This design comes from an exercise in tuning for small area, a short achievable clock period and few clock cycles on the open sky130 flow, not from production work. Where RTL was checked, it was by simulation tests only, not by an equivalence proof against the original. Some runs may be left out. An edit can pass the tests and still lose a function that they never use. Only the layout flow was run in run 5; the RTL was not checked for function there.

Fig. 1: run 1, track usage over the die
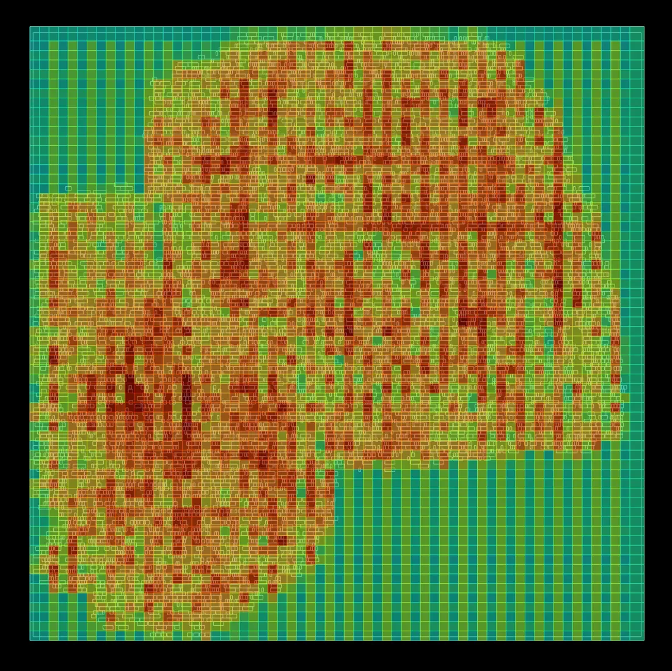
Fig. 2: run 1, clock tree after CTS
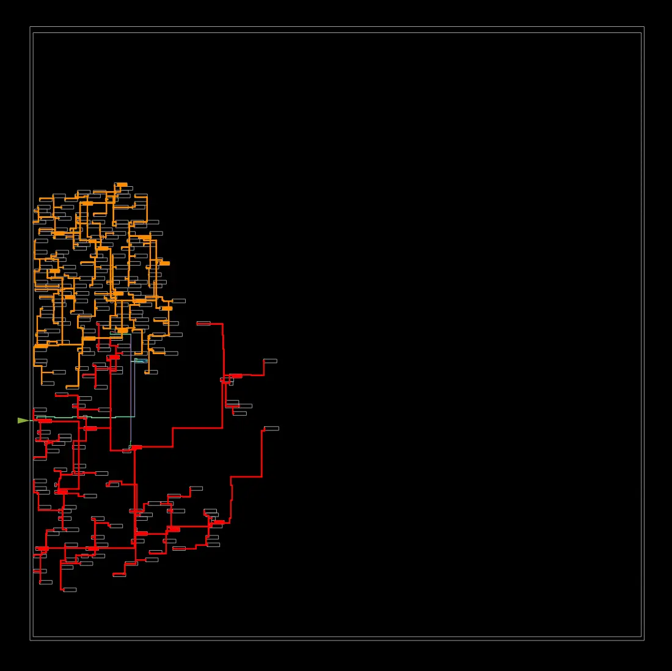
Fig. 3: run 1, I/O pins on the die edge
Pins as bars across the die edge, other pins in grey.
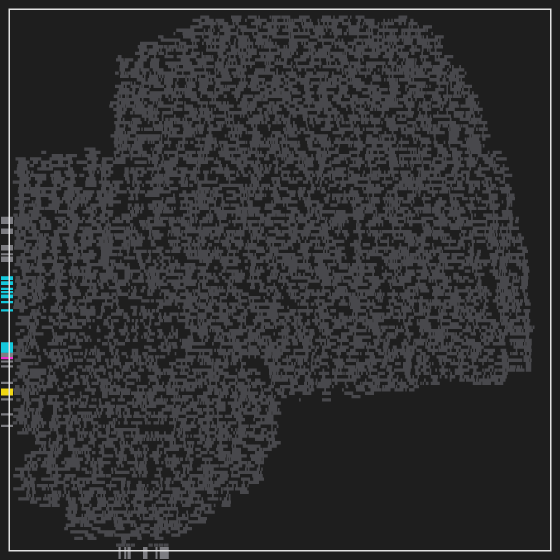
==> design/flow/design.v <==
module alu #(
    parameter INST_W = 4,
    parameter INT_W  = 6,
    parameter FRAC_W = 10,
    parameter DATA_W = INT_W + FRAC_W
)(
    input                      i_clk,
    input                      i_rst_n,
    input                      i_in_valid,
    output                     o_busy,
    input         [INST_W-1:0] i_inst,
    input  signed [DATA_W-1:0] i_data_a,
    input  signed [DATA_W-1:0] i_data_b,
    output                     o_out_valid,
    output        [DATA_W-1:0] o_data
);
localparam S_IDLE = 2'b00;
localparam S_BUSY = 2'b01;
localparam S_OUTPUT = 2'b10;
reg [1:0] state, state_nxt;
reg [INST_W-1:0]    inst, inst_nxt;
reg [DATA_W-1:0]    data_a, data_a_nxt;
reg [DATA_W-1:0]    data_b, data_b_nxt;
reg                 o_busy_reg, o_busy_reg_nxt;
reg                 o_out_valid_reg, o_out_valid_reg_nxt;
reg [DATA_W-1:0]    o_data_reg, o_data_reg_nxt;
reg [$clog2(DATA_W)-1:0] counter, counter_nxt;
reg [35:0] accumulation, accumulation_nxt;
reg accumulation_done, accumulation_done_nxt;
reg [DATA_W-1:0] matrix[0:7];
reg [DATA_W-1:0] matrix_nxt[0:7];
integer i;
genvar gv;
genvar gv1, gv2, gv3;
assign o_busy = o_busy_reg;
assign o_out_valid = o_out_valid_reg;
assign o_data = o_data_reg;
wire [DATA_W-1:0] addition, subtraction;
wire [2*DATA_W-1:0] mul[0:15];
wire [2*DATA_W-1:0] multiplication;
wire [35:0] mac;
wire [11:0] sin_data;  
wire [23:0] pwr2[0:11], pwr2_add;  
wire [21:0] sin_data_pwr2;  
wire [43:0] pwr3[0:21], pwr3_add;  
wire [31:0] sin_data_pwr3;  
wire [63:0] pwr5[0:31], pwr5_add;  
wire [51:0] sin_data_pwr5;  
wire [51:0] first, third, fifth;
wire [103:0] first_mul;  
wire [103:0] third_mul[0:4];  
wire [103:0] fifth_mul[0:1];  
wire [103:0] taylor_add;
wire [61:0] taylor;  
assign addition = data_a + data_b;
assign subtraction = data_a - data_b;
generate
    for (gv=0; gv<16; gv=gv+1) begin : mul_assignment
        if (gv == 0) assign mul[gv] = (data_b[gv]) ? {{DATA_W{data_a[15]}}, data_a} : {(2*DATA_W){1'b0}};
        else assign mul[gv] = (data_b[gv]) ? {{(DATA_W-gv){data_a[15]}}, data_a, {gv{1'b0}}} : {(2*DATA_W){1'b0}};
    end
endgenerate
assign multiplication = mul[0] + mul[1] + mul[2] + mul[3] + mul[4] + mul[5] + mul[6] + mul[7]
                      + mul[8] + mul[9] + mul[10] + mul[11] + mul[12] + mul[13] + mul[14] - mul[15];
assign mac = {{4{multiplication[31]}}, multiplication} + accumulation;
assign sin_data = data_a[11:0];
generate
    for (gv1=0; gv1<12; gv1=gv1+1) begin : pwr2_assignment
        if (gv1 == 0) assign pwr2[gv1] = (sin_data[gv1]) ? {{12{sin_data[11]}}, sin_data} : {24{1'b0}};
        else assign pwr2[gv1] = (sin_data[gv1]) ? {{(12-gv1){sin_data[11]}}, sin_data, {gv1{1'b0}}} : {24{1'b0}};
    end
endgenerate
assign pwr2_add = pwr2[0] + pwr2[1] + pwr2[2] + pwr2[3] + pwr2[4] + pwr2[5] 
                + pwr2[6] + pwr2[7] + pwr2[8] + pwr2[9] + pwr2[10] - pwr2[11];
assign sin_data_pwr2 = pwr2_add[21:0];
generate
    for (gv2=0; gv2<22; gv2=gv2+1) begin : pwr3_assignment
        if (gv2 == 0) assign pwr3[gv2] = (sin_data[gv2]) ? {{22{sin_data_pwr2[21]}}, sin_data_pwr2} : {44{1'b0}};
        else if (gv2 >= 12) assign pwr3[gv2] = (sin_data[11]) ? {{(22-gv2){sin_data_pwr2[21]}}, sin_data_pwr2, {gv2{1'b0}}} : {44{1'b0}};
        else assign pwr3[gv2] = (sin_data[gv2]) ? {{(22-gv2){sin_data_pwr2[21]}}, sin_data_pwr2, {gv2{1'b0}}} : {44{1'b0}};
    end
endgenerate
assign pwr3_add = pwr3[0] + pwr3[1] + pwr3[2] + pwr3[3] + pwr3[4] + pwr3[5] 
                + pwr3[6] + pwr3[7] + pwr3[8] + pwr3[9] + pwr3[10] + pwr3[11]
                + pwr3[12] + pwr3[13] + pwr3[14] + pwr3[15] + pwr3[16] + pwr3[17]
                + pwr3[18] + pwr3[19] + pwr3[20] - pwr3[21];
assign sin_data_pwr3 = pwr3_add[31:0];
generate
    for (gv3=0; gv3<32; gv3=gv3+1) begin : pwr5_assignment
        if (gv3 == 0) assign pwr5[gv3] = (sin_data_pwr2[gv3]) ? {{32{sin_data_pwr3[31]}}, sin_data_pwr3} : {66{1'b0}};
        else if (gv3 >= 22) assign pwr5[gv3] = (sin_data_pwr2[21]) ? {{(32-gv3){sin_data_pwr3[31]}}, sin_data_pwr3, {gv3{1'b0}}} : {66{1'b0}};
        else assign pwr5[gv3] = (sin_data_pwr2[gv3]) ? {{(32-gv3){sin_data_pwr3[31]}}, sin_data_pwr3, {gv3{1'b0}}} : {66{1'b0}};
    end
endgenerate
assign pwr5_add = pwr5[0] + pwr5[1] + pwr5[2] + pwr5[3] + pwr5[4] + pwr5[5] 
                + pwr5[6] + pwr5[7] + pwr5[8] + pwr5[9] + pwr5[10] + pwr5[11]
                + pwr5[12] + pwr5[13] + pwr5[14] + pwr5[15] + pwr5[16] + pwr5[17]
                + pwr5[18] + pwr5[19] + pwr5[20] + pwr5[21] + pwr5[22] + pwr5[23]
                + pwr5[24] + pwr5[25] + pwr5[26] + pwr5[27] + pwr5[28] + pwr5[29]
                + pwr5[30] - pwr5[31];
assign sin_data_pwr5 = pwr5_add[51:0];
assign first = {sin_data, {40{1'b0}}};
assign third = {sin_data_pwr3, {20{1'b0}}};
assign fifth = sin_data_pwr5;
assign first_mul = {{42{first[51]}}, first, {10{1'b0}}};
assign third_mul[0] = {{52{third[51]}}, third};
assign third_mul[1] = {{51{third[51]}}, third, 1'b0};
assign third_mul[2] = {{49{third[51]}}, third, {3{1'b0}}};
assign third_mul[3] = {{47{third[51]}}, third, {5{1'b0}}};
assign third_mul[4] = {{45{third[51]}}, third, {7{1'b0}}};
assign fifth_mul[0] = {{52{fifth[51]}}, fifth};
assign fifth_mul[1] = {{49{fifth[51]}}, fifth, {3{1'b0}}};
assign taylor_add = first_mul - third_mul[0] - third_mul[1] - third_mul[2] - third_mul[3] - third_mul[4] + fifth_mul[0] + fifth_mul[1];
assign taylor = taylor_add[61:0];
always @(*) begin
    state_nxt = state;
    inst_nxt = inst;
    data_a_nxt = data_a;
    data_b_nxt = data_b;
    o_busy_reg_nxt = o_busy_reg;
    o_out_valid_reg_nxt = o_out_valid_reg;
    o_data_reg_nxt = o_data_reg;
    counter_nxt = counter;
    accumulation_nxt = accumulation;
    accumulation_done_nxt = accumulation_done;
    for (i=0; i<8; i=i+1) begin
        matrix_nxt[i] = matrix[i];
    end
    case (state)
    S_IDLE: begin
        if (i_in_valid) begin
            inst_nxt = i_inst;
            if (i_inst == 4'b1001) begin
                if (counter == 4'b0111) begin
                    for(i=0; i<8; i=i+1) begin
                        matrix_nxt[i][1:0] = i_data_a[(14-i*2)+:2];
                    end
                    state_nxt = S_BUSY;
                    counter_nxt = 4'b0000;
                    o_busy_reg_nxt = 1'b1;
                end
                else begin
                    for(i=0; i<8; i=i+1) begin
                        matrix_nxt[i][(14-counter*2)+:2] = i_data_a[(14-i*2)+:2];
                    end
                    counter_nxt = counter + 1;
                end
            end
            else begin
                state_nxt = S_BUSY;
                data_a_nxt = i_data_a;
                data_b_nxt = i_data_b;
                o_busy_reg_nxt = 1'b1;
            end
        end
    end
    S_BUSY: begin
        case (inst)
        4'b0000: begin  
            if (!data_a[15] && !data_b[15]) begin
                if (addition[15]) o_data_reg_nxt = {1'b0, {(DATA_W-1){1'b1}}};
                else o_data_reg_nxt = addition;
            end
            else if (data_a[15] && data_b[15]) begin
                if (!addition[15]) o_data_reg_nxt = {1'b1, {(DATA_W-1){1'b0}}};
                else o_data_reg_nxt = addition;
            end
            else begin
                o_data_reg_nxt = addition;
            end
            state_nxt = S_OUTPUT;
            o_out_valid_reg_nxt = 1'b1;
        end
        4'b0001: begin  
            if (!data_a[15] && data_b[15]) begin
                if (subtraction[15]) o_data_reg_nxt = {1'b0, {(DATA_W-1){1'b1}}};
                else o_data_reg_nxt = subtraction;
            end
            else if (data_a[15] && !data_b[15]) begin
                if (!subtraction[15]) o_data_reg_nxt = {1'b1, {(DATA_W-1){1'b0}}};
                else o_data_reg_nxt = subtraction;
            end
            else begin
                o_data_reg_nxt = subtraction;
            end
            state_nxt = S_OUTPUT;
            o_out_valid_reg_nxt = 1'b1;
        end
        4'b0010: begin  
            if (!accumulation_done) begin
                accumulation_done_nxt = 1'b1;
                if (!multiplication[31] && !accumulation[35]) begin
                    if (mac[35]) accumulation_nxt = {1'b0, {35{1'b1}}};
                    else accumulation_nxt = mac;
                end
                else if (multiplication[31] && accumulation[35]) begin
                    if (!mac[35]) accumulation_nxt = {1'b1, {35{1'b0}}};
                    else accumulation_nxt = mac;
                end
                else begin
                    accumulation_nxt = mac;
                end
            end
            else begin
                accumulation_done_nxt = 1'b0;
                if (accumulation[35] == 1'b0) begin
                    if (accumulation[34:0] >= {{10{1'b0}}, {16{1'b1}}, {9{1'b0}}}) o_data_reg_nxt = {1'b0, {(DATA_W-1){1'b1}}};
                    else if (accumulation[9:0] >= {1'b1, {9{1'b0}}}) o_data_reg_nxt = accumulation[25:10] + 16'b1;
                    else o_data_reg_nxt = accumulation[25:10];
                end
                else begin
                    if (accumulation[34:0] <= {{10{1'b1}}, {16{1'b0}}, {9{1'b1}}}) o_data_reg_nxt = {1'b1, {(DATA_W-1){1'b0}}};
                    else if (accumulation[9:0] >= {1'b1, {9{1'b0}}}) o_data_reg_nxt = accumulation[25:10] + 16'b1;
                    else o_data_reg_nxt = accumulation[25:10];
                end
                state_nxt = S_OUTPUT;
                o_out_valid_reg_nxt = 1'b1;
            end
        end
        4'b0011: begin  
            if (taylor[49:0] >= {1'b1, {49{1'b0}}}) o_data_reg_nxt = {{4{taylor[61]}}, taylor[61:50]} + 12'b1;
            else o_data_reg_nxt = {{4{taylor[61]}}, taylor[61:50]};
            state_nxt = S_OUTPUT;
            o_out_valid_reg_nxt = 1'b1;
        end
        4'b0100: begin  
            for (i=0; i<15; i=i+1) begin
                o_data_reg_nxt[i] = data_a[i] ^ data_a[i+1];
            end
            o_data_reg_nxt[15] = data_a[15];
            state_nxt = S_OUTPUT;
            o_out_valid_reg_nxt = 1'b1;
        end
        4'b0101: begin  
            if (counter == 4'b1111) begin
                if (data_a[0]) begin
                    for (i=0; i<15; i=i+1) begin
                        o_data_reg_nxt[i+1] = data_b[i];
                    end
                    o_data_reg_nxt[0] = ~data_b[15];
                end
                else begin
                    o_data_reg_nxt = data_b;
                end
                state_nxt = S_OUTPUT;
                o_out_valid_reg_nxt = 1'b1;
                counter_nxt = 4'b0000;
            end
            else begin
                if (data_a[0]) begin
                    for (i=0; i<15; i=i+1) begin
                        data_b_nxt[i+1] = data_b[i];
                    end
                    data_b_nxt[0] = ~data_b[15];
                end
                else begin
                    data_b_nxt = data_b;
                end
                data_a_nxt = data_a >> 1;
                counter_nxt = counter + 1;
            end
        end
        4'b0110: begin  
            if (data_b == 4'b0000) begin
                o_data_reg_nxt = data_a;
                state_nxt = S_OUTPUT;
                o_out_valid_reg_nxt = 1'b1;
            end
            else begin
                data_b_nxt = data_b - 1;
                for (i=0; i<15; i=i+1) begin
                    data_a_nxt[i] = data_a[i+1];
                end
                data_a_nxt[15] = data_a[0];
            end
        end
        4'b0111: begin  
            if (data_a[15]) begin
                o_data_reg_nxt = {{12{1'b0}}, counter};
                state_nxt = S_OUTPUT;
                o_out_valid_reg_nxt = 1'b1;
                counter_nxt = 4'b0000;
            end
            else begin
                if (counter == 4'b1111) begin
                    o_data_reg_nxt = {{11{1'b0}}, 5'b10000};
                    state_nxt = S_OUTPUT;
                    o_out_valid_reg_nxt = 1'b1;
                    counter_nxt = 4'b0000;
                end
                else begin
                    data_a_nxt = data_a << 1;
                    counter_nxt = counter + 1;
                end
            end
        end
        4'b1000: begin  
            for (i=0; i<13; i=i+1) begin
                o_data_reg_nxt[i] = (data_a[i+:4] == data_b[(15-i)-:4]);
            end
            o_data_reg_nxt[15:13] = 3'b000;
            state_nxt = S_OUTPUT;
            o_out_valid_reg_nxt = 1'b1;
        end
        4'b1001: begin  
            o_data_reg_nxt = matrix[0];
            counter_nxt = counter + 1;
            state_nxt = S_OUTPUT;
            o_out_valid_reg_nxt = 1'b1;
        end
        default: begin
        end
        endcase
    end
    S_OUTPUT: begin
        if (inst == 4'b1001) begin
            if (counter == 4'b1000) begin
                counter_nxt = 4'b0000;
                state_nxt = S_IDLE;
                o_busy_reg_nxt = 1'b0;
                o_out_valid_reg_nxt = 1'b0;
            end
            else begin
                o_data_reg_nxt = matrix[counter[2:0]];
                counter_nxt = counter + 1;
                o_out_valid_reg_nxt = 1'b1;
            end
        end
        else begin
            state_nxt = S_IDLE;
            o_busy_reg_nxt = 1'b0;
            o_out_valid_reg_nxt = 1'b0;
        end
    end
    default: begin
    end
    endcase
end
always @(posedge i_clk or negedge i_rst_n) begin
    if (!i_rst_n) begin  
        state <= S_IDLE;
        inst <= {INST_W{1'b0}};
        data_a <= {DATA_W{1'b0}};
        data_b <= {DATA_W{1'b0}};
        o_busy_reg <= 1'b0;
        o_out_valid_reg <= 1'b0;
        o_data_reg <= {DATA_W{1'b0}};
        counter <= {($clog2(DATA_W)){1'b0}};
        accumulation <= {36{1'b0}};
        accumulation_done <= 1'b0;
        for (i=0; i<8; i=i+1) begin
            matrix[i] <= {DATA_W{1'b0}};
        end
    end
    else begin
        state <= state_nxt;
        inst <= inst_nxt;
        data_a <= data_a_nxt;
        data_b <= data_b_nxt;
        o_busy_reg <= o_busy_reg_nxt;
        o_out_valid_reg <= o_out_valid_reg_nxt;
        o_data_reg <= o_data_reg_nxt;
        counter <= counter_nxt;
        accumulation <= accumulation_nxt;
        accumulation_done <= accumulation_done_nxt;
        for (i=0; i<8; i=i+1) begin
            matrix[i] <= matrix_nxt[i];
        end
    end
end
endmodule
==> design/flow/run.sh <==
#!/bin/bash
# synth_recipe.tcl (not shown) runs the flow's synth.tcl, then flattens the netlist and writes it again
# the make line also repeats each setting of config.mk as NAME=value (left out here)
make -C /OpenROAD-flow-scripts/flow DESIGN_CONFIG=/design/flow/config.mk WORK_HOME=/design/flow/orfs CLKGATE_MAP_FILE= SYNTH_SCRIPT=/design/flow/synth_recipe.tcl finish
==> design/flow/config.mk <==
export PLATFORM = sky130hd
export DESIGN_NAME = alu
export DESIGN_NICKNAME = alu
export VERILOG_FILES = /design/flow/design.v
export SDC_FILE = /design/flow/constraint.sdc
export NUM_CORES = 4
export LEC_CHECK = 0
export CAP_MARGIN = 20
export CORE_MARGIN = 2
export CORE_UTILIZATION = 40
export SLEW_MARGIN = 20
==> design/flow/constraint.sdc <==
create_clock -name core_clock -period 27.0 [get_ports {i_clk}]
set_input_delay 5.4000 -clock core_clock [delete_from_list [all_inputs] [get_ports {i_clk}]]
set_output_delay 5.4000 -clock core_clock [all_outputs]
set_load 0.01 [all_outputs]
==> reports/results.ini, run 1 <==
[synthesis]
synth-simple-area-share_pct=10.9
synthCells=8445
synth_xor_area_share_pct=3.36
asyncSetResetFlopFracSynth_pct=100
synthTopCellsByArea=fa_1, ha_1, inv_1

[status]
outcome=no timing/DRC/antenna violations

[die]
die-area_um2=198000

[critical_path]
cp_common_cell=fa_1
reg2regPathDepth=85

[cells_and_area]
largest_class=multi-input gates
top_register=matrix
fillers=18900
nNonClkBuffers=201
ff_latch_area_um2=5650
multi_input_area_share_pct=76.6
largest_register_ffs=128
syn_to_final_growth_pct=6.40
final_common_cell=inv_1

[drt]
top_layer=met5
routed_via_density=5.28
wl_per_cell_um=21.5
firstDrtPassIters=6
drt-total-wl_um=235000

[timing]
fin_ws_ns=1.37
setup_viol=0
fin_crit_ns=25.63
rsz0062_at_grt=false

[run]
cap_violations=0

[global_route]
antenna_found_initial=3
gr-total-overflow=0
grt_pass1_wl_um=374000

[place]
dp_hpwl_um=192000
place_area_um2=81800

[clock_network]
cts_buffer_depth=3
clk_latency_ns=0.59

[worst_hold_path]
hold-path-cell-count=1

Testbench counts for the RTL of run 1, summed over its fixed seeds: cycles 21,628.
Back to the opening pictures, Fig. 1:
GR peak layer: met2
met1 Use GR: 33.3%
Total Routing Usage GR: 24.4%
post-layout util: 42.9%
grt met3 use: 3.44%

Back to the opening pictures, Fig. 2:
CTS Root Cell: clkbuf_16
CTS Sinks: 225
CTS buffer count: 26
H-tree Lvls: 1

Back to the opening pictures, Fig. 3:
port	colour	pins	direction	edge
i_rst_n	magenta	1	input	left
o_data	cyan	16	output	left
i_inst	yellow	4	input	left
die height: 445 um
number of port buffers: 56
die width: 445 um

Fig. 4: run 1, metal layers overlaid
Two of the layers only.
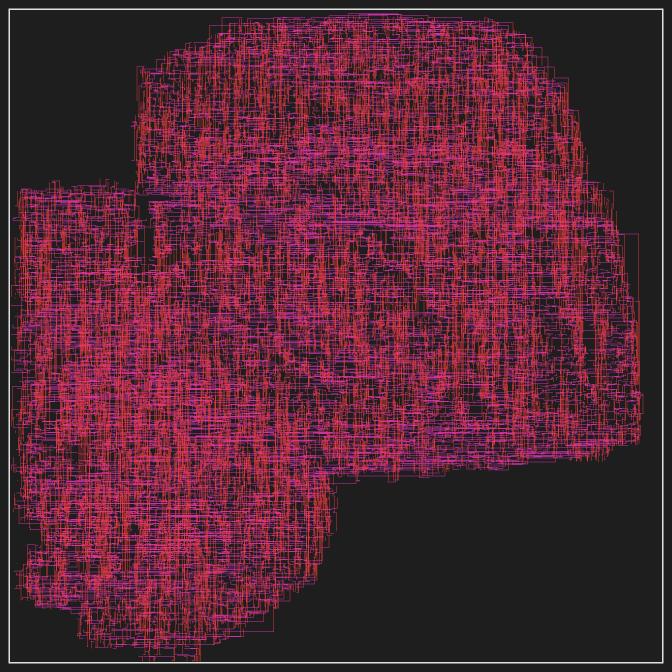

## Run 2: files that changed since run 1, shown whole
==> design/flow/design.v <==
module alu #(
    parameter INST_W = 4,
    parameter INT_W  = 6,
    parameter FRAC_W = 10,
    parameter DATA_W = INT_W + FRAC_W
)(
    input                      i_clk,
    input                      i_rst_n,
    input                      i_in_valid,
    output                     o_busy,
    input         [INST_W-1:0] i_inst,
    input  signed [DATA_W-1:0] i_data_a,
    input  signed [DATA_W-1:0] i_data_b,
    output                     o_out_valid,
    output        [DATA_W-1:0] o_data
);
reg        s0_res;       
reg        s0_row;       
reg        s1_res;       
reg        s1_mac;       
reg  [2:0] row_cnt;      
reg  [3:0] t_cnt;        
reg        busy_r;
reg        out_valid_r;
wire acc_row  = i_in_valid && (i_inst == 4'b1001);
wire last_row = acc_row && (row_cnt == 3'd7);
always @(posedge i_clk or negedge i_rst_n) begin
    if (!i_rst_n) begin
        s0_res      <= 1'b0;
        s0_row      <= 1'b0;
        s1_res      <= 1'b0;
        s1_mac      <= 1'b0;
        row_cnt     <= 3'd0;
        t_cnt       <= 4'd0;
        busy_r      <= 1'b0;
        out_valid_r <= 1'b0;
    end else begin
        s0_res      <= i_in_valid && (i_inst != 4'b1001);
        s0_row      <= acc_row;
        s1_res      <= s0_res;
        s1_mac      <= s0_res && (op0 == 4'b0010);
        if (acc_row) row_cnt <= row_cnt + 3'd1;
        if (last_row) t_cnt <= 4'd7;
        else if (t_cnt != 4'd0) t_cnt <= t_cnt + 4'd1;
        busy_r      <= last_row || (busy_r && (t_cnt != 4'd13));
        out_valid_r <= s1_res || t_cnt[3];
    end
end
assign o_busy      = busy_r;
assign o_out_valid = out_valid_r;
reg [3:0]  op0;
reg [15:0] a0, b0;
always @(posedge i_clk) begin
    op0 <= i_inst;
    a0  <= i_data_a;
    b0  <= i_data_b;
end
reg [15:0] m [0:7];
integer i;
always @(posedge i_clk) begin
    if (s0_row) begin
        for (i = 0; i < 8; i = i + 1)
            m[i] <= {m[i][13:0], a0[(14-i*2)+:2]};
    end
end
wire [15:0] add_r = a0 + b0;
wire [15:0] sub_r = a0 - b0;
reg  [15:0] add_s, sub_s;
always @(*) begin
    if (!a0[15] && !b0[15] && add_r[15])      add_s = 16'h7FFF;
    else if (a0[15] && b0[15] && !add_r[15])  add_s = 16'h8000;
    else                                      add_s = add_r;
    if (!a0[15] && b0[15] && sub_r[15])       sub_s = 16'h7FFF;
    else if (a0[15] && !b0[15] && !sub_r[15]) sub_s = 16'h8000;
    else                                      sub_s = sub_r;
end
wire signed [15:0] ma = a0;
wire signed [15:0] mb = b0;
wire signed [31:0] prod = ma * mb;
wire [11:0] sin_x = a0[11:0];
wire [10:0] sin_u = sin_x[11] ? (~sin_x[10:0] + 11'd1) : sin_x[10:0];
wire [12:0] sin_rom;
localparam [2047:0] SIN_T0 = 2048'h71c70e3c78f0e1e1e1f0f83e0f81f01f80ff00ff800fff800007fffffffffff80000fff800ff807f80f7871e38f1c71ce38c739c6739cc663319998cccccc9999b3266cd9366d936c926dbffe003ff007f807f80fc07e07e07c1f83e1f078471e38e71c71ce39c639ce718ce7398ce63399ccc66633333199999999b33332666ccd993266c99326c9b26c9b64db649b6d924924924924925b6d24b6d25b4b696d2d2d2d2d2d2d296b4a5ad294a5294a56b5a95ad4ad4ad5a952a54a952ad5aa55aad56ab55aa955aab556aa9556aaa5556aaa95554aaaad55556aaaaab55555552aaaaaaaaa55555555555555552aaaaaaaaaaaaaaaaaaaaaaaaaaaaaaaaaaaa;
assign sin_rom[0] = SIN_T0[sin_u];
localparam [2047:0] SIN_T1 = 2048'hfc0fe03f80fe01fe00ff801ff800fff8000ffff8000007fffffffffffffffffffff000000ffff8000f7f81fc0fe07e0fc0f83e0783e0f87c3e1e1f0f0f0f1e1e3c3870e1c78e1c70e38e3fffffc00007fff8000fff8007ff801ffc01ff8007e03f07e07e0fc1f83e0f81f0f83e0f07c3e1f0f8783c3c3e1e1e1e1e3c3c3c7870f1e1c3870e1c38f1c38f1c78e3871c71e38e38e38e38e39c71c738e39c738e71ce31ce31ce31ce738c631ce739ce7398c6319ce7318ce6319cc67319cce63399cce673399cce66333998cce6673339998ccce66673333199998cccccc666666633333333339999999999999999ccccccccccccccccccccccccccccccccccccc;
assign sin_rom[1] = SIN_T1[sin_u];
localparam [2047:0] SIN_T2 = 2048'h3ffe0007ffe0001ffff800007fffff800000007fffffffffffffffffffffffffffffffff3fffffff08001fff0007ff000ffc007fc00ff803fe01ff00ff01fe03fc07f01f80fe07f03f03ffffffffff80000000ffffff800001ffffe000078003ff8007ff001ffc00ffe00ffdff007fc01ff007fc03fc01fe01fe03fc03f807f01fe03f80fe03f01fc0fe07f03f81f81fc0fc0fc0fc0fc1f81f83f03e07c0f81f03e0fc1f03e0f83f07c1f07c1f07c1f07c1e0f83e0f07c1e0f87c1e0f07c3e1f0f87c3e1f0f87c3c1e0f0f8783c3e1e0f0f078783c3c1e1e1f0f0f0f87878783c3c3c3c3c1e1e1e1e1e1e1e1e0f0f0f0f0f0f0f0f0f0f0f0f0f0f0f0f0f0f0;
assign sin_rom[2] = SIN_T2[sin_u];
localparam [2047:0] SIN_T3 = 2048'h1ffffffe000000007ffffffffff8000000000000000000000000000000000000000003fffffffffffe0000007fffff000007ffff00003fffe0000fffe0003fff8001fff0007ffc003ffffffffffffffffff000000000001fffffffffffffc000007ffffe00000fffff00000007fffe00007fffc0001fffe0003fffc0007ffe0003fff0003ffe000fff8003ffe001fff000fff000ffe001ffc003ff800ffe003ff001ffc00ffc007fe007fe007fe007fe00ffc00ff801ff007fe00ff803fe00ff803fe00ff803fe00ff007fc03fe00ff007f803fc01fe01ff00ff007f807fc03fc03fc01fe01fe01fe01fe00ff00ff00ff00ff00ff00ff00ff00ff00ff00;
assign sin_rom[3] = SIN_T3[sin_u];
localparam [2047:0] SIN_T4 = 2048'h1fffffffffffffffffff8000000000000000000000000000000000000000003ffffffff00000000007ffffffffff8000000003ffffffff00000003ffffffe0000007fffffdfffffffffffffffffffffffffffffe00000000000000000007ffffffffff0000000000007ffffffff800000001fffffffc00000007ffffffc0000003ffffff0000003fffffe000000ffffff000001fffffc00000fffffc00001fffff000007ffff800007ffff80000fffff00001ffff80000ffffc0000ffffc0000ffffc0000ffff80003ffff00007fffc0001fffe0000ffff80007fffc0003fffe0001fffe0001ffff0000ffff0000ffff0000ffff0000ffff0000;
assign sin_rom[4] = SIN_T4[sin_u];
localparam [2047:0] SIN_T5 = 2048'h7ffffffffffffffffffffffffffffffffffffffffffffffffffffffffffff800000000000000000003fffffffffffffffc00000000000007fffffffffffffffffffffffffffffffffffffffffffffffffffffff8000000000000000001ffff800000000000000001fffffffffffffff800000000000003ffffffffffffc000000000000fffffffffffe00000000000ffffffffffe00000000007fffffffff8000000000fffffffffe000000000fffffffff000000000fffffffff000000003ffffffff800000001ffffffff000000007fffffffc00000001fffffffe00000000ffffffff00000000ffffffff00000000;
assign sin_rom[5] = SIN_T5[sin_u];
localparam [2047:0] SIN_T6 = 2048'h3ffffffffffffffffffffffffffffffffffffffc000000000000000000000000000007fffffffffffffffffffffffffffffffffffffffffffff800000000000000000000000000000000000000000000000001fffffffffffffffffffffffffffffc0000000000000000000000000fffffffffffffffffffffff0000000000000000000007fffffffffffffffffff0000000000000000000ffffffffffffffffff000000000000000003ffffffffffffffffe00000000000000007fffffffffffffffe0000000000000000ffffffffffffffff0000000000000000;
assign sin_rom[6] = SIN_T6[sin_u];
localparam [2047:0] SIN_T7 = 2048'h3ffffffff0000000000000000000000000000000000000000000000000000000000007fffffe0000000000000000000000000000000000000007fffffffffffffffffffffffffffffffffffffffffffffffffe0000000000000000000000000000000000000000000000000000000ffffffffffffffffffffffffffffffffffffffffffff800000000000000000000000000000000000000fffffffffffffffffffffffffffffffffffc0000000000000000000000000000000007ffffffffffffffffffffffffffffffff00000000000000000000000000000000;
assign sin_rom[7] = SIN_T7[sin_u];
localparam [2047:0] SIN_T8 = 2048'h3ffffffffffffffffffffffffffffffffffffffffffffffffffffffffffffffffffff80000000000000000000000000000000000000000000007fffffffffffffffffffffffffffffffffffffffffffffffffffffffffffffffffffffffffffffffffffffffffffffffffffffffff00000000000000000000000000000000000000000000000000000000000000000000000000000000000fffffffffffffffffffffffffffffffffffffffffffffffffffffffffffffffffffff80000000000000000000000000000000000000000000000000000000000000000;
assign sin_rom[8] = SIN_T8[sin_u];
localparam [2047:0] SIN_T9 = 2048'h3ffffffff0000000000000000000000000000000000000000000000000000000000000000001ffffffffffffffffffffffffffffffffffffffffffffffffffffffffffffffffffffffffffffffffffffffffffffffffffffffffffffffffffffffffffffffffffffffffffffffffffffffffffffffffffffffffffffffffffffffffffffffffffffffffffffffffffffffffffffffffffff00000000000000000000000000000000000000000000000000000000000000000000000000000000000000000000000000000000000000000000000000000000000000;
assign sin_rom[9] = SIN_T9[sin_u];
localparam [2047:0] SIN_T10 = 2048'h3ffffffffffffffffffffffffffffffffffffffffffffffffffffffffffffffffffffffffffffffffffffffffffffffffffffffffffffffffff80000000000000000000000000000000000000000000000000000000000000000000000000000000000000000000000000000000000000000000000000000000000000000000000000000000000000000000000000000000000000000000000000000000000000000000000000000000000000000000000000000000000000000000000000000000000000000000000000000000000000000000000000000000000;
assign sin_rom[10] = SIN_T10[sin_u];
localparam [2047:0] SIN_T11 = 2048'hffffffffffffffffffffffffffffffffffffffffffffffffffffffffffffffffffffffffffc00000000000000000000000000000000000000000000000000000000000000000000000000000000000000000000000000000000000000000000000000000000000000000000000000000000000000000000000000000000000000000000000000000000000000000000000000000000000000000000000000000000000000000000000000000000000000000000000000000000000000000000000000000000000000000000000000000000000000000000000000000000000000000000000000000000000000000000000000000000000000000000000000000;
assign sin_rom[11] = SIN_T11[sin_u];
localparam [2047:0] SIN_T12 = 2048'hffffffffffffffffffffffffffffffffffffffffffffffffffffffffffffffffffffffffffc00000000000000000000000000000000000000000000000000000000000000000000000000000000000000000000000000000000000000000000000000000000000000000000000000000000000000000000000000000000000000000000000000000000000000000000000000000000000000000000000000000000000000000000000000000000000000000000000000000000000000000000000000000000000000000000000000000000000000000000000000000000000000000000000000000000000000000000000000000000000000000000000000000;
assign sin_rom[12] = SIN_T12[sin_u];
wire [12:0] sin_s = sin_x[11] ? (~sin_rom + 13'd1) : sin_rom;
wire [15:0] sin_r = (sin_x == 12'h800) ? 16'hF800 : {{3{sin_s[12]}}, sin_s};
wire [15:0] gray_r = a0 ^ {1'b0, a0[15:1]};
reg  [4:0] ones;
integer j;
always @(*) begin
    ones = 5'd0;
    for (j = 0; j < 16; j = j + 1) ones = ones + {4'd0, a0[j]};
end
wire [31:0] lrcw_w = {b0, ~b0} << ones;
wire [15:0] lrcw_r = lrcw_w[31:16];
wire [31:0] rot_w = {a0, a0} >> b0[3:0];
wire [15:0] rot_r = rot_w[15:0];
reg  [4:0] clz;
integer k;
always @(*) begin
    clz = 5'd16;
    for (k = 0; k < 16; k = k + 1) if (a0[k]) clz = 5'd15 - k[4:0];
end
wire [15:0] clz_r = {11'd0, clz};
reg  [15:0] rm_r;
integer n;
always @(*) begin
    for (n = 0; n < 13; n = n + 1) rm_r[n] = (a0[n+:4] == b0[(15-n)-:4]);
    rm_r[15:13] = 3'b000;
end
reg [15:0] res0;
always @(*) begin
    case (op0)
    4'b0000: res0 = add_s;
    4'b0001: res0 = sub_s;
    4'b0011: res0 = sin_r;
    4'b0100: res0 = gray_r;
    4'b0101: res0 = lrcw_r;
    4'b0110: res0 = rot_r;
    4'b0111: res0 = clz_r;
    default: res0 = rm_r;
    endcase
end
reg [31:0] r1;
always @(posedge i_clk) begin
    r1 <= (op0 == 4'b0010) ? prod : {16'd0, res0};
end
reg  [35:0] acc;
wire [35:0] mac = {{4{r1[31]}}, r1} + acc;
reg  [35:0] acc_n;
always @(*) begin
    if (!r1[31] && !acc[35] && mac[35])      acc_n = {1'b0, {35{1'b1}}};
    else if (r1[31] && acc[35] && !mac[35])  acc_n = {1'b1, {35{1'b0}}};
    else                                     acc_n = mac;
end
reg [15:0] mac_r;
always @(*) begin
    if (acc_n[35] == 1'b0) begin
        if (acc_n[34:0] >= {{10{1'b0}}, {16{1'b1}}, {9{1'b0}}}) mac_r = 16'h7FFF;
        else mac_r = acc_n[25:10] + {15'd0, acc_n[9]};
    end else begin
        if (acc_n[34:0] <= {{10{1'b1}}, {16{1'b0}}, {9{1'b1}}}) mac_r = 16'h8000;
        else mac_r = acc_n[25:10] + {15'd0, acc_n[9]};
    end
end
always @(posedge i_clk or negedge i_rst_n) begin
    if (!i_rst_n) acc <= 36'd0;
    else if (s1_mac) acc <= acc_n;
end
reg [15:0] o_data_r;
always @(posedge i_clk) begin
    if (t_cnt[3])    o_data_r <= m[t_cnt[2:0]];
    else if (s1_mac) o_data_r <= mac_r;
    else             o_data_r <= r1[15:0];
end
assign o_data = o_data_r;
endmodule
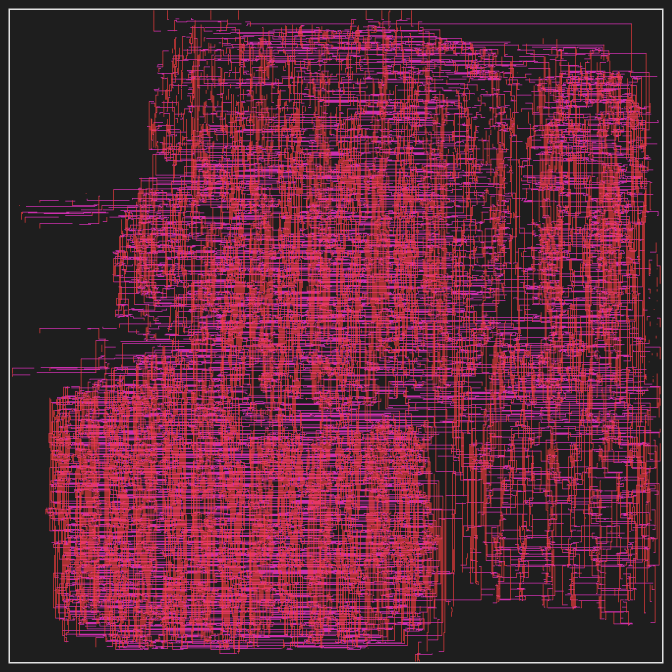
Fig. 5. Metal layers overlaid (run 2).
Two of the layers only.
layer	colour	wire length
met2	red	64.3 mm
met1	magenta	63.1 mm
final wirelength: 153000 um
DR vias: 36100

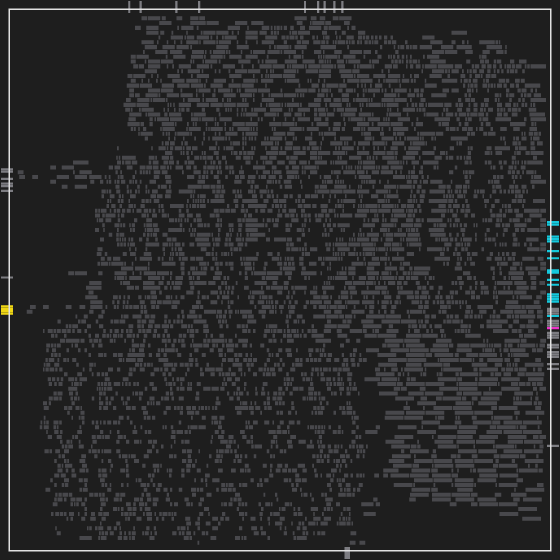
Fig. 6. I/O pins on the die edge (run 2).
Pins as bars across the die edge, other pins in grey.
port	colour	pins	direction	edge
i_inst	yellow	4	input	left
i_rst_n	magenta	1	input	right
o_data	cyan	16	output	right
all pins by edge	34 right, 11 left, 9 top, 3 bottom

==> reports/results.ini, run 2 <==
[worst_hold_path]
min-delay-start=m[0][7]
hold-path-cell-count=0  ; -1

[die]
die_w_um=305  ; -31%
die_y_um=305  ; -31%
die-area_um2=93200  ; -53%

[drt]
wl_per_cell_um=28.0  ; +30%
firstDrtPassIters=7  ; +1
top_layer=met5
routed_via_density=6.59  ; +25%
drc_errors=0

[cells_and_area]
final_common_cell=inv_1
largest_register_ffs=128  ; unchanged
multi_input_area_um2=26300
largest_class=multi-input gates
stdcell_count=5481
top_register=m
fin_util_pct=43.0  ; +0.083 points
multi_input_area_share_pct=68.0  ; -8.6 points
nNonClkBuffers=158  ; -21%
fillers=9089  ; -52%
ff_latch_area_um2=6760  ; +20%

[synthesis]
synthTopCellsByArea=fa_1, edfxtp_1, ha_1
synth-simple-area-share_pct=16.5  ; +5.6 points
synth_xor_area_share_pct=3.12  ; -0.25 points
synthFlopType=edfxtp_1
synth_cell_type_count=121
post-synth-top-area-cell=fa_1
synthCells=4413  ; -48%
yosysTopAreaCellShare_pct=15.2
asyncSetResetFlopFracSynth_pct=18.8  ; -81 points

[critical_path]
cp-startpoint=a0[0]
max_stage_delay_ns=0.83
arrival_ns=9.36
cp_common_cell=ha_1
reg2regPathDepth=26  ; -69%
crit_fanout=28

[global_route]
antenna_found_initial=7  ; +4
grt_pass1_wl_um=227000  ; -39%
grt_use_total_pct=32.1  ; +7.7 points
use_met2_pct=47.5
met1_usage_pct=43.9  ; +11 points
top_usage_layer=met2
gr-total-overflow=0  ; unchanged
use_met3_pct=8.40  ; +5.0 points

[timing]
tightest_slew_ns=1.19
holdWs_ns=0.425
rsz0062_at_grt=false
fin_ws_ns=18.10  ; +16.74 ns
fin_crit_ns=8.90  ; -16.74 ns
setup_viol=0  ; unchanged

[place]
place_area_um2=37600  ; -54%
port-buffer-count=56  ; unchanged
dp_hpwl_um=110000  ; -43%
place_congestion=1.04

[run]
cap_violations=0  ; unchanged

[clock_network]
ctsRootBufferMaster=clkbuf_16
cts_buffer_depth=3  ; unchanged
clk_latency_ns=0.59  ; about the same

[status]
outcome=no timing/DRC/antenna violations

Testbench counts for the RTL of run 2, summed over its fixed seeds: cycles 3,586.
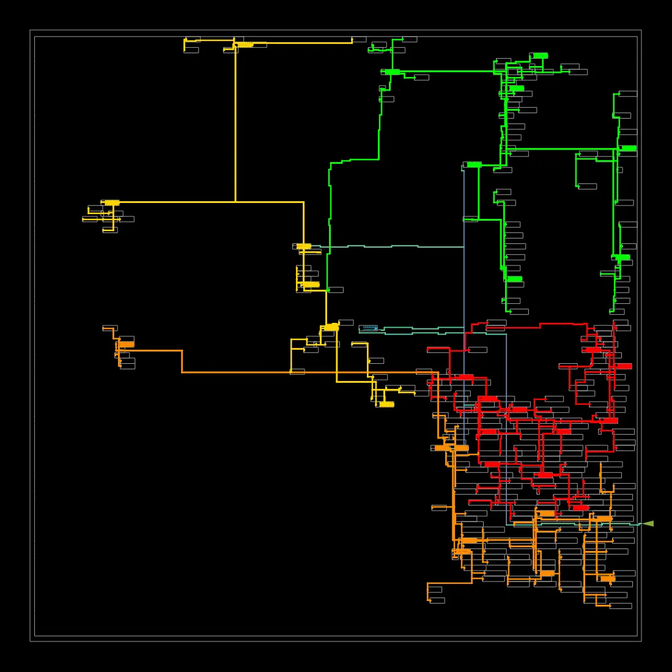
Fig. 7. Clock tree after CTS (run 2).
seq_cells: 261
H-tree Lvls: 2
CTS Sinks: 261
CTS buffer count: 34

Fig. 8: run 2, wires at chosen ports, followed through buffers
Bar = 100 um.
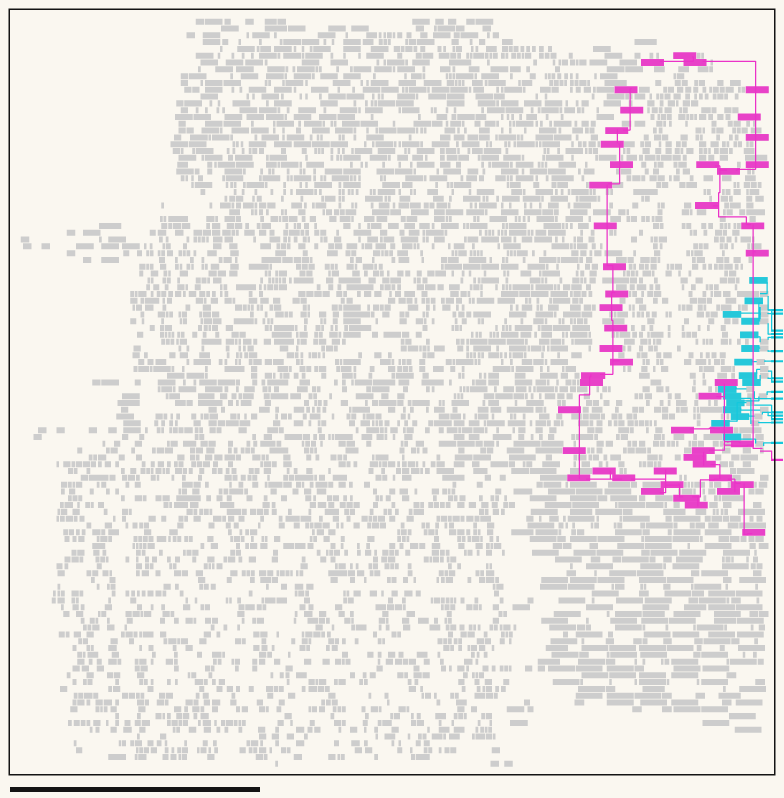

## Run 3: large edit since run 2, in outline
design/flow/design.v: 181 -> 579 lines; modules unchanged: 0
  alu: edited, 181 -> 579 lines
--- a/design/flow/config.mk
+++ b/design/flow/config.mk
@@ -6,4 +6,5 @@
 export NUM_CORES = 4
 export LEC_CHECK = 0
+export ABC_AREA = 1
 export CAP_MARGIN = 20
 export CORE_MARGIN = 2
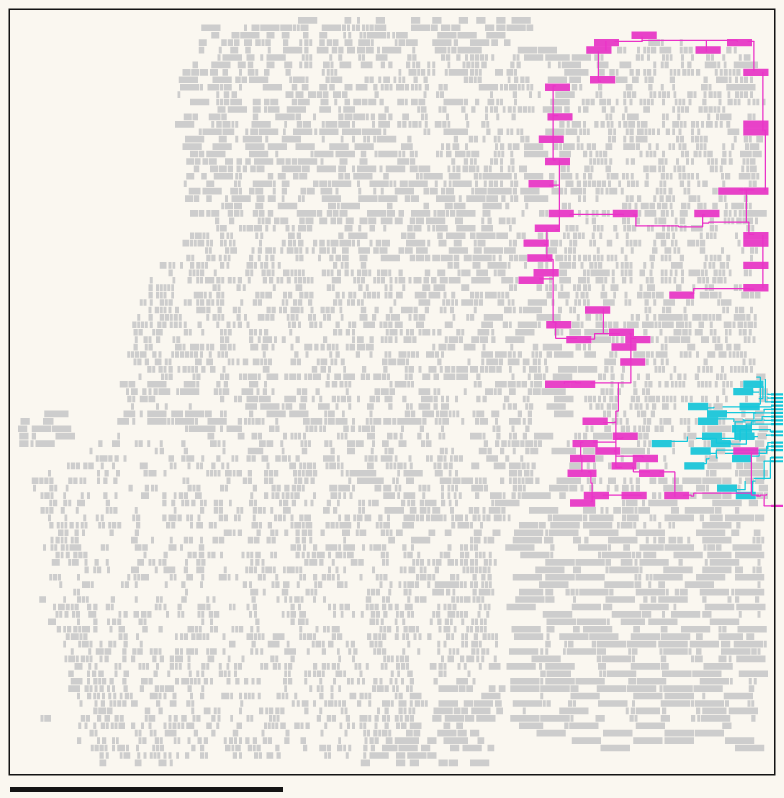
Fig. 9. Wires at chosen ports, followed through buffers (run 3).
Bar = 100 um.
port	colour	bits	direction	end cells	buffers	wire
o_data	cyan	16	output	16	16	283 um
i_rst_n	magenta	1	input	52	2	630 um
num ports: 57

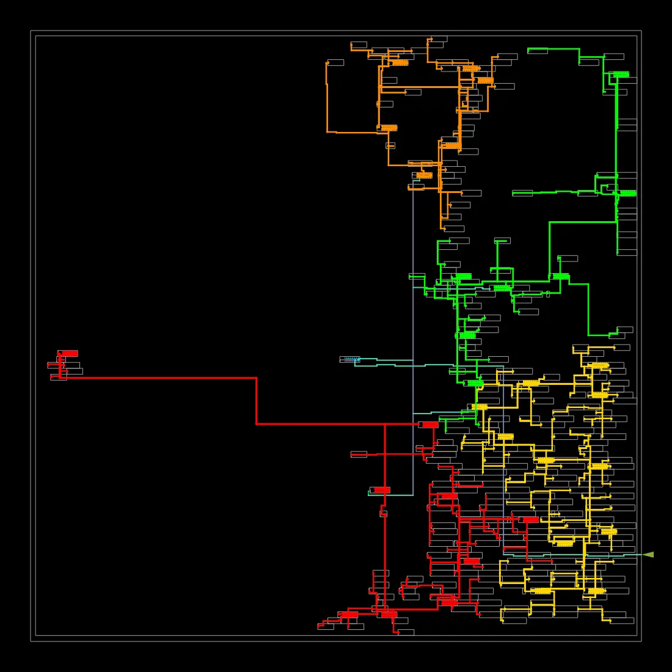
Fig. 10. Clock tree after CTS (run 3).
CTS Sinks: 264
seq_cells: 264

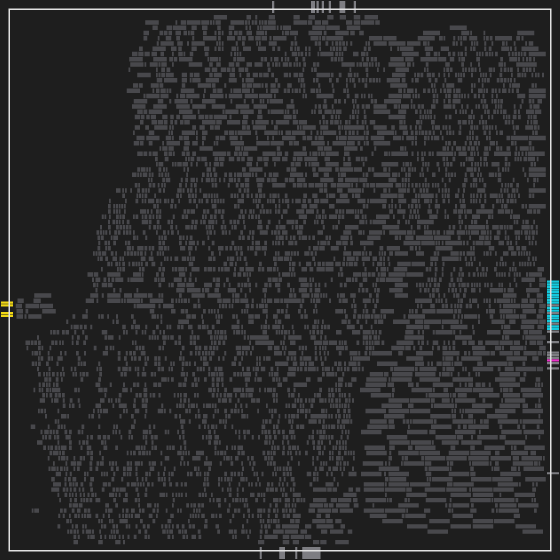
Fig. 11. I/O pins on the die edge (run 3).
Pins as bars across the die edge, other pins in grey.
port	colour	pins	direction	edge
o_data	cyan	16	output	right
i_rst_n	magenta	1	input	right
i_inst	yellow	4	input	left
all pins by edge	28 right, 15 bottom, 10 top, 4 left
die height: 280 um
die width: 280 um

==> reports/results.ini, run 3 <==
[critical_path]
reg2regPathDepth=23  ; -12%
crit_buf_inv=2
cp_common_cell=nand2_1
cp-start-kind=primary input
path_depth=7
crit_slowest_cell=nor3_1
arrival_ns=7.72  ; -1.64 ns
crit_fanout=5  ; -82%
max_stage_delay_ns=0.96  ; +0.13 ns
rrSetupSlack_ns=20.16
end_kind=register
cp-startpoint=i_inst[3]
cpLargestDelayFamily=simple AND/OR/NAND/NOR gates
rr_endpoint=r1[8]

[synthesis]
synthFlopType=edfxtp_1
synth-simple-area-share_pct=28.0  ; +11 points
yosysSeqAreaShare_pct=22.4
muxShareOfSynthArea_pct=0.197
ys_seq_elements=264
synth_cell_type_count=63  ; -48%
synth-adder-area-share_pct=13.3
synth_xor_area_share_pct=5.83  ; +2.7 points
ys_warn_count=2
asyncSetResetFlopFracSynth_pct=19.7  ; +0.92 points
yosysTopAreaCellShare_pct=15.4  ; +0.24 points
synthTopCellsByArea=nand2_1, edfxtp_1, ha_1
post-synth-top-area-cell=nand2_1
synth_compound_area_share_pct=21.0
synth_nets=4918
synth.most_common_cell=nand2_1
synthCells=4612  ; +4.5%
synth_edf_count=128
synth_top_family_by_area=simple AND/OR/NAND/NOR gates

[drt]
wl_per_cell_um=23.1  ; -17%
top_layer=met5
vias=33600  ; -6.9%
drtIter0Drc=4541
drc_errors=0  ; unchanged
drt-total-wl_um=129000  ; -16%
routed_via_density=6.05  ; -8.2%
firstDrtPassIters=9  ; +2
met3_wirelength_um=14600
met1_length_um=54300

[timing]
holdWs_ns=0.385  ; -0.0401 ns
fin_crit_sh_pct=26.9
rsz0062_at_grt=false
setup_viol=0  ; unchanged
tightest_slew_ns=1.28  ; +0.0914 ns
fin_ws_ns=19.75  ; +1.64 ns
fin_crit_ns=7.25  ; -1.64 ns
clock_skew_ns=0.0463

[die]
num_rows=101
die-area_um2=78300  ; -16%
design.core.area_um2=75700

[clock_network]
cts_buffers=34  ; unchanged
ctsRootBufferMaster=clkbuf_16
cts_buffer_depth=3  ; unchanged
clk_latency_ns=0.58  ; about the same
htreeDepth=2  ; unchanged

[global_route]
top_usage_layer=met2
gr-total-overflow=0  ; unchanged
antenna_found_initial=3  ; -4
grt_pass1_vias=31400
use_met2_pct=47.7  ; +0.24 points
use_met3_pct=6.89  ; -1.5 points
grt_use_total_pct=32.1  ; -0.086 points
met1_usage_pct=44.8  ; +0.92 points
grt_pass1_wl_um=194000  ; -15%

[cells_and_area]
ff_latch_area_um2=6830  ; +1.0%
stdcell_count=5560  ; +1.4%
final_common_cell=nand2_1
syn_to_final_growth_pct=8.82
nNonClkBuffers=146  ; -7.6%
nClkBuffers=47
top_register=m
fillers=8026  ; -12%
multi_input_area_um2=20900  ; -21%
drive_gt1_share_pct=4.78
multi_input_area_share_pct=63.0  ; -5.0 points
seq_share_pct=20.6
largest_class=multi-input gates
buffer_area_share_pct=3.72
largest_register_ffs=128  ; unchanged
fin_util_pct=43.8  ; +0.78 points

[status]
outcome=no timing/DRC/antenna violations

[run]
cap_violations=0  ; unchanged

[place]
dp_hpwl_um=95300  ; -13%
place_area_um2=32000  ; -15%
place_congestion=1.03  ; -0.72%
port-buffer-count=56  ; unchanged

[worst_hold_path]
hp-class=register to register
min-delay-start=s0_res
hold-path-cell-count=0  ; unchanged

Testbench counts for the RTL of run 3, summed over its fixed seeds: cycles 3,586.
Fig. 12: run 3, routed clock nets over the placement
Bar = 100 um.
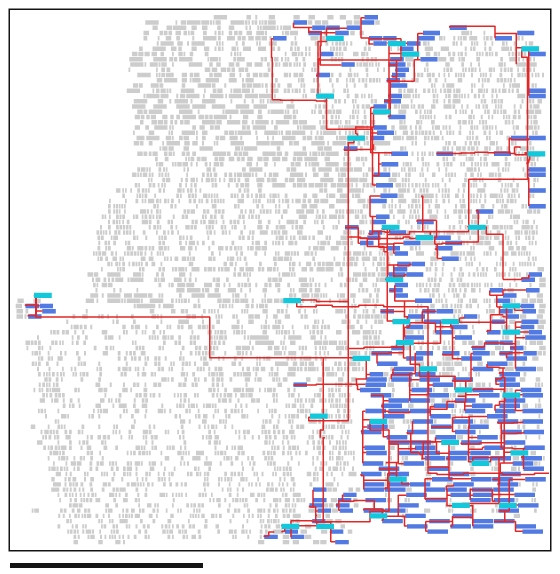

==> inputs of run 4 (changes only) <==
--- a/design/flow/design.v
+++ b/design/flow/design.v
@@ -15,74 +15,69 @@
     output        [DATA_W-1:0] o_data
 );
+reg        v0;
 reg [3:0]  op0;
 reg [15:0] a0, b0;
+reg        busy_r;
 always @(posedge i_clk) begin
     op0 <= i_inst;
-    a0  <= i_data_a;
     b0  <= i_data_b;
+    if (!busy_r) a0 <= i_data_a;
 end
-reg        s0_res;       
-reg        s0_row;       
 reg        s1_res;       
 reg        s1_mac;       
+reg        s1_sin;       
+reg        s1_neg;       
 reg  [2:0] row_cnt;      
 reg  [3:0] t_cnt;        
-reg        row7;         
-reg        busy_r;
 reg        out_valid_r;
-reg        s1_sin;       
-reg        s1_neg;       
-wire acc_row  = i_in_valid && (i_inst == 4'b1001);
-wire last_row = acc_row && row7;
+wire s0_res  = v0 && (op0 != 4'b1001);
+wire s0_row  = v0 && (op0 == 4'b1001);
+wire s0_last = s0_row && (row_cnt == 3'd7);
+wire rows7   = s0_row ? (row_cnt == 3'd6) : (row_cnt == 3'd7);
+wire mac0    = s0_res && (op0 == 4'b0010);
 always @(posedge i_clk or negedge i_rst_n) begin
     if (!i_rst_n) begin
-        s0_res      <= 1'b0;
-        s0_row      <= 1'b0;
+        v0          <= 1'b0;
         s1_res      <= 1'b0;
         s1_mac      <= 1'b0;
         row_cnt     <= 3'd0;
-        row7        <= 1'b0;
-        s1_sin      <= 1'b0;
-        s1_neg      <= 1'b0;
         t_cnt       <= 4'd0;
         busy_r      <= 1'b0;
         out_valid_r <= 1'b0;
     end else begin
-        s0_res      <= i_in_valid && (i_inst != 4'b1001);
-        s0_row      <= acc_row;
+        v0          <= i_in_valid;
         s1_res      <= s0_res;
-        s1_mac      <= s0_res && (op0 == 4'b0010);
-        if (acc_row) begin
-            row_cnt <= row_cnt + 3'd1;
-            row7    <= (row_cnt == 3'd6);
-        end
-        s1_sin      <= (op0 == 4'b0011);
-        s1_neg      <= a0[11];
-        if (last_row) t_cnt <= 4'd7;
+        s1_mac      <= mac0;
+        if (s0_row) row_cnt <= row_cnt + 3'd1;
+        if (s0_last) t_cnt <= 4'd8;
         else if (t_cnt != 4'd0) t_cnt <= t_cnt + 4'd1;
-        busy_r      <= last_row || (busy_r && (t_cnt != 4'd13));
+        busy_r      <= (i_in_valid && rows7) || (busy_r && (t_cnt != 4'd13));
         out_valid_r <= s1_res || t_cnt[3];
     end
 end
+always @(posedge i_clk) begin
+    s1_sin <= (op0 == 4'b0011);
+    s1_neg <= a0[11];
+end
 assign o_busy      = busy_r;
 assign o_out_valid = out_valid_r;
-reg [15:0] m [0:7];
+reg [13:0] m [0:7];
+reg [3:0]  r7lo;
 integer i;
 always @(posedge i_clk) begin
-    if (s0_row) begin
+    if (s0_row && !s0_last) begin
         for (i = 0; i < 8; i = i + 1)
-            m[i] <= {m[i][13:0], a0[(14-i*2)+:2]};
+            m[i] <= {m[i][11:0], a0[(14-i*2)+:2]};
     end
+    if (s0_last) r7lo <= a0[3:0];
 end
-wire [15:0] add_r = a0 + b0;
-wire [15:0] sub_r = a0 - b0;
-reg  [15:0] add_s, sub_s;
+wire        is_sub = op0[0];
+wire [15:0] bx     = is_sub ? ~b0 : b0;
+wire [15:0] sum_r  = a0 + bx + {15'd0, is_sub};
+reg  [15:0] addsub_r;
 always @(*) begin
-    if (!a0[15] && !b0[15] && add_r[15])      add_s = 16'h7FFF;
-    else if (a0[15] && b0[15] && !add_r[15])  add_s = 16'h8000;
-    else                                      add_s = add_r;
-    if (!a0[15] && b0[15] && sub_r[15])       sub_s = 16'h7FFF;
-    else if (a0[15] && !b0[15] && !sub_r[15]) sub_s = 16'h8000;
-    else                                      sub_s = sub_r;
+    if (!a0[15] && !bx[15] && sum_r[15])      addsub_r = 16'h7FFF;
+    else if (a0[15] && bx[15] && !sum_r[15])  addsub_r = 16'h8000;
+    else                                      addsub_r = sum_r;
 end
 wire [15:0] ma = a0;
@@ -506,14 +501,16 @@
 wire [12:0] sin_m = {sin_rom[12], sin_rom[11] | (sin_x == 12'h800), sin_rom[10:0]};
 wire [15:0] gray_r = a0 ^ {1'b0, a0[15:1]};
-reg  [4:0] ones;
+reg  [4:0] zeros;
 integer j;
 always @(*) begin
-    ones = 5'd0;
-    for (j = 0; j < 16; j = j + 1) ones = ones + {4'd0, a0[j]};
+    zeros = 5'd0;
+    for (j = 0; j < 16; j = j + 1) zeros = zeros + {4'd0, ~a0[j]};
 end
-wire [31:0] lrcw_w = {b0, ~b0} << ones;
-wire [15:0] lrcw_r = lrcw_w[31:16];
-wire [31:0] rot_w = {a0, a0} >> b0[3:0];
-wire [15:0] rot_r = rot_w[15:0];
+wire        is_lrcw = (op0 == 4'b0101);
+wire [15:0] fs_hi   = is_lrcw ? b0 : a0;
+wire [15:0] fs_lo   = is_lrcw ? ~b0 : a0;
+wire [4:0]  fs_sh   = is_lrcw ? zeros : {1'b0, b0[3:0]};
+wire [31:0] fs_w    = {fs_hi, fs_lo} >> fs_sh;
+wire [15:0] fs_r    = fs_w[15:0];
 reg  [4:0] clz;
 integer k;
@@ -532,18 +529,14 @@
 always @(*) begin
     case (op0)
-    4'b0000: res0 = add_s;
-    4'b0001: res0 = sub_s;
-    4'b0011: res0 = {3'b000, sin_m};
-    4'b0100: res0 = gray_r;
-    4'b0101: res0 = lrcw_r;
-    4'b0110: res0 = rot_r;
-    4'b0111: res0 = clz_r;
-    default: res0 = rm_r;
+    4'b0000, 4'b0001: res0 = addsub_r;
+    4'b0011:          res0 = {3'b000, sin_m};
+    4'b0100:          res0 = gray_r;
+    4'b0101, 4'b0110: res0 = fs_r;
+    4'b0111:          res0 = clz_r;
+    default:          res0 = rm_r;
     endcase
 end
 reg [31:0] r1;
-always @(posedge i_clk) begin
-    r1 <= (op0 == 4'b0010) ? prod : {16'd0, res0};
-end
+always @(posedge i_clk) r1 <= (op0 == 4'b0010) ? prod : {16'd0, res0};
 reg  [35:0] acc;
 wire [35:0] mac = {{4{r1[31]}}, r1} + acc;
@@ -554,4 +547,8 @@
     else                                     acc_n = mac;
 end
+always @(posedge i_clk or negedge i_rst_n) begin
+    if (!i_rst_n) acc <= 36'd0;
+    else if (s1_mac) acc <= acc_n;
+end
 reg [15:0] mac_r;
 always @(*) begin
@@ -564,12 +561,11 @@
     end
 end
-always @(posedge i_clk or negedge i_rst_n) begin
-    if (!i_rst_n) acc <= 36'd0;
-    else if (s1_mac) acc <= acc_n;
-end
 wire [12:0] sin_s = s1_neg ? (~r1[12:0] + 13'd1) : r1[12:0];
+wire [2:0]  tc    = t_cnt[2:0];
+wire [1:0]  t_lst = (tc == 3'd6) ? r7lo[3:2] : (tc == 3'd7) ? r7lo[1:0] : a0[(14-tc*2)+:2];
+wire [15:0] t_col = {m[tc], t_lst};
 reg [15:0] o_data_r;
 always @(posedge i_clk) begin
-    if (t_cnt[3])    o_data_r <= m[t_cnt[2:0]];
+    if (t_cnt[3])    o_data_r <= t_col;
     else if (s1_mac) o_data_r <= mac_r;
     else if (s1_sin) o_data_r <= {{3{sin_s[12]}}, sin_s};
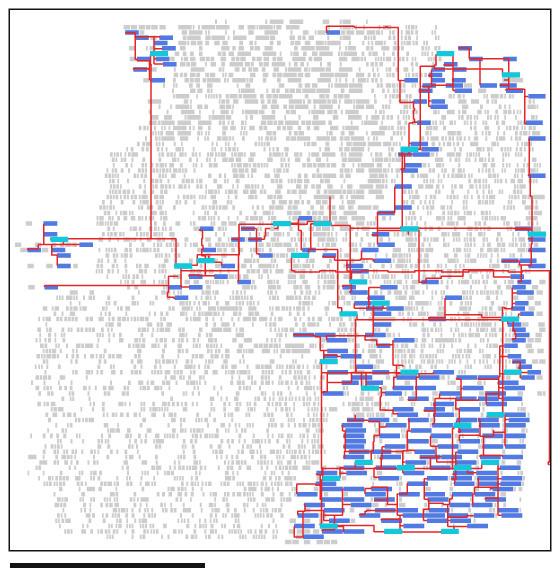
Fig. 13. Routed clock nets over the placement (run 4).
Bar = 100 um.
[clock wires] red | length: 3760 um
[cells driving clock nets] cyan | count: 30
[flip-flops] blue | count: 250
routed clock nets	31
Final Skew: 0.0422 ns

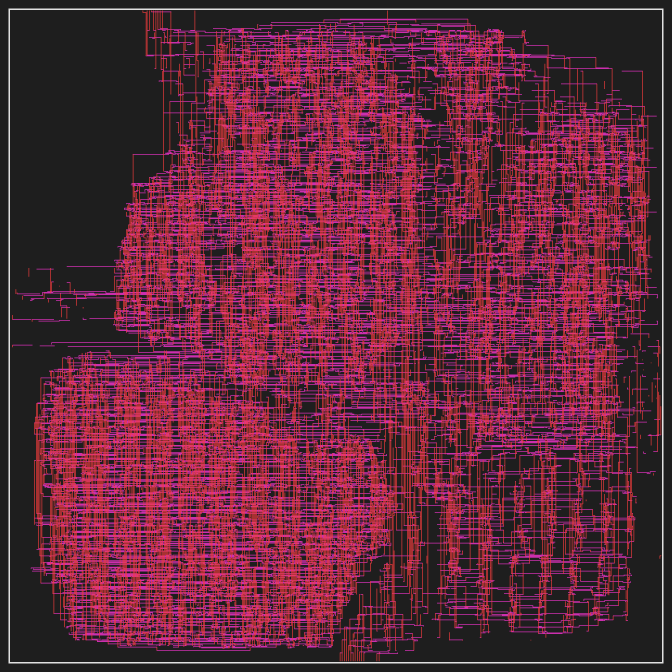
Fig. 14. Metal layers overlaid (run 4).
Two of the layers only.
layer	colour	wire length
met1	magenta	53.0 mm
met2	red	54.2 mm
final wirelength: 128000 um
Total Routing Usage GR: 32.3%

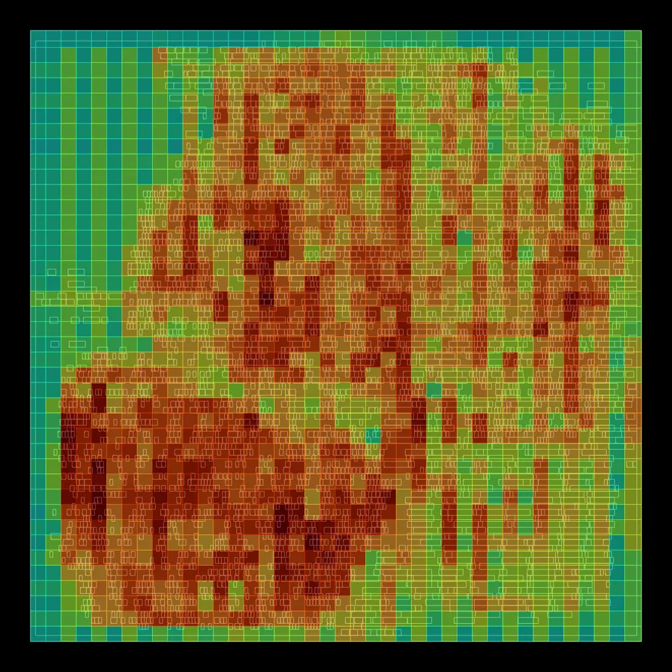
Fig. 15. Track usage over the die (run 4).
grt met3 use: 7.00%
post-layout util: 43.9%
M2 GR Usage: 49.0%
drt wl/cell: 23.8 um

==> reports/results.ini, run 4 <==
[status]
outcome=no timing/DRC/antenna violations

[critical_path]
reg2regPathDepth=22  ; -4.3%
cp-start-kind=register
arrival_ns=1.57  ; -6.15 ns
rrSetupSlack_ns=20.03  ; -0.13 ns
crit_buf_inv=1  ; -1
crit_slowest_cell=clkdlybuf4s50_1
cpLargestDelayFamily=buffers and inverters
rr_endpoint=r1[9]
cp-startpoint=busy_r
r2r_start=a0[13]
path_depth=1  ; -6
crit_fanout=3  ; -2
end_kind=output pin

[cells_and_area]
seq_share_pct=20.4  ; -0.24 points
stdcell_count=5380  ; -3.2%
top_register=m
drive_gt1_share_pct=5.14  ; +0.36 points
ff_latch_area_um2=6570  ; -3.8%
largest_class=multi-input gates
multi_input_area_share_pct=63.4  ; +0.43 points
syn_to_final_growth_pct=8.34
diodes=1
nNonClkBuffers=144  ; -1.4%
buffer_area_share_pct=3.84  ; +0.12 points
final_common_cell=nand2_1
reg_top3=m: 112 flops, acc: 36 flops, r1: 32 flops
fillers=7767  ; -3.2%
multi_input_area_um2=20400  ; -2.1%
n_sequential_cell=250  ; -5.3%
inverters=472

[place]
place_area_um2=31200  ; -2.5%
port-buffer-count=56  ; unchanged
dp_hpwl_um=94100  ; -1.4%
place_congestion=1.05  ; +1.6%

[synthesis]
muxShareOfSynthArea_pct=0.236  ; +0.038 points
synth-adder-area-share_pct=12.9  ; -0.43 points
synth_nets=4756  ; -3.3%
synthFlopType=edfxtp_1
ys_seq_elements=250  ; -5.3%
asyncSetResetFlopFracSynth_pct=19.2  ; -0.50 points
post-synth-top-area-cell=nand2_1
yosysTopAreaCellShare_pct=14.8  ; -0.57 points
synth-simple-area-share_pct=27.3  ; -0.66 points
synth_edf_count=132  ; +3.1%
yosysSeqAreaShare_pct=22.1  ; -0.35 points
synth_compound_area_share_pct=21.5  ; +0.49 points
synthTopCellsByArea=nand2_1, edfxtp_1, ha_1
synth_xor_area_share_pct=6.48  ; +0.65 points
ys_warn_count=2  ; unchanged
synthCells=4467  ; -3.1%
synth_cell_type_count=65  ; +3.2%

[drt]
met3_wirelength_um=14800  ; +1.4%
drc_errors=0  ; unchanged
top_layer=met5
met1_length_um=53000  ; -2.4%
vias=32800  ; -2.4%
drtIter0Drc=4819  ; +6.1%
firstDrtPassIters=9  ; unchanged

[die]
design.core.area_um2=73300  ; -3.1%
num_io_pins=57  ; unchanged
die_w_um=277  ; -1.1%
die_y_um=277  ; -1.1%
die-area_um2=76600  ; -2.3%
num_rows=99  ; -2.0%

[worst_hold_path]
min-delay-start=m[0][4]
hold-path-cell-count=0  ; unchanged
hp-class=register to register

[global_route]
grt_pass1_wl_um=192000  ; -0.55%
met1_usage_pct=44.4  ; -0.48 points
gr-total-overflow=0  ; unchanged
top_usage_layer=met2
grt_pass1_vias=30600  ; -2.8%
antenna_found_initial=4  ; +1

[timing]
tns_ns=0
rsz0062_at_grt=false
tightest_slew_ns=1.23  ; -0.0498 ns
fin_ws_ns=20.03  ; +0.280 ns
fin_crit_sh_pct=25.8  ; -1.0 points
holdWs_ns=0.444  ; +0.0590 ns
fin_crit_ns=6.97  ; -0.280 ns
setup_viol=0  ; unchanged

[clock_network]
cts_buffer_depth=3  ; unchanged
ctsRootBufferMaster=clkbuf_16
clock_sinks=250  ; -5.3%
clk_latency_ns=0.61  ; +0.03 ns
htreeDepth=1  ; -1
cts_buffers=30  ; -12%

[run]
cap_violations=0  ; unchanged

Testbench counts for the RTL of run 4, summed over its fixed seeds: cycles 3,586.
Fig. 16: run 4, I/O pins on the die edge
Pins as bars across the die edge, other pins in grey.
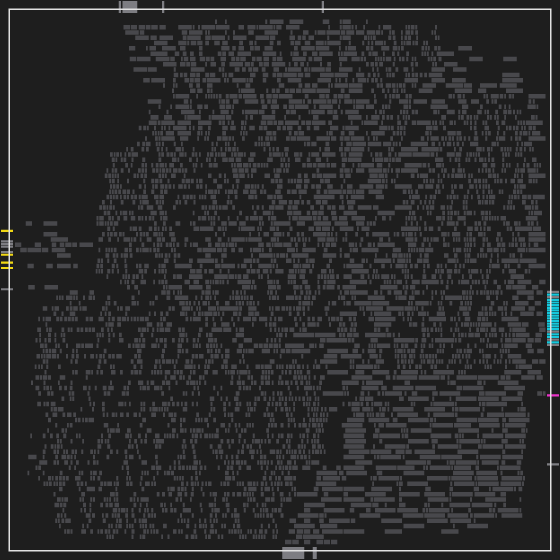

==> inputs of run 5 (changes only) <==
--- a/design/flow/design.v
+++ b/design/flow/design.v
@@ -501,10 +501,29 @@
 wire [12:0] sin_m = {sin_rom[12], sin_rom[11] | (sin_x == 12'h800), sin_rom[10:0]};
 wire [15:0] gray_r = a0 ^ {1'b0, a0[15:1]};
-reg  [4:0] zeros;
-integer j;
-always @(*) begin
-    zeros = 5'd0;
-    for (j = 0; j < 16; j = j + 1) zeros = zeros + {4'd0, ~a0[j]};
-end
+wire pc_w1 = ~a0[0] ^ ~a0[1] ^ ~a0[2];
+wire pc_w2 = (~a0[0] & ~a0[1]) | (~a0[0] & ~a0[2]) | (~a0[1] & ~a0[2]);
+wire pc_w3 = ~a0[3] ^ ~a0[4] ^ ~a0[5];
+wire pc_w4 = (~a0[3] & ~a0[4]) | (~a0[3] & ~a0[5]) | (~a0[4] & ~a0[5]);
+wire pc_w5 = ~a0[6] ^ ~a0[7] ^ ~a0[8];
+wire pc_w6 = (~a0[6] & ~a0[7]) | (~a0[6] & ~a0[8]) | (~a0[7] & ~a0[8]);
+wire pc_w7 = ~a0[9] ^ ~a0[10] ^ ~a0[11];
+wire pc_w8 = (~a0[9] & ~a0[10]) | (~a0[9] & ~a0[11]) | (~a0[10] & ~a0[11]);
+wire pc_w9 = ~a0[12] ^ ~a0[13] ^ ~a0[14];
+wire pc_w10 = (~a0[12] & ~a0[13]) | (~a0[12] & ~a0[14]) | (~a0[13] & ~a0[14]);
+wire pc_w11 = pc_w1 ^ pc_w3 ^ pc_w5;
+wire pc_w12 = (pc_w1 & pc_w3) | (pc_w1 & pc_w5) | (pc_w3 & pc_w5);
+wire pc_w13 = pc_w7 ^ pc_w9 ^ ~a0[15];
+wire pc_w14 = (pc_w7 & pc_w9) | (pc_w7 & ~a0[15]) | (pc_w9 & ~a0[15]);
+wire pc_w15 = pc_w2 ^ pc_w4 ^ pc_w6;
+wire pc_w16 = (pc_w2 & pc_w4) | (pc_w2 & pc_w6) | (pc_w4 & pc_w6);
+wire pc_w17 = pc_w12 ^ pc_w14 ^ pc_w15;
+wire pc_w18 = (pc_w12 & pc_w14) | (pc_w12 & pc_w15) | (pc_w14 & pc_w15);
+wire pc_w19 = pc_w17 ^ pc_w8 ^ pc_w10;
+wire pc_w20 = (pc_w17 & pc_w8) | (pc_w17 & pc_w10) | (pc_w8 & pc_w10);
+wire pc_w21 = pc_w20 ^ pc_w18 ^ pc_w16;
+wire pc_w22 = (pc_w20 & pc_w18) | (pc_w20 & pc_w16) | (pc_w18 & pc_w16);
+wire [4:0] pc_x = {1'b0, pc_w22, pc_w21, pc_w19, pc_w11};
+wire [4:0] pc_y = {1'b0, 1'b0, 1'b0, 1'b0, pc_w13};
+wire [4:0] zeros = pc_x + pc_y;
 wire        is_lrcw = (op0 == 4'b0101);
 wire [15:0] fs_hi   = is_lrcw ? b0 : a0;
==> design/flow/flow/run.sh (new file) <==
#!/bin/bash
# The standard layout, with faster port buffers and timing repair aimed
# at a shorter period than the design's (the SDC itself is unchanged).
set -euo pipefail
bash standard.sh \
  BUFFER_PORTS_ARGS="-buffer_cell sky130_fd_sc_hd__buf_4" \
  SETUP_SLACK_MARGIN=20.5 \
  finish > standard.log 2>&1
==> design/flow/standard.sh (new file) <==
#!/bin/bash
# synth_recipe.tcl (not shown) runs the flow's synth.tcl, then flattens the netlist and writes it again
# the make line also repeats each setting of config.mk as NAME=value (left out here)
make -C /OpenROAD-flow-scripts/flow DESIGN_CONFIG=/design/flow/config.mk WORK_HOME=/design/flow/orfs CLKGATE_MAP_FILE= SYNTH_SCRIPT=/design/flow/synth_recipe.tcl "${@:-finish}"
removed: design/flow/run.sh
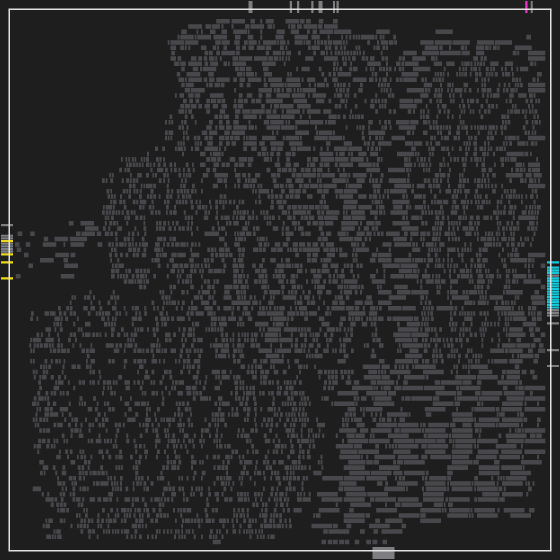
Fig. 17. I/O pins on the die edge (run 5).
Pins as bars across the die edge, other pins in grey.
port	colour	pins	direction	edge
i_inst	yellow	4	input	left
i_rst_n	magenta	1	input	top
o_data	cyan	16	output	right
all pins by edge	23 right, 12 bottom, 11 top, 11 left
die width: 276 um
die height: 276 um

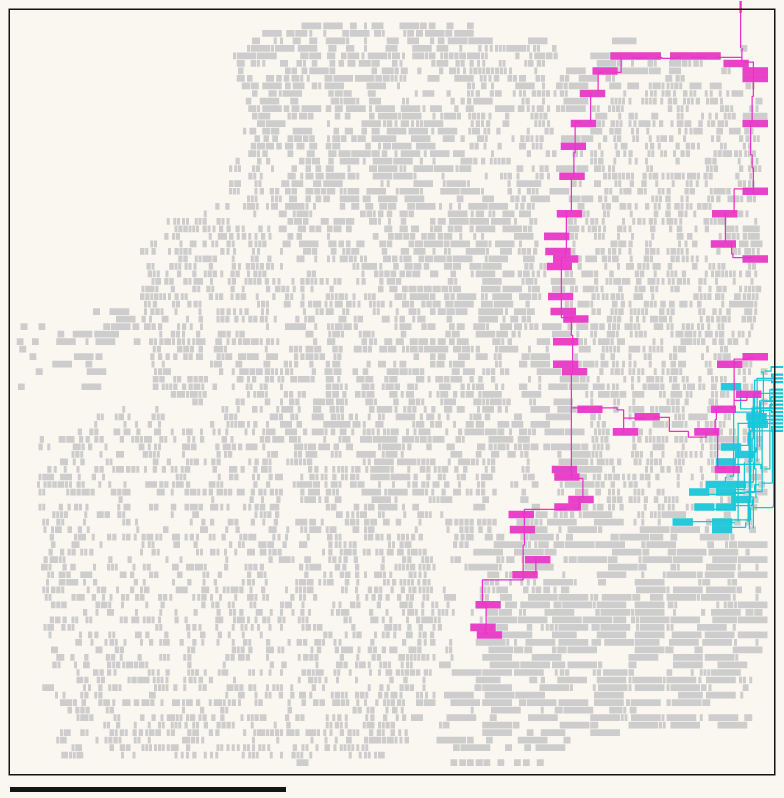
Fig. 18. Wires at chosen ports, followed through buffers (run 5).
Bar = 100 um.
port	colour	bits	direction	end cells	buffers	wire
i_rst_n	magenta	1	input	48	1	534 um
o_data	cyan	16	output	16	16	676 um

==> reports/results.ini, run 5 <==
[global_route]
use_met3_pct=6.56  ; -0.45 points
grt_pass1_wl_um=189000  ; -1.6%
antenna_found_initial=1  ; -3
use_met2_pct=48.8  ; -0.12 points
grt_use_total_pct=31.7  ; -0.59 points

[timing]
rsz0062_at_grt=true
tightest_slew_ns=1.16  ; -0.0724 ns

[synthesis]
yosysTopAreaCellShare_pct=14.2  ; -0.65 points
synth-adder-area-share_pct=13.2  ; +0.27 points
yosysSeqAreaShare_pct=22.1  ; +0.054 points
ys_warn_count=2  ; unchanged
synth_xor_area_share_pct=6.05  ; -0.43 points
synthTopCellsByArea=nand2_1, edfxtp_1, ha_1
synth_nets=4742  ; -0.29%

[drt]
met1_length_um=51800  ; -2.3%
vias=32700  ; -0.37%
wl_per_cell_um=23.5  ; -1.3%
top_layer=met4
drc_errors=0  ; unchanged
drtIter0Drc=4497  ; -6.7%

[critical_path]
cp-start-kind=register
crit_fanout=2  ; -1
end_kind=output pin
crit_slowest_cell=dfrtp_2
r2r_start=a0[2]
reg2regPathDepth=21  ; -4.5%

[cells_and_area]
drive_gt1_share_pct=6.21  ; +1.1 points
diodes=0  ; -1
inverters=476  ; +0.85%
syn_to_final_growth_pct=7.67
reg_top3=m: 112 flops, acc: 36 flops, r1: 32 flops
seq_share_pct=20.6  ; +0.18 points
multi_input_area_um2=20400  ; -0.28%
ff_latch_area_um2=6570  ; about the same

[clock_network]
htreeDepth=1  ; unchanged

[run]
cap_violations=0  ; unchanged

[status]
outcome=no timing/DRC/antenna violations

[die]
num_rows=99  ; unchanged
die-area_um2=76400  ; -0.24%
num_io_pins=57  ; unchanged

[place]
port-buffer-count=56  ; unchanged
dp_hpwl_um=92700  ; -1.4%
place_congestion=1.03  ; -1.8%

[worst_hold_path]
hold-path-cell-count=0  ; unchanged

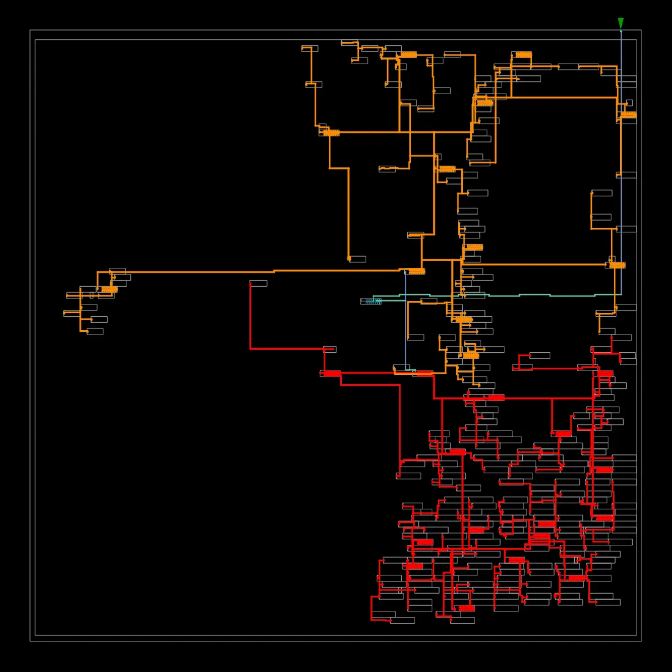
Fig. 19. Clock tree after CTS (run 5).
CTS buffer count: 29
seq_cells: 250
CTS Sinks: 250

Fig. 20: run 5, track usage over the die
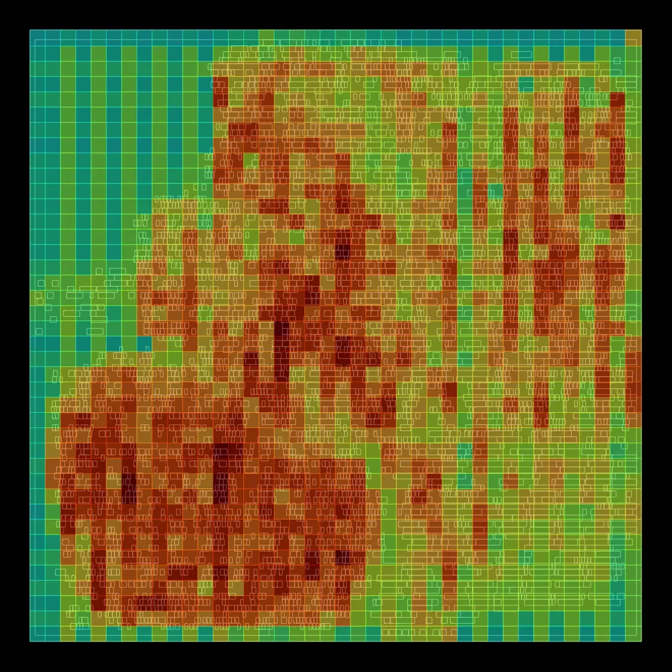

==> inputs of run 6 (changes only) <==
--- a/design/flow/design.v
+++ b/design/flow/design.v
@@ -525,11 +525,15 @@
 wire [4:0] pc_x = {1'b0, pc_w22, pc_w21, pc_w19, pc_w11};
 wire [4:0] pc_y = {1'b0, 1'b0, 1'b0, 1'b0, pc_w13};
-wire [4:0] zeros = pc_x + pc_y;
+wire [4:0]  zeros   = pc_x + pc_y;
 wire        is_lrcw = (op0 == 4'b0101);
-wire [15:0] fs_hi   = is_lrcw ? b0 : a0;
-wire [15:0] fs_lo   = is_lrcw ? ~b0 : a0;
-wire [4:0]  fs_sh   = is_lrcw ? zeros : {1'b0, b0[3:0]};
-wire [31:0] fs_w    = {fs_hi, fs_lo} >> fs_sh;
-wire [15:0] fs_r    = fs_w[15:0];
+wire [15:0] rt_src  = is_lrcw ? b0 : a0;
+wire [3:0]  rt_amt  = is_lrcw ? zeros[3:0] : b0[3:0];
+wire [31:0] rt_w    = {rt_src, rt_src} >> rt_amt;
+reg  [15:0] lr_mask;
+integer j;
+always @(*) begin
+    for (j = 0; j < 16; j = j + 1) lr_mask[j] = is_lrcw && ({1'b0, zeros} < 6'd16 - j[5:0]);
+end
+wire [15:0] fs_r    = rt_w[15:0] ^ lr_mask;
 reg  [4:0] clz;
 integer k;
--- a/design/flow/config.mk
+++ b/design/flow/config.mk
@@ -9,4 +9,6 @@
 export CAP_MARGIN = 20
 export CORE_MARGIN = 2
-export CORE_UTILIZATION = 40
+export CORE_UTILIZATION = 55
+export CTS_CLUSTER_DIAMETER = 80
+export CTS_CLUSTER_SIZE = 40
 export SLEW_MARGIN = 20
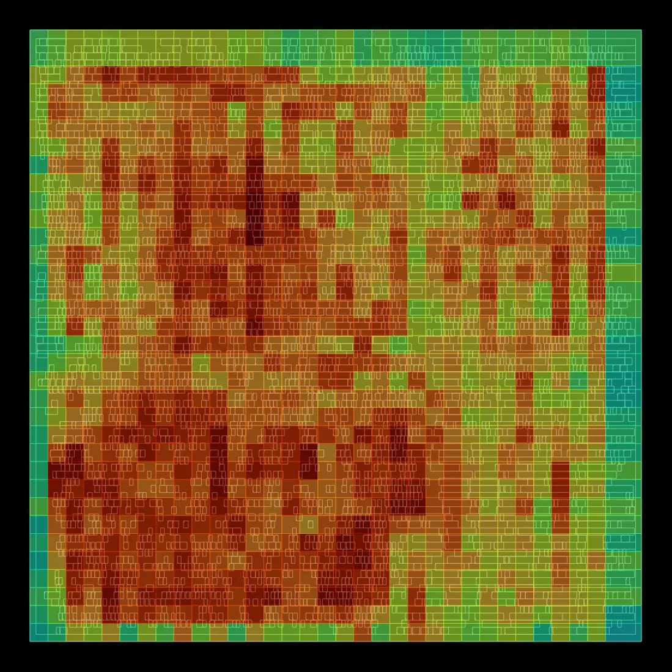
Fig. 21. Track usage over the die (run 6).
grt met3 use: 15.4%
drt wl/cell: 23.6 um

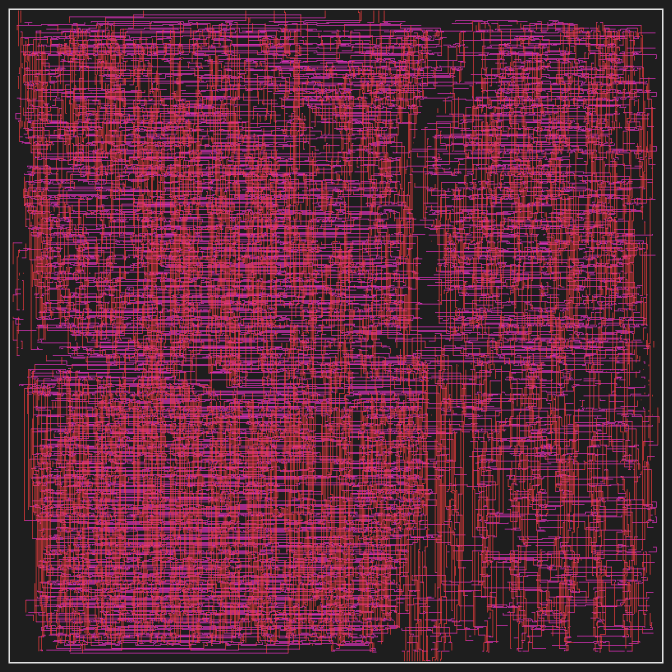
Fig. 22. Metal layers overlaid (run 6).
Two of the layers only.
layer	colour	wire length
met2	red	47.6 mm
met1	magenta	47.9 mm

==> reports/results.ini, run 6 <==
[cells_and_area]
nNonClkBuffers=156
syn_to_final_growth_pct=6.95
ff_latch_area_um2=6580  ; +0.13%
reg_top3=m: 112 flops, acc: 36 flops, r1: 32 flops
seq_share_pct=21.0  ; +0.48 points
drive_gt1_share_pct=7.43  ; +1.2 points
diodes=1  ; +1
largest_class=multi-input gates
multi_input_area_um2=19900  ; -2.2%
n_sequential_cell=250  ; unchanged
inverters=499  ; +4.8%
stdcell_area_um2=31300
buffer_area_share_pct=3.81
top_register=m

[die]
die_y_um=235  ; -15%
num_io_pins=57  ; unchanged
start_util_pct=55.6
die_w_um=235  ; -15%
num_rows=84  ; -15%
die-area_um2=55000  ; -28%

[synthesis]
synth.avg_cell_area_um2=6.67
yosysTopAreaCellShare_pct=14.2  ; +0.025 points
synth_xor_area_share_pct=6.29  ; +0.24 points
synth_compound_area_share_pct=21.3
ys_seq_elements=250
post-synth-top-area-cell=nand2_1
synth_nets=4678  ; -1.3%
synth-adder-area-share_pct=13.4  ; +0.20 points
ys_warn_count=2  ; unchanged
synthTopCellsByArea=nand2_1, edfxtp_1, ha_1
synth_top_family_by_area=simple AND/OR/NAND/NOR gates
yosysSeqAreaShare_pct=22.5  ; +0.34 points
asyncSetResetFlopFracSynth_pct=19.2
synthTopCellsByCount=nand2_1, inv_1, nor2_1

[clock_network]
clock_sinks=250  ; unchanged
path_clk_slew_ns=0.11
htreeDepth=1  ; unchanged
cts_buffers=20  ; -31%
cts_resized=8

[drt]
drc_errors=0  ; unchanged
met3_wirelength_um=18000
vias=32400  ; -1.1%
top_layer=met5
drtIter0Drc=4979  ; +11%
met1_length_um=47900  ; -7.7%

[global_route]
top_usage_layer=met2
antenna_found_initial=1  ; unchanged
use_met2_pct=59.5  ; +11 points
grt_pass1_wl_um=176000  ; -6.9%
gr-total-overflow=0
grt_use_total_pct=41.9  ; +10 points

[status]
outcome=no timing/DRC/antenna violations

[critical_path]
end_kind=output pin
r2r_start=a0[11]
critPathKind=register to output pin
crit_fanout=2  ; unchanged
cp-start-kind=register
crit_slowest_cell=dfrtp_1
path_depth=1
reg2regPathDepth=25  ; +19%
arrival_ns=1.12

[place]
dp_hpwl_um=86100  ; -7.1%
port-buffer-count=56  ; unchanged
place_area_um2=30100
place_congestion=1.10  ; +6.8%

[timing]
fin_crit_sh_pct=24.1
tightest_slew_ns=1.14  ; -0.0180 ns
holdWs_ns=0.432
clock.fmax_mhz=153
rsz0062_at_grt=true
clock_skew_ns=0.0651
setup_viol=0

[run]
cap_violations=0  ; unchanged

[worst_hold_path]
hp-class=register to register
hold-path-cell-count=0  ; unchanged

Testbench counts for the RTL of run 6, summed over its fixed seeds: cycles 3,586.
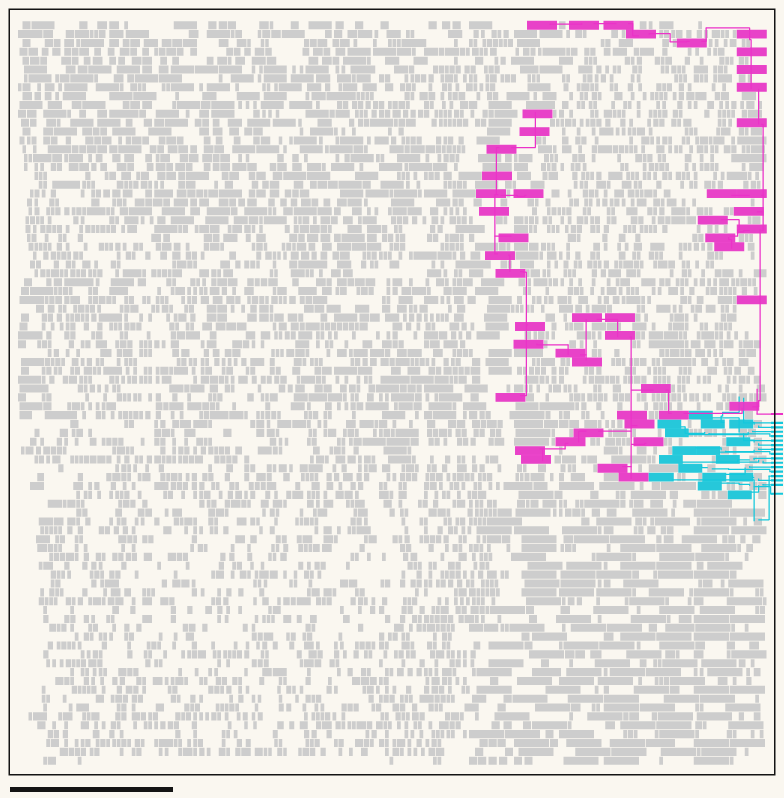
Fig. 23. Wires at chosen ports, followed through buffers (run 6).
Bar = 50 um.
port	colour	bits	direction	end cells	buffers	wire
o_data	cyan	16	output	16	16	325 um
i_rst_n	magenta	1	input	48	1	494 um

Fig. 24: run 6, routed clock nets over the placement
Bar = 50 um.
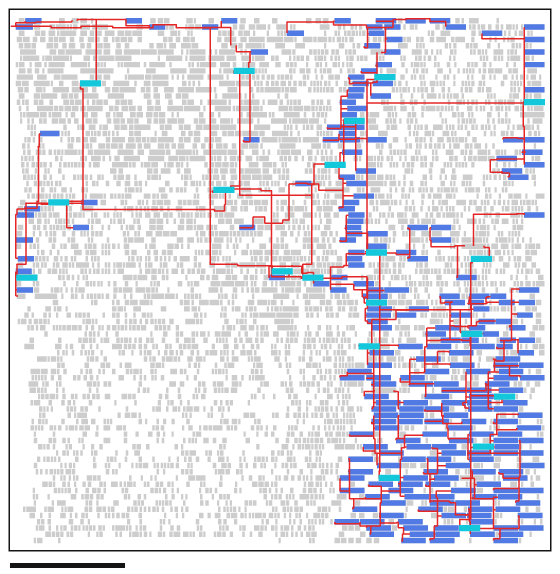

==> inputs of run 7 (changes only) <==
--- a/design/flow/config.mk
+++ b/design/flow/config.mk
@@ -9,6 +9,4 @@
 export CAP_MARGIN = 20
 export CORE_MARGIN = 2
-export CORE_UTILIZATION = 55
-export CTS_CLUSTER_DIAMETER = 80
-export CTS_CLUSTER_SIZE = 40
+export CORE_UTILIZATION = 40
 export SLEW_MARGIN = 20
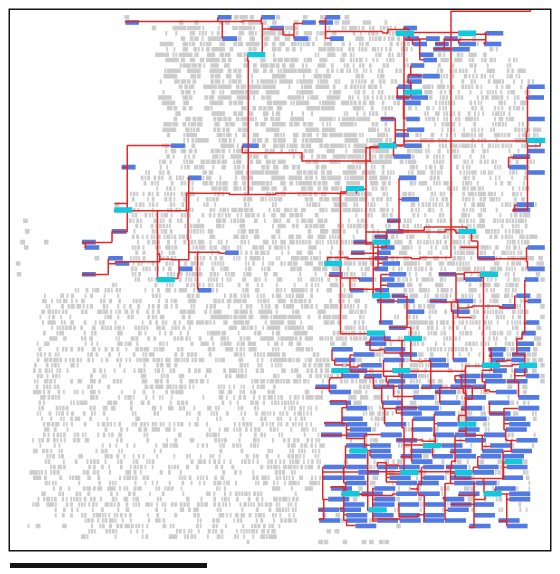
Fig. 25. Routed clock nets over the placement (run 7).
Bar = 100 um.
[flip-flops] blue | count: 250
[cells driving clock nets] cyan | count: 29
[clock wires] red | length: 3820 um
routed clock nets	30

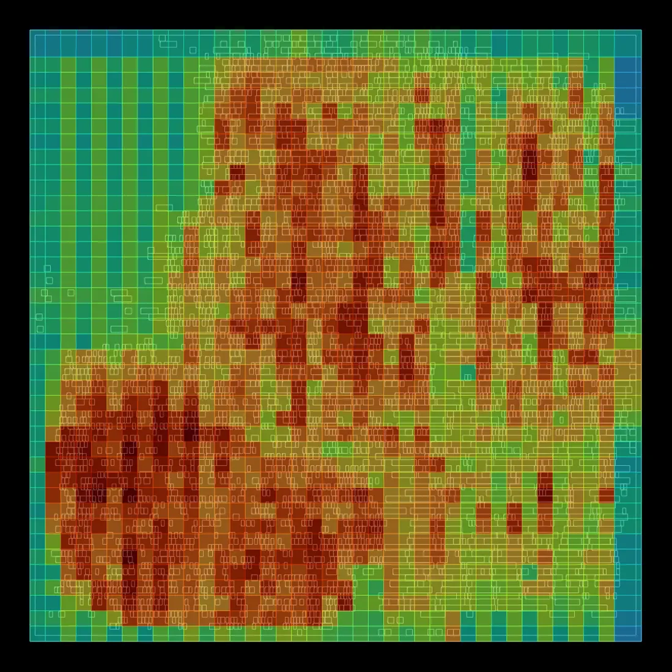
Fig. 26. Track usage over the die (run 7).
drt wl/cell: 23.1 um
M2 GR Usage: 48.3%
Total Routing Usage GR: 31.8%
met1 Use GR: 44.1%
grt met3 use: 6.00%

==> reports/results.ini, run 7 <==
[timing]
fin_ws_ns=20.47
setup_viol=0  ; unchanged
holdWs_ns=0.432  ; -0.000222 ns
hold_viol_final=0
fin_crit_sh_pct=24.2  ; +0.038 points
clock.fmax_mhz=153  ; -0.16%
relSlewSlack_pct=30.4
tightest_slew_ns=1.04  ; -0.103 ns
clock_skew_ns=0.0410  ; -0.0241 ns
rsz0062_at_grt=true

[drt]
drc_errors=0  ; unchanged
top_layer=met5
met1_length_um=51000  ; +6.6%
met3_wirelength_um=13800  ; -24%
drtIter0Drc=4585  ; -7.9%

[critical_path]
crit_slowest_cell=dfrtp_2
reg2regPathDepth=24  ; -4.0%
end_kind=output pin
cp_cell_sequence=buf_6
r2r_start=b0[2]
max_stage_delay_ns=0.43
rr_endpoint=r1[30]
cp-start-kind=register
crit_fanout=2  ; unchanged
arrival_ns=1.13  ; about the same
critPathKind=register to output pin
path_depth=1  ; unchanged

[synthesis]
yosysSeqAreaShare_pct=22.5  ; unchanged
synthTopCellsByArea=nand2_1, edfxtp_1, ha_1
yosysTopAreaCellShare_pct=14.2  ; unchanged
synthTopCellsByCount=nand2_1, inv_1, nor2_1
synth_nets=4678  ; unchanged
synth-adder-area-share_pct=13.4  ; unchanged
synth_edf_count=132
asyncSetResetFlopFracSynth_pct=19.2  ; unchanged
ys_seq_elements=250  ; unchanged
post-synth-top-area-cell=nand2_1
synth_top_family_by_area=simple AND/OR/NAND/NOR gates
synth.avg_cell_area_um2=6.67  ; unchanged
synth_xor_area_share_pct=6.29  ; unchanged
ys_warn_count=2  ; unchanged
synth_compound_area_share_pct=21.3  ; unchanged

[clock_network]
cts_buffers=29  ; +45%
cts_buffer_depth=3
clk_latency_ns=0.60
post_cts_buffers=1
htreeDepth=1  ; unchanged
cts_resized=8  ; unchanged
ctsRootBufferMaster=clkbuf_16
path_clk_slew_ns=0.06  ; -0.05 ns
clock_sinks=250  ; unchanged

[die]
num_io_pins=57  ; unchanged
die-area_um2=75200  ; +37%
die_y_um=274  ; +17%
design.core.area_um2=72600
num_rows=99  ; +18%
nWellTaps=959
die_w_um=274  ; +17%
start_util_pct=40.3  ; -15 points

[cells_and_area]
nNonClkBuffers=144  ; -7.7%
stdcell_area_um2=31600  ; +1.2%
ff_latch_area_um2=6580  ; about the same
inverters=496  ; -0.60%
n_sequential_cell=250  ; unchanged
largest_class=multi-input gates
diodes=1  ; unchanged
seq_share_pct=20.8  ; -0.25 points
top_register=m
syn_to_final_growth_pct=8.25
multi_input_area_um2=19900  ; about the same
drive_gt1_share_pct=7.21  ; -0.21 points
buffer_area_share_pct=3.44  ; -0.37 points
final_common_cell=nand2_1
reg_top3=m: 112 flops, acc: 36 flops, r1: 32 flops

[worst_hold_path]
hp-class=register to register
min-delay-start=s1_res
hold-path-cell-count=1  ; +1

[global_route]
grt_pass1_wl_um=185000  ; +4.9%
gr-total-overflow=0  ; unchanged
top_usage_layer=met2
antenna_found_initial=2  ; +1

[place]
preCtsSetupSlack_ns=20.16
place_congestion=1.05  ; -4.7%
port-buffer-count=56  ; unchanged
dp_hpwl_um=90400  ; +5.0%
place_area_um2=30400  ; +1.1%

[status]
outcome=no timing/DRC/antenna violations

[run]
cap_violations=0  ; unchanged

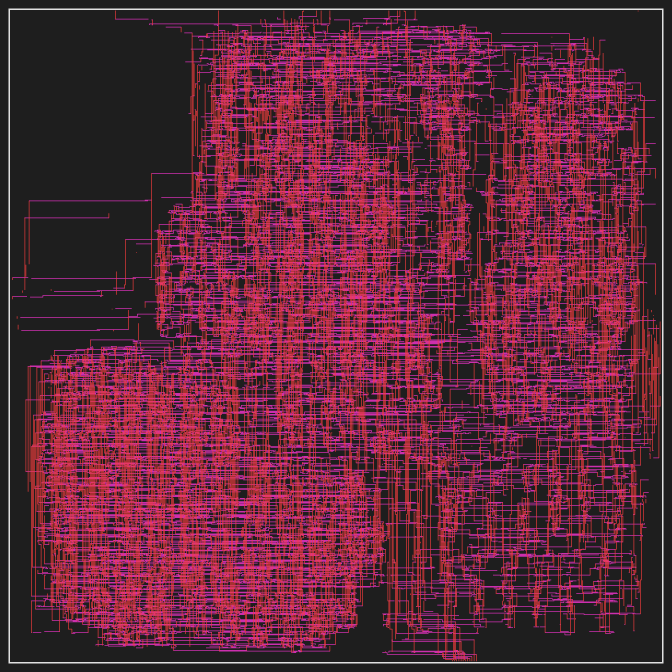
Fig. 27. Metal layers overlaid (run 7).
Two of the layers only.
layer	colour	wire length
met2	red	52.0 mm
met1	magenta	51.0 mm
final wirelength: 123000 um
DR vias: 32000

Fig. 28: run 7, wires at chosen ports, followed through buffers
Bar = 100 um.
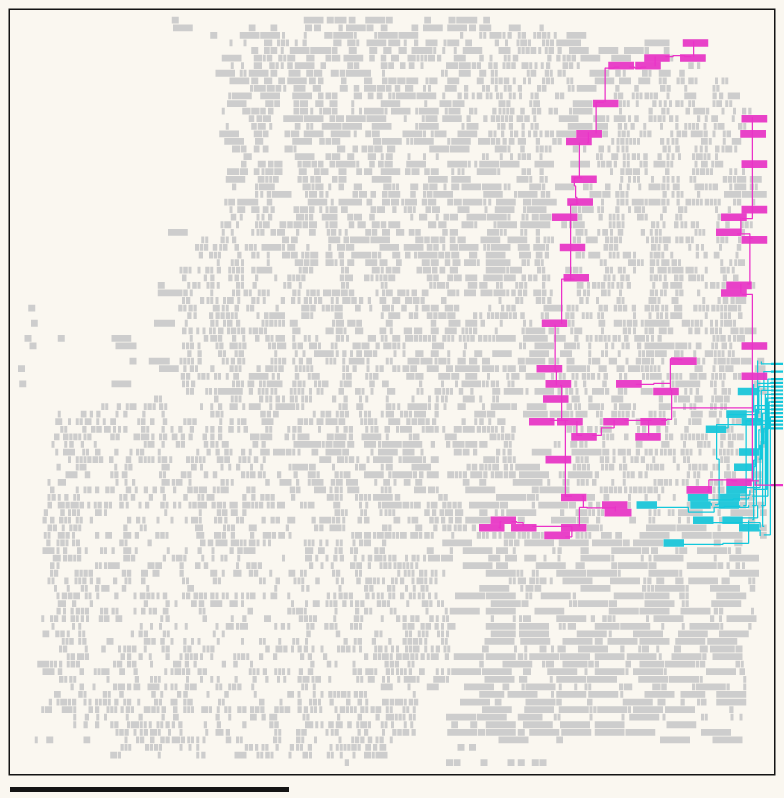

==> inputs of run 8 (changes only) <==
--- a/design/flow/design.v
+++ b/design/flow/design.v
@@ -18,9 +18,10 @@
 reg [3:0]  op0;
 reg [15:0] a0, b0;
-reg        busy_r;
+reg        busy_r;       
+reg        busy_i;       
 always @(posedge i_clk) begin
     op0 <= i_inst;
     b0  <= i_data_b;
-    if (!busy_r) a0 <= i_data_a;
+    if (!busy_i) a0 <= i_data_a;
 end
 reg        s1_res;       
@@ -36,4 +37,5 @@
 wire rows7   = s0_row ? (row_cnt == 3'd6) : (row_cnt == 3'd7);
 wire mac0    = s0_res && (op0 == 4'b0010);
+wire last_in = i_in_valid && rows7;
 always @(posedge i_clk or negedge i_rst_n) begin
     if (!i_rst_n) begin
@@ -44,4 +46,5 @@
         t_cnt       <= 4'd0;
         busy_r      <= 1'b0;
+        busy_i      <= 1'b0;
         out_valid_r <= 1'b0;
     end else begin
@@ -50,8 +53,9 @@
         s1_mac      <= mac0;
         if (s0_row) row_cnt <= row_cnt + 3'd1;
-        if (s0_last) t_cnt <= 4'd8;
+        if (last_in) t_cnt <= 4'd9;
         else if (t_cnt != 4'd0) t_cnt <= t_cnt + 4'd1;
-        busy_r      <= (i_in_valid && rows7) || (busy_r && (t_cnt != 4'd13));
-        out_valid_r <= s1_res || t_cnt[3];
+        busy_r      <= last_in || (busy_r && (t_cnt != 4'd13));
+        busy_i      <= last_in || (busy_i && (t_cnt != 4'd13));
+        out_valid_r <= last_in || s1_res || t_cnt[3];
     end
 end
@@ -63,5 +67,5 @@
 assign o_out_valid = out_valid_r;
 reg [13:0] m [0:7];
-reg [3:0]  r7lo;
+reg [1:0]  r7lo;
 integer i;
 always @(posedge i_clk) begin
@@ -70,5 +74,5 @@
             m[i] <= {m[i][11:0], a0[(14-i*2)+:2]};
     end
-    if (s0_last) r7lo <= a0[3:0];
+    if (s0_last) r7lo <= a0[1:0];
 end
 wire        is_sub = op0[0];
@@ -586,9 +590,12 @@
 wire [12:0] sin_s = s1_neg ? (~r1[12:0] + 13'd1) : r1[12:0];
 wire [2:0]  tc    = t_cnt[2:0];
-wire [1:0]  t_lst = (tc == 3'd6) ? r7lo[3:2] : (tc == 3'd7) ? r7lo[1:0] : a0[(14-tc*2)+:2];
+wire [1:0]  t_lst = (tc == 3'd7) ? r7lo : a0[(14-tc*2)+:2];
 wire [15:0] t_col = {m[tc], t_lst};
+wire [15:0] t_0   = s0_row ? {m[0][11:0], a0[15:14], i_data_a[15:14]}
+                           : {m[0], i_data_a[15:14]};
 reg [15:0] o_data_r;
 always @(posedge i_clk) begin
-    if (t_cnt[3])    o_data_r <= t_col;
+    if (last_in)     o_data_r <= t_0;
+    else if (t_cnt[3]) o_data_r <= t_col;
     else if (s1_mac) o_data_r <= mac_r;
     else if (s1_sin) o_data_r <= {{3{sin_s[12]}}, sin_s};
--- a/design/flow/config.mk
+++ b/design/flow/config.mk
@@ -10,3 +10,5 @@
 export CORE_MARGIN = 2
 export CORE_UTILIZATION = 40
+export CTS_CLUSTER_DIAMETER = 200
+export CTS_CLUSTER_SIZE = 22
 export SLEW_MARGIN = 20
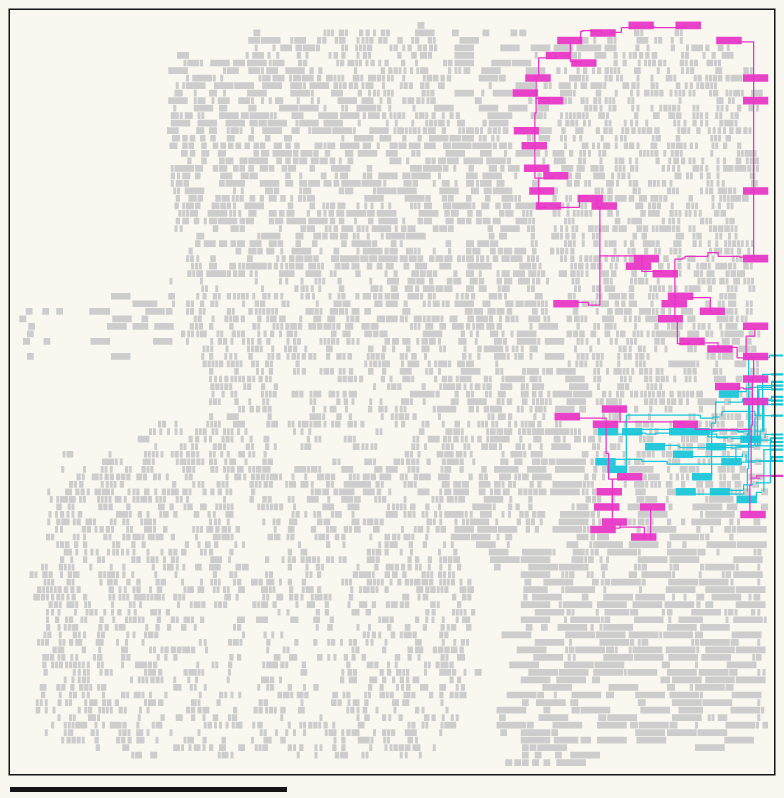
Fig. 29. Wires at chosen ports, followed through buffers (run 8).
Bar = 100 um.
port	colour	bits	direction	end cells	buffers	wire
i_rst_n	magenta	1	input	49	1	648 um
o_data	cyan	16	output	16	16	690 um

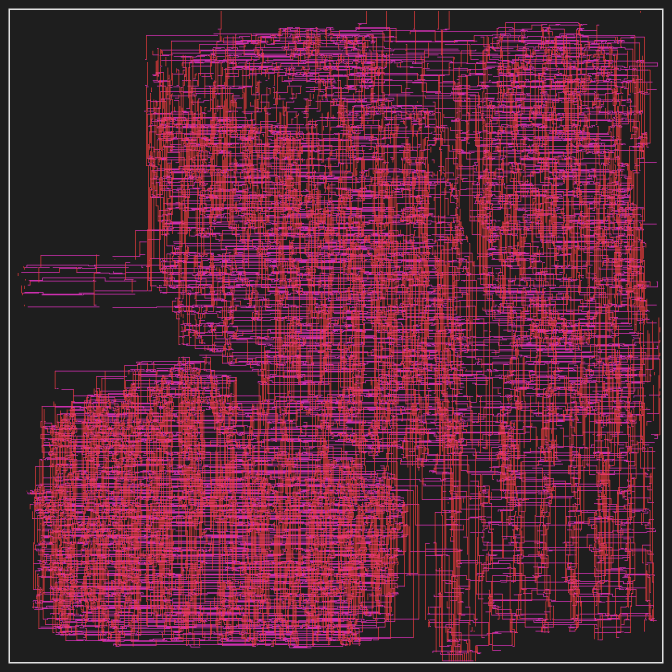
Fig. 30. Metal layers overlaid (run 8).
Two of the layers only.
layer	colour	wire length
met2	red	52.6 mm
met1	magenta	52.0 mm
DR vias: 32300
final wirelength: 125000 um
Total Routing Usage GR: 31.4%

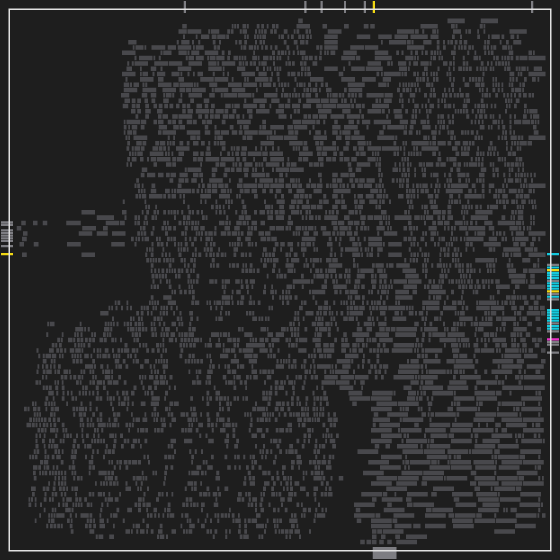
Fig. 31. I/O pins on the die edge (run 8).
Pins as bars across the die edge, other pins in grey.
port	colour	pins	direction	edge
o_data	cyan	16	output	right
i_rst_n	magenta	1	input	right
i_inst	yellow	4	input	2 right, 1 top, 1 left
all pins by edge	28 right, 13 bottom, 9 left, 7 top

==> reports/results.ini, run 8 <==
[drt]
drtIter0Drc=4179  ; -8.9%
top_layer=met5
drc_errors=0  ; unchanged
wl_per_cell_um=23.4  ; +1.3%
met1_length_um=52000  ; +1.9%
met3_wirelength_um=13700  ; about the same

[synthesis]
synthTopCellsByCount=nand2_1, inv_1, nor2_1
synth.avg_cell_area_um2=6.68  ; +0.17%
synth_compound_area_share_pct=21.4  ; +0.12 points
yosysTopAreaCellShare_pct=13.7  ; -0.56 points
post-synth-top-area-cell=nand2_1
asyncSetResetFlopFracSynth_pct=19.7  ; +0.48 points
synth_xor_area_share_pct=6.74  ; +0.45 points
synth-adder-area-share_pct=13.2  ; -0.19 points
synth_nets=4732  ; +1.2%
yosysSeqAreaShare_pct=22.0  ; -0.43 points
synth_edf_count=130  ; -1.5%
synth_top_family_by_area=simple AND/OR/NAND/NOR gates

[cells_and_area]
reg_top3=m: 112 flops, acc: 36 flops, r1: 32 flops
n_sequential_cell=249  ; -0.40%
diodes=1  ; unchanged
top_register=m
stdcell_area_um2=31400  ; -0.76%
drive_gt1_share_pct=6.39  ; -0.82 points
nNonClkBuffers=141  ; -2.1%
ff_latch_area_um2=6530  ; -0.70%
seq_share_pct=20.8  ; about the same
multi_input_area_um2=20200  ; +1.2%
final_common_cell=nand2_1

[timing]
fin_ws_ns=20.53  ; +0.0625 ns
holdWs_ns=0.447  ; +0.0156 ns
fin_crit_sh_pct=24.0  ; -0.23 points
rsz0062_at_grt=true
clock_skew_ns=0.0397  ; -0.00128 ns
setup_viol=0  ; unchanged

[worst_hold_path]
hold-path-cell-count=0  ; -1
hp-class=register to register

[status]
outcome=no timing/DRC/antenna violations

[critical_path]
cp-start-kind=register
critPathKind=register to output pin
cp_cell_sequence=buf_4
path_depth=1  ; unchanged
rr_endpoint=r1[0]
r2r_start=a0[0]
arrival_ns=1.07  ; -0.06 ns
crit_fanout=1  ; -1

[die]
nWellTaps=959  ; unchanged
die-area_um2=76300  ; +1.4%
design.core.area_um2=73200  ; +0.85%
start_util_pct=40.5  ; +0.22 points
die_w_um=276  ; +0.69%

[global_route]
top_usage_layer=met2
antenna_found_initial=5  ; +3
grt_pass1_wl_um=186000  ; +0.82%
use_met3_pct=6.66  ; +0.66 points
use_met2_pct=47.5  ; -0.85 points
met1_usage_pct=43.0  ; -1.0 points

[clock_network]
cts_buffers=15  ; -48%
ctsRootBufferMaster=clkbuf_16
cts_buffer_depth=3  ; unchanged
clk_latency_ns=0.54  ; -0.06 ns
cts_resized=3  ; -5
clock_sinks=249  ; -0.40%
path_clk_slew_ns=0.09  ; +0.03 ns
post_cts_buffers=0  ; -1
htreeDepth=1  ; unchanged

[place]
port-buffer-count=56  ; unchanged
place_area_um2=30900  ; +1.5%
preCtsSetupSlack_ns=19.80  ; -0.362 ns
dp_hpwl_um=91600  ; +1.3%

[run]
cap_violations=0  ; unchanged

Testbench counts for the RTL of run 8, summed over its fixed seeds: cycles 3,420.
Fig. 32: run 8, clock tree after CTS
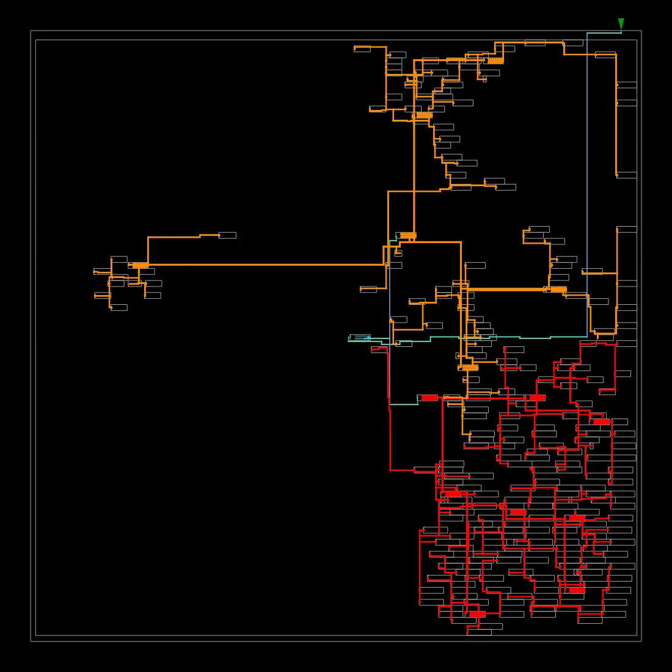

==> inputs of run 9 (changes only) <==
--- a/design/flow/config.mk
+++ b/design/flow/config.mk
@@ -10,5 +10,3 @@
 export CORE_MARGIN = 2
 export CORE_UTILIZATION = 40
-export CTS_CLUSTER_DIAMETER = 200
-export CTS_CLUSTER_SIZE = 22
 export SLEW_MARGIN = 20
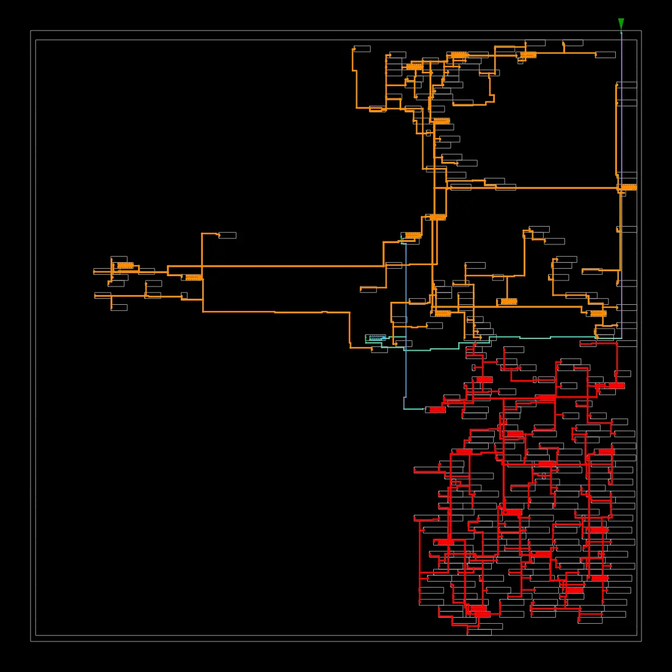
Fig. 33. Clock tree after CTS (run 9).
CTS Sinks: 249
H-tree Lvls: 1
seq_cells: 249

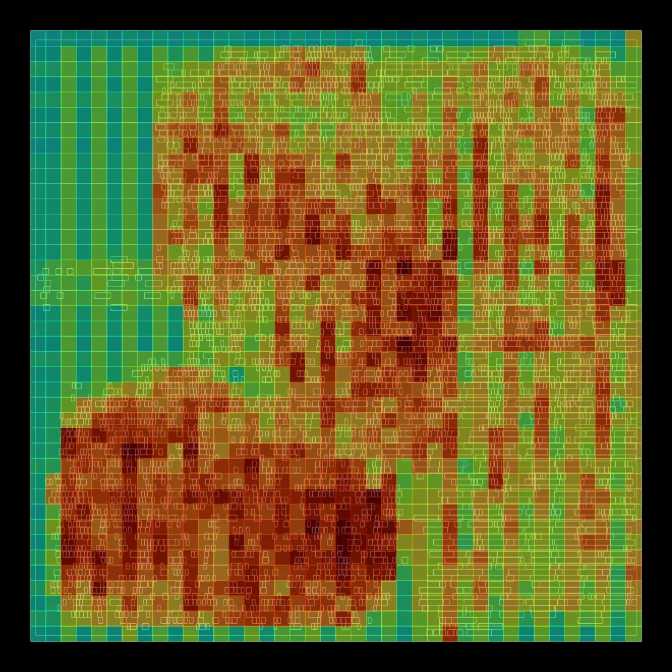
Fig. 34. Track usage over the die (run 9).
Total Routing Usage GR: 31.5%
grt met3 use: 6.93%
post-layout util: 43.6%
met1 Use GR: 43.0%
M2 GR Usage: 47.8%

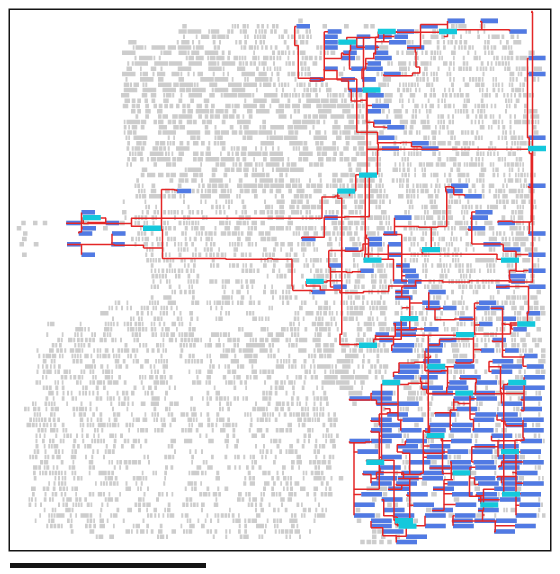
Fig. 35. Routed clock nets over the placement (run 9).
Bar = 100 um.
[cells driving clock nets] cyan | count: 29
[flip-flops] blue | count: 249
[clock wires] red | length: 3880 um
routed clock nets	30
Final Skew: 0.0356 ns
worst skew pair latency: 0.61 ns

==> reports/results.ini, run 9 <==
[die]
start_util_pct=40.5  ; unchanged
nWellTaps=959  ; unchanged
design.core.area_um2=73200  ; unchanged
die-area_um2=76300  ; unchanged

[drt]
vias=32300  ; +0.11%
drc_errors=0  ; unchanged
drtIter0Drc=4358  ; +4.3%
drt-total-wl_um=125000  ; +0.49%
met3_wirelength_um=14000  ; +2.0%
met1_length_um=52000  ; about the same
top_layer=met5

[synthesis]
synth_edf_count=130  ; unchanged
yosysTopAreaCellShare_pct=13.7  ; unchanged
synth_nets=4732  ; unchanged
post-synth-top-area-cell=nand2_1
synth_xor_area_share_pct=6.74  ; unchanged
synth-adder-area-share_pct=13.2  ; unchanged
yosysSeqAreaShare_pct=22.0  ; unchanged

[cells_and_area]
multi_input_area_um2=20200  ; unchanged
ff_latch_area_um2=6540  ; about the same
diodes=1  ; unchanged
top_register=m
seq_share_pct=20.5  ; -0.35 points
stdcell_area_um2=32000  ; +1.8%
nNonClkBuffers=143  ; +1.4%

[critical_path]
r2r_start=a0[0]
cp-start-kind=register
arrival_ns=7.07  ; +6.00 ns
path_depth=26  ; +25
critPathKind=register to register
rr_endpoint=r1[0]
crit_fanout=29  ; +28

[worst_hold_path]
hold-path-cell-count=0  ; unchanged
hp-class=register to register

[timing]
setup_viol=0  ; unchanged
fin_crit_sh_pct=24.1  ; +0.15 points
rsz0062_at_grt=true
holdWs_ns=0.444  ; -0.00307 ns

[place]
preCtsSetupSlack_ns=19.80  ; unchanged
place_area_um2=30900  ; unchanged
dp_hpwl_um=91600  ; unchanged

[run]
cap_violations=0  ; unchanged

[clock_network]
cts_buffers=29  ; +14
path_clk_slew_ns=0.08  ; about the same
ctsRootBufferMaster=clkbuf_16

[status]
outcome=no timing/DRC/antenna violations

[global_route]
antenna_found_initial=4  ; -1

Fig. 36: run 9, wires at chosen ports, followed through buffers
Bar = 100 um.
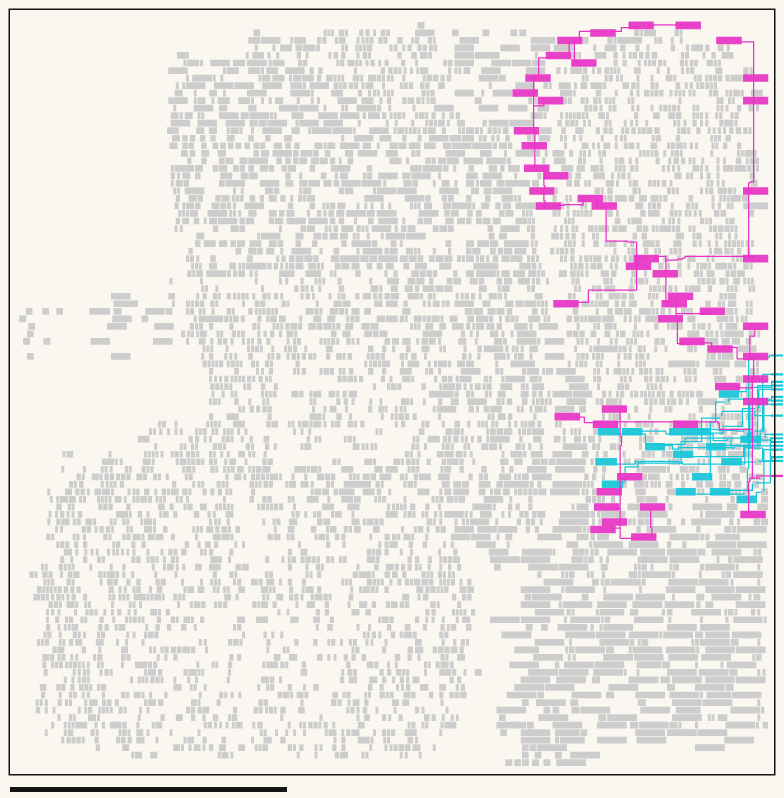

## Run 10: large edit since run 9, in outline
design/flow/design.v: 605 -> 677 lines; modules unchanged: 0
  alu: edited, 605 -> 677 lines
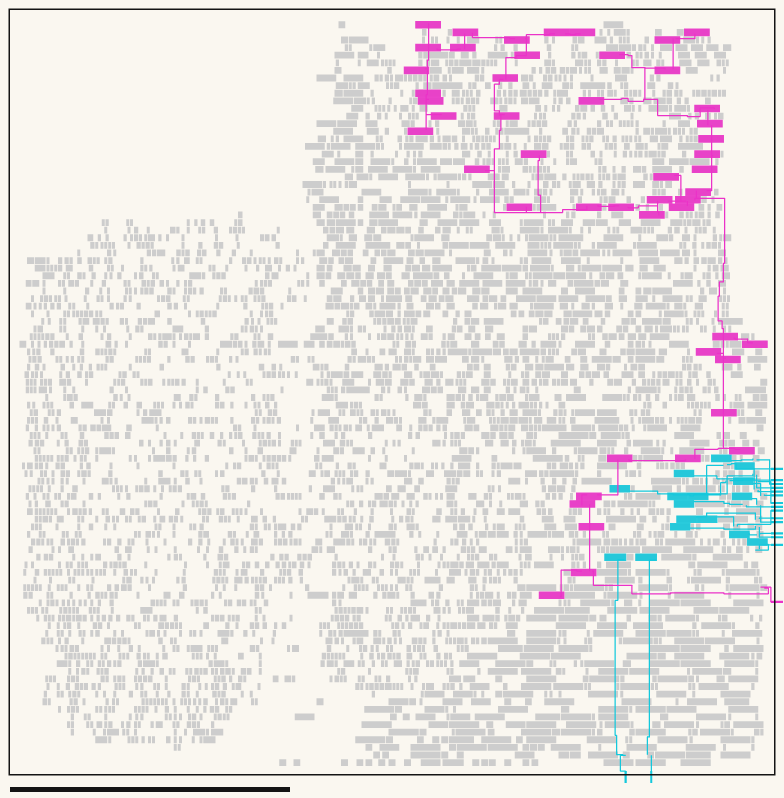
Fig. 37. Wires at chosen ports, followed through buffers (run 10).
Bar = 100 um.
port	colour	bits	direction	end cells	buffers	wire
i_rst_n	magenta	1	input	49	1	733 um
o_data	cyan	16	output	16	16	535 um

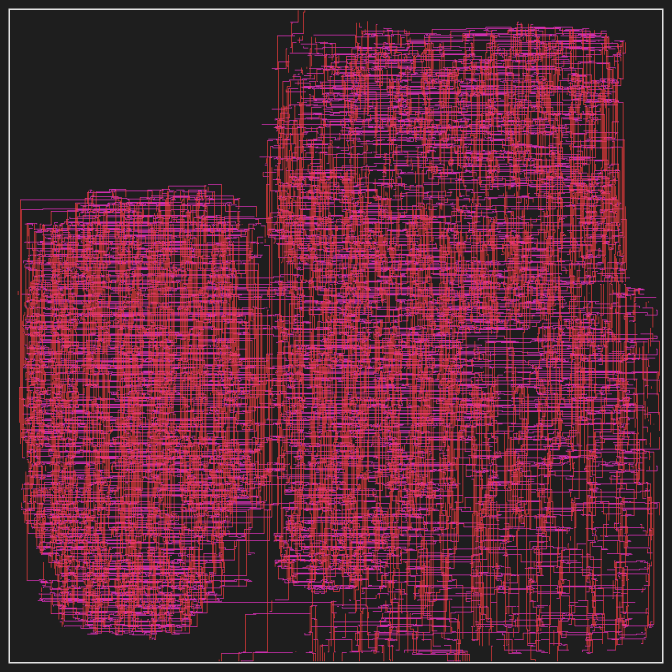
Fig. 38. Metal layers overlaid (run 10).
Two of the layers only.
layer	colour	wire length
met2	red	55.0 mm
met1	magenta	49.1 mm
final wirelength: 124000 um
Total Routing Usage GR: 32.4%

==> reports/results.ini, run 10 <==
[status]
outcome=no timing/DRC/antenna violations

[cells_and_area]
fillers=7656
fin_util_pct=43.6  ; about the same
diodes=2  ; +1
nNonClkBuffers=160  ; +12%
n_sequential_cell=233  ; -6.4%
drive_gt1_share_pct=7.44
ff_latch_area_um2=6220  ; -4.8%
seq_share_pct=19.9  ; -0.54 points
inverters=456
stdcell_area_um2=31300  ; -2.2%
final-clk-cell-share_pct=2.61
reg_top3=m: 112 flops, acc: 36 flops
nets=4653
buffer_area_share_pct=3.93
top_register=m
final_cell_mix=nand2_1, inv_1, nand3_1
multi_input_area_um2=20000  ; -0.66%
stdcell_count=5322

[die]
start_util_pct=40.5  ; about the same
design.core.area_um2=71600  ; -2.2%
nWellTaps=950  ; -0.94%
num_io_pins=57
die-area_um2=74600  ; -2.2%

[synthesis]
synth_xor_area_share_pct=7.01  ; +0.27 points
synth_nets=4700  ; -0.68%
synth_compound_area_share_pct=15.7
muxShareOfSynthArea_pct=0.112
yosysTopAreaCellShare_pct=17.6  ; +4.0 points
synthTopCellsByArea=nand2_1, edfxtp_1, fa_1
synth-simple-area-share_pct=31.4
synth-adder-area-share_pct=14.5  ; +1.3 points
synth.avg_cell_area_um2=6.59
post-synth-top-area-cell=nand2_1
asyncSetResetFlopFracSynth_pct=21.0
synth_edf_count=130  ; unchanged
yosysSeqAreaShare_pct=21.4  ; -0.61 points
synth_cell_type_count=64

[critical_path]
critPathKind=register to output pin
reg2regPathDepth=24
crit_slowest_cell=dfrtp_1
crit_fanout=2  ; -93%
arrival_ns=1.11  ; -5.96 ns
rr_endpoint=acc[23]
r2r_start=a0[14]
max_stage_delay_ns=0.42
end_kind=output pin
cp-start-kind=register
crit_buf_inv=1
path_depth=1  ; -96%
cp-endpoint=o_busy

[drt]
drtIter0Drc=3989  ; -8.5%
wl_per_cell_um=23.3
met3_wirelength_um=11400  ; -19%
vias=31300  ; -3.0%
routed_via_density=5.88
met1_length_um=49100  ; -5.6%
top_layer=met5
drc_errors=0  ; unchanged

[worst_hold_path]
hold-path-cell-count=0  ; unchanged
hold-path-endpoint=m[5][5]
hp-class=register to register

[clock_network]
cts_buffers=25  ; -14%
clock_sinks=233  ; -6.4%
ctsRootBufferMaster=clkbuf_16
htreeDepth=1  ; unchanged
path_clk_slew_ns=0.06  ; -0.02 ns
ctsHoldBuffers=0

[timing]
tns_ns=0
hold_viol_final=0
clock.fmax_mhz=154
holdWs_ns=0.446  ; +0.00225 ns
rsz0062_at_grt=true
fin_crit_ns=6.51
fin_crit_sh_pct=24.1  ; about the same
setup_viol=0  ; unchanged

[global_route]
grt_max_degree=69
use_met3_pct=5.18  ; -1.7 points
antenna_found_initial=5  ; +1
use_met2_pct=51.4  ; +3.5 points
met1_usage_pct=41.5  ; -1.5 points

[place]
dp_hpwl_um=90800  ; -0.89%
place_congestion=1.07
place_area_um2=30000  ; -3.0%
preCtsSetupSlack_ns=19.34  ; -0.462 ns
dp_cells=5236

[run]
cap_violations=0  ; unchanged

Testbench counts for the RTL of run 10, summed over its fixed seeds: cycles 3,420.
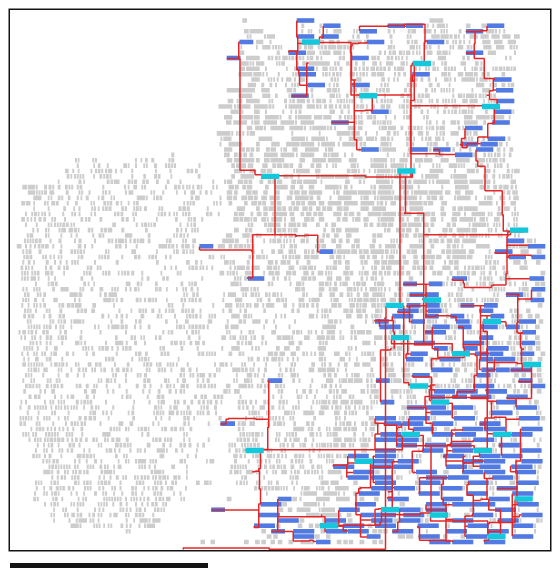
Fig. 39. Routed clock nets over the placement (run 10).
Bar = 100 um.
[clock wires] red | length: 3630 um
[flip-flops] blue | count: 233
[cells driving clock nets] cyan | count: 25
routed clock nets	26
worst skew pair latency: 0.59 ns
Final Skew: 0.0349 ns

## static timing again, ports no longer ideal
The results above use ideal ports. As a check the final layouts listed here were re-extracted and re-timed, cells and wires unchanged. Step 1 (the two cells are an assumption about what drives the block):
set clk [get_ports {i_clk}]
set_driving_cell -lib_cell sky130_fd_sc_hd__clkbuf_16 $clk
set_driving_cell -lib_cell sky130_fd_sc_hd__buf_2 [delete_from_list [all_inputs] $clk]
Step 2 moves the port delays by t, midway between the first and last clock arrival at a register: inputs arrive t later, outputs are due t later. That takes back most of the time a late clock gives input paths. Slacks: no drivers / after step 1 / after step 2; pairs: no drivers / after step 1.
| run | t, ns | setup slack, ns | hold slack, ns | worst setup path at the end | pins driven straight from the clock port |
|---|---|---|---|---|---|
| run 1 | 0.619 | 1.367 / 1.367 / 1.367 | 0.480 / 0.480 / 0.480 | register to register | 1 |
| run 2 | 0.635 | 18.102 / 18.102 / 18.102 | 0.425 / 0.425 / 0.425 | register to register | 1 |
| run 3 | 0.617 | 19.746 / 19.786 / 19.169 | 0.385 / 0.385 / 0.385 | input to register | 1 |
| run 4 | 0.655 | 20.026 / 19.961 / 20.029 | 0.444 / 0.444 / 0.444 | register to register | 1 |
| run 5 | 0.651 | 20.458 / 20.389 / 20.750 | 0.438 / 0.438 / 0.438 | register to register | 1 |
| run 6 | 0.619 | 20.481 / 20.415 / 20.748 | 0.432 / 0.432 / 0.432 | register to register | 1 |
| run 7 | 0.645 | 20.470 / 20.407 / 20.742 | 0.432 / 0.432 / 0.432 | register to register | 1 |
| run 8 | 0.593 | 20.533 / 20.460 / 20.190 | 0.447 / 0.447 / 0.447 | input to register | 1 |
| run 9 | 0.663 | 20.492 / 20.427 / 20.167 | 0.444 / 0.444 / 0.444 | input to register | 1 |
| run 10 | 0.623 | 20.486 / 20.431 / 20.345 | 0.446 / 0.446 / 0.446 | input to register | 1 |
After both steps setup and hold are still met in every run listed. For run 3, which loses most, drivers alone change the setup slack by +0.040 ns; drivers and shift together by -0.577 ns.
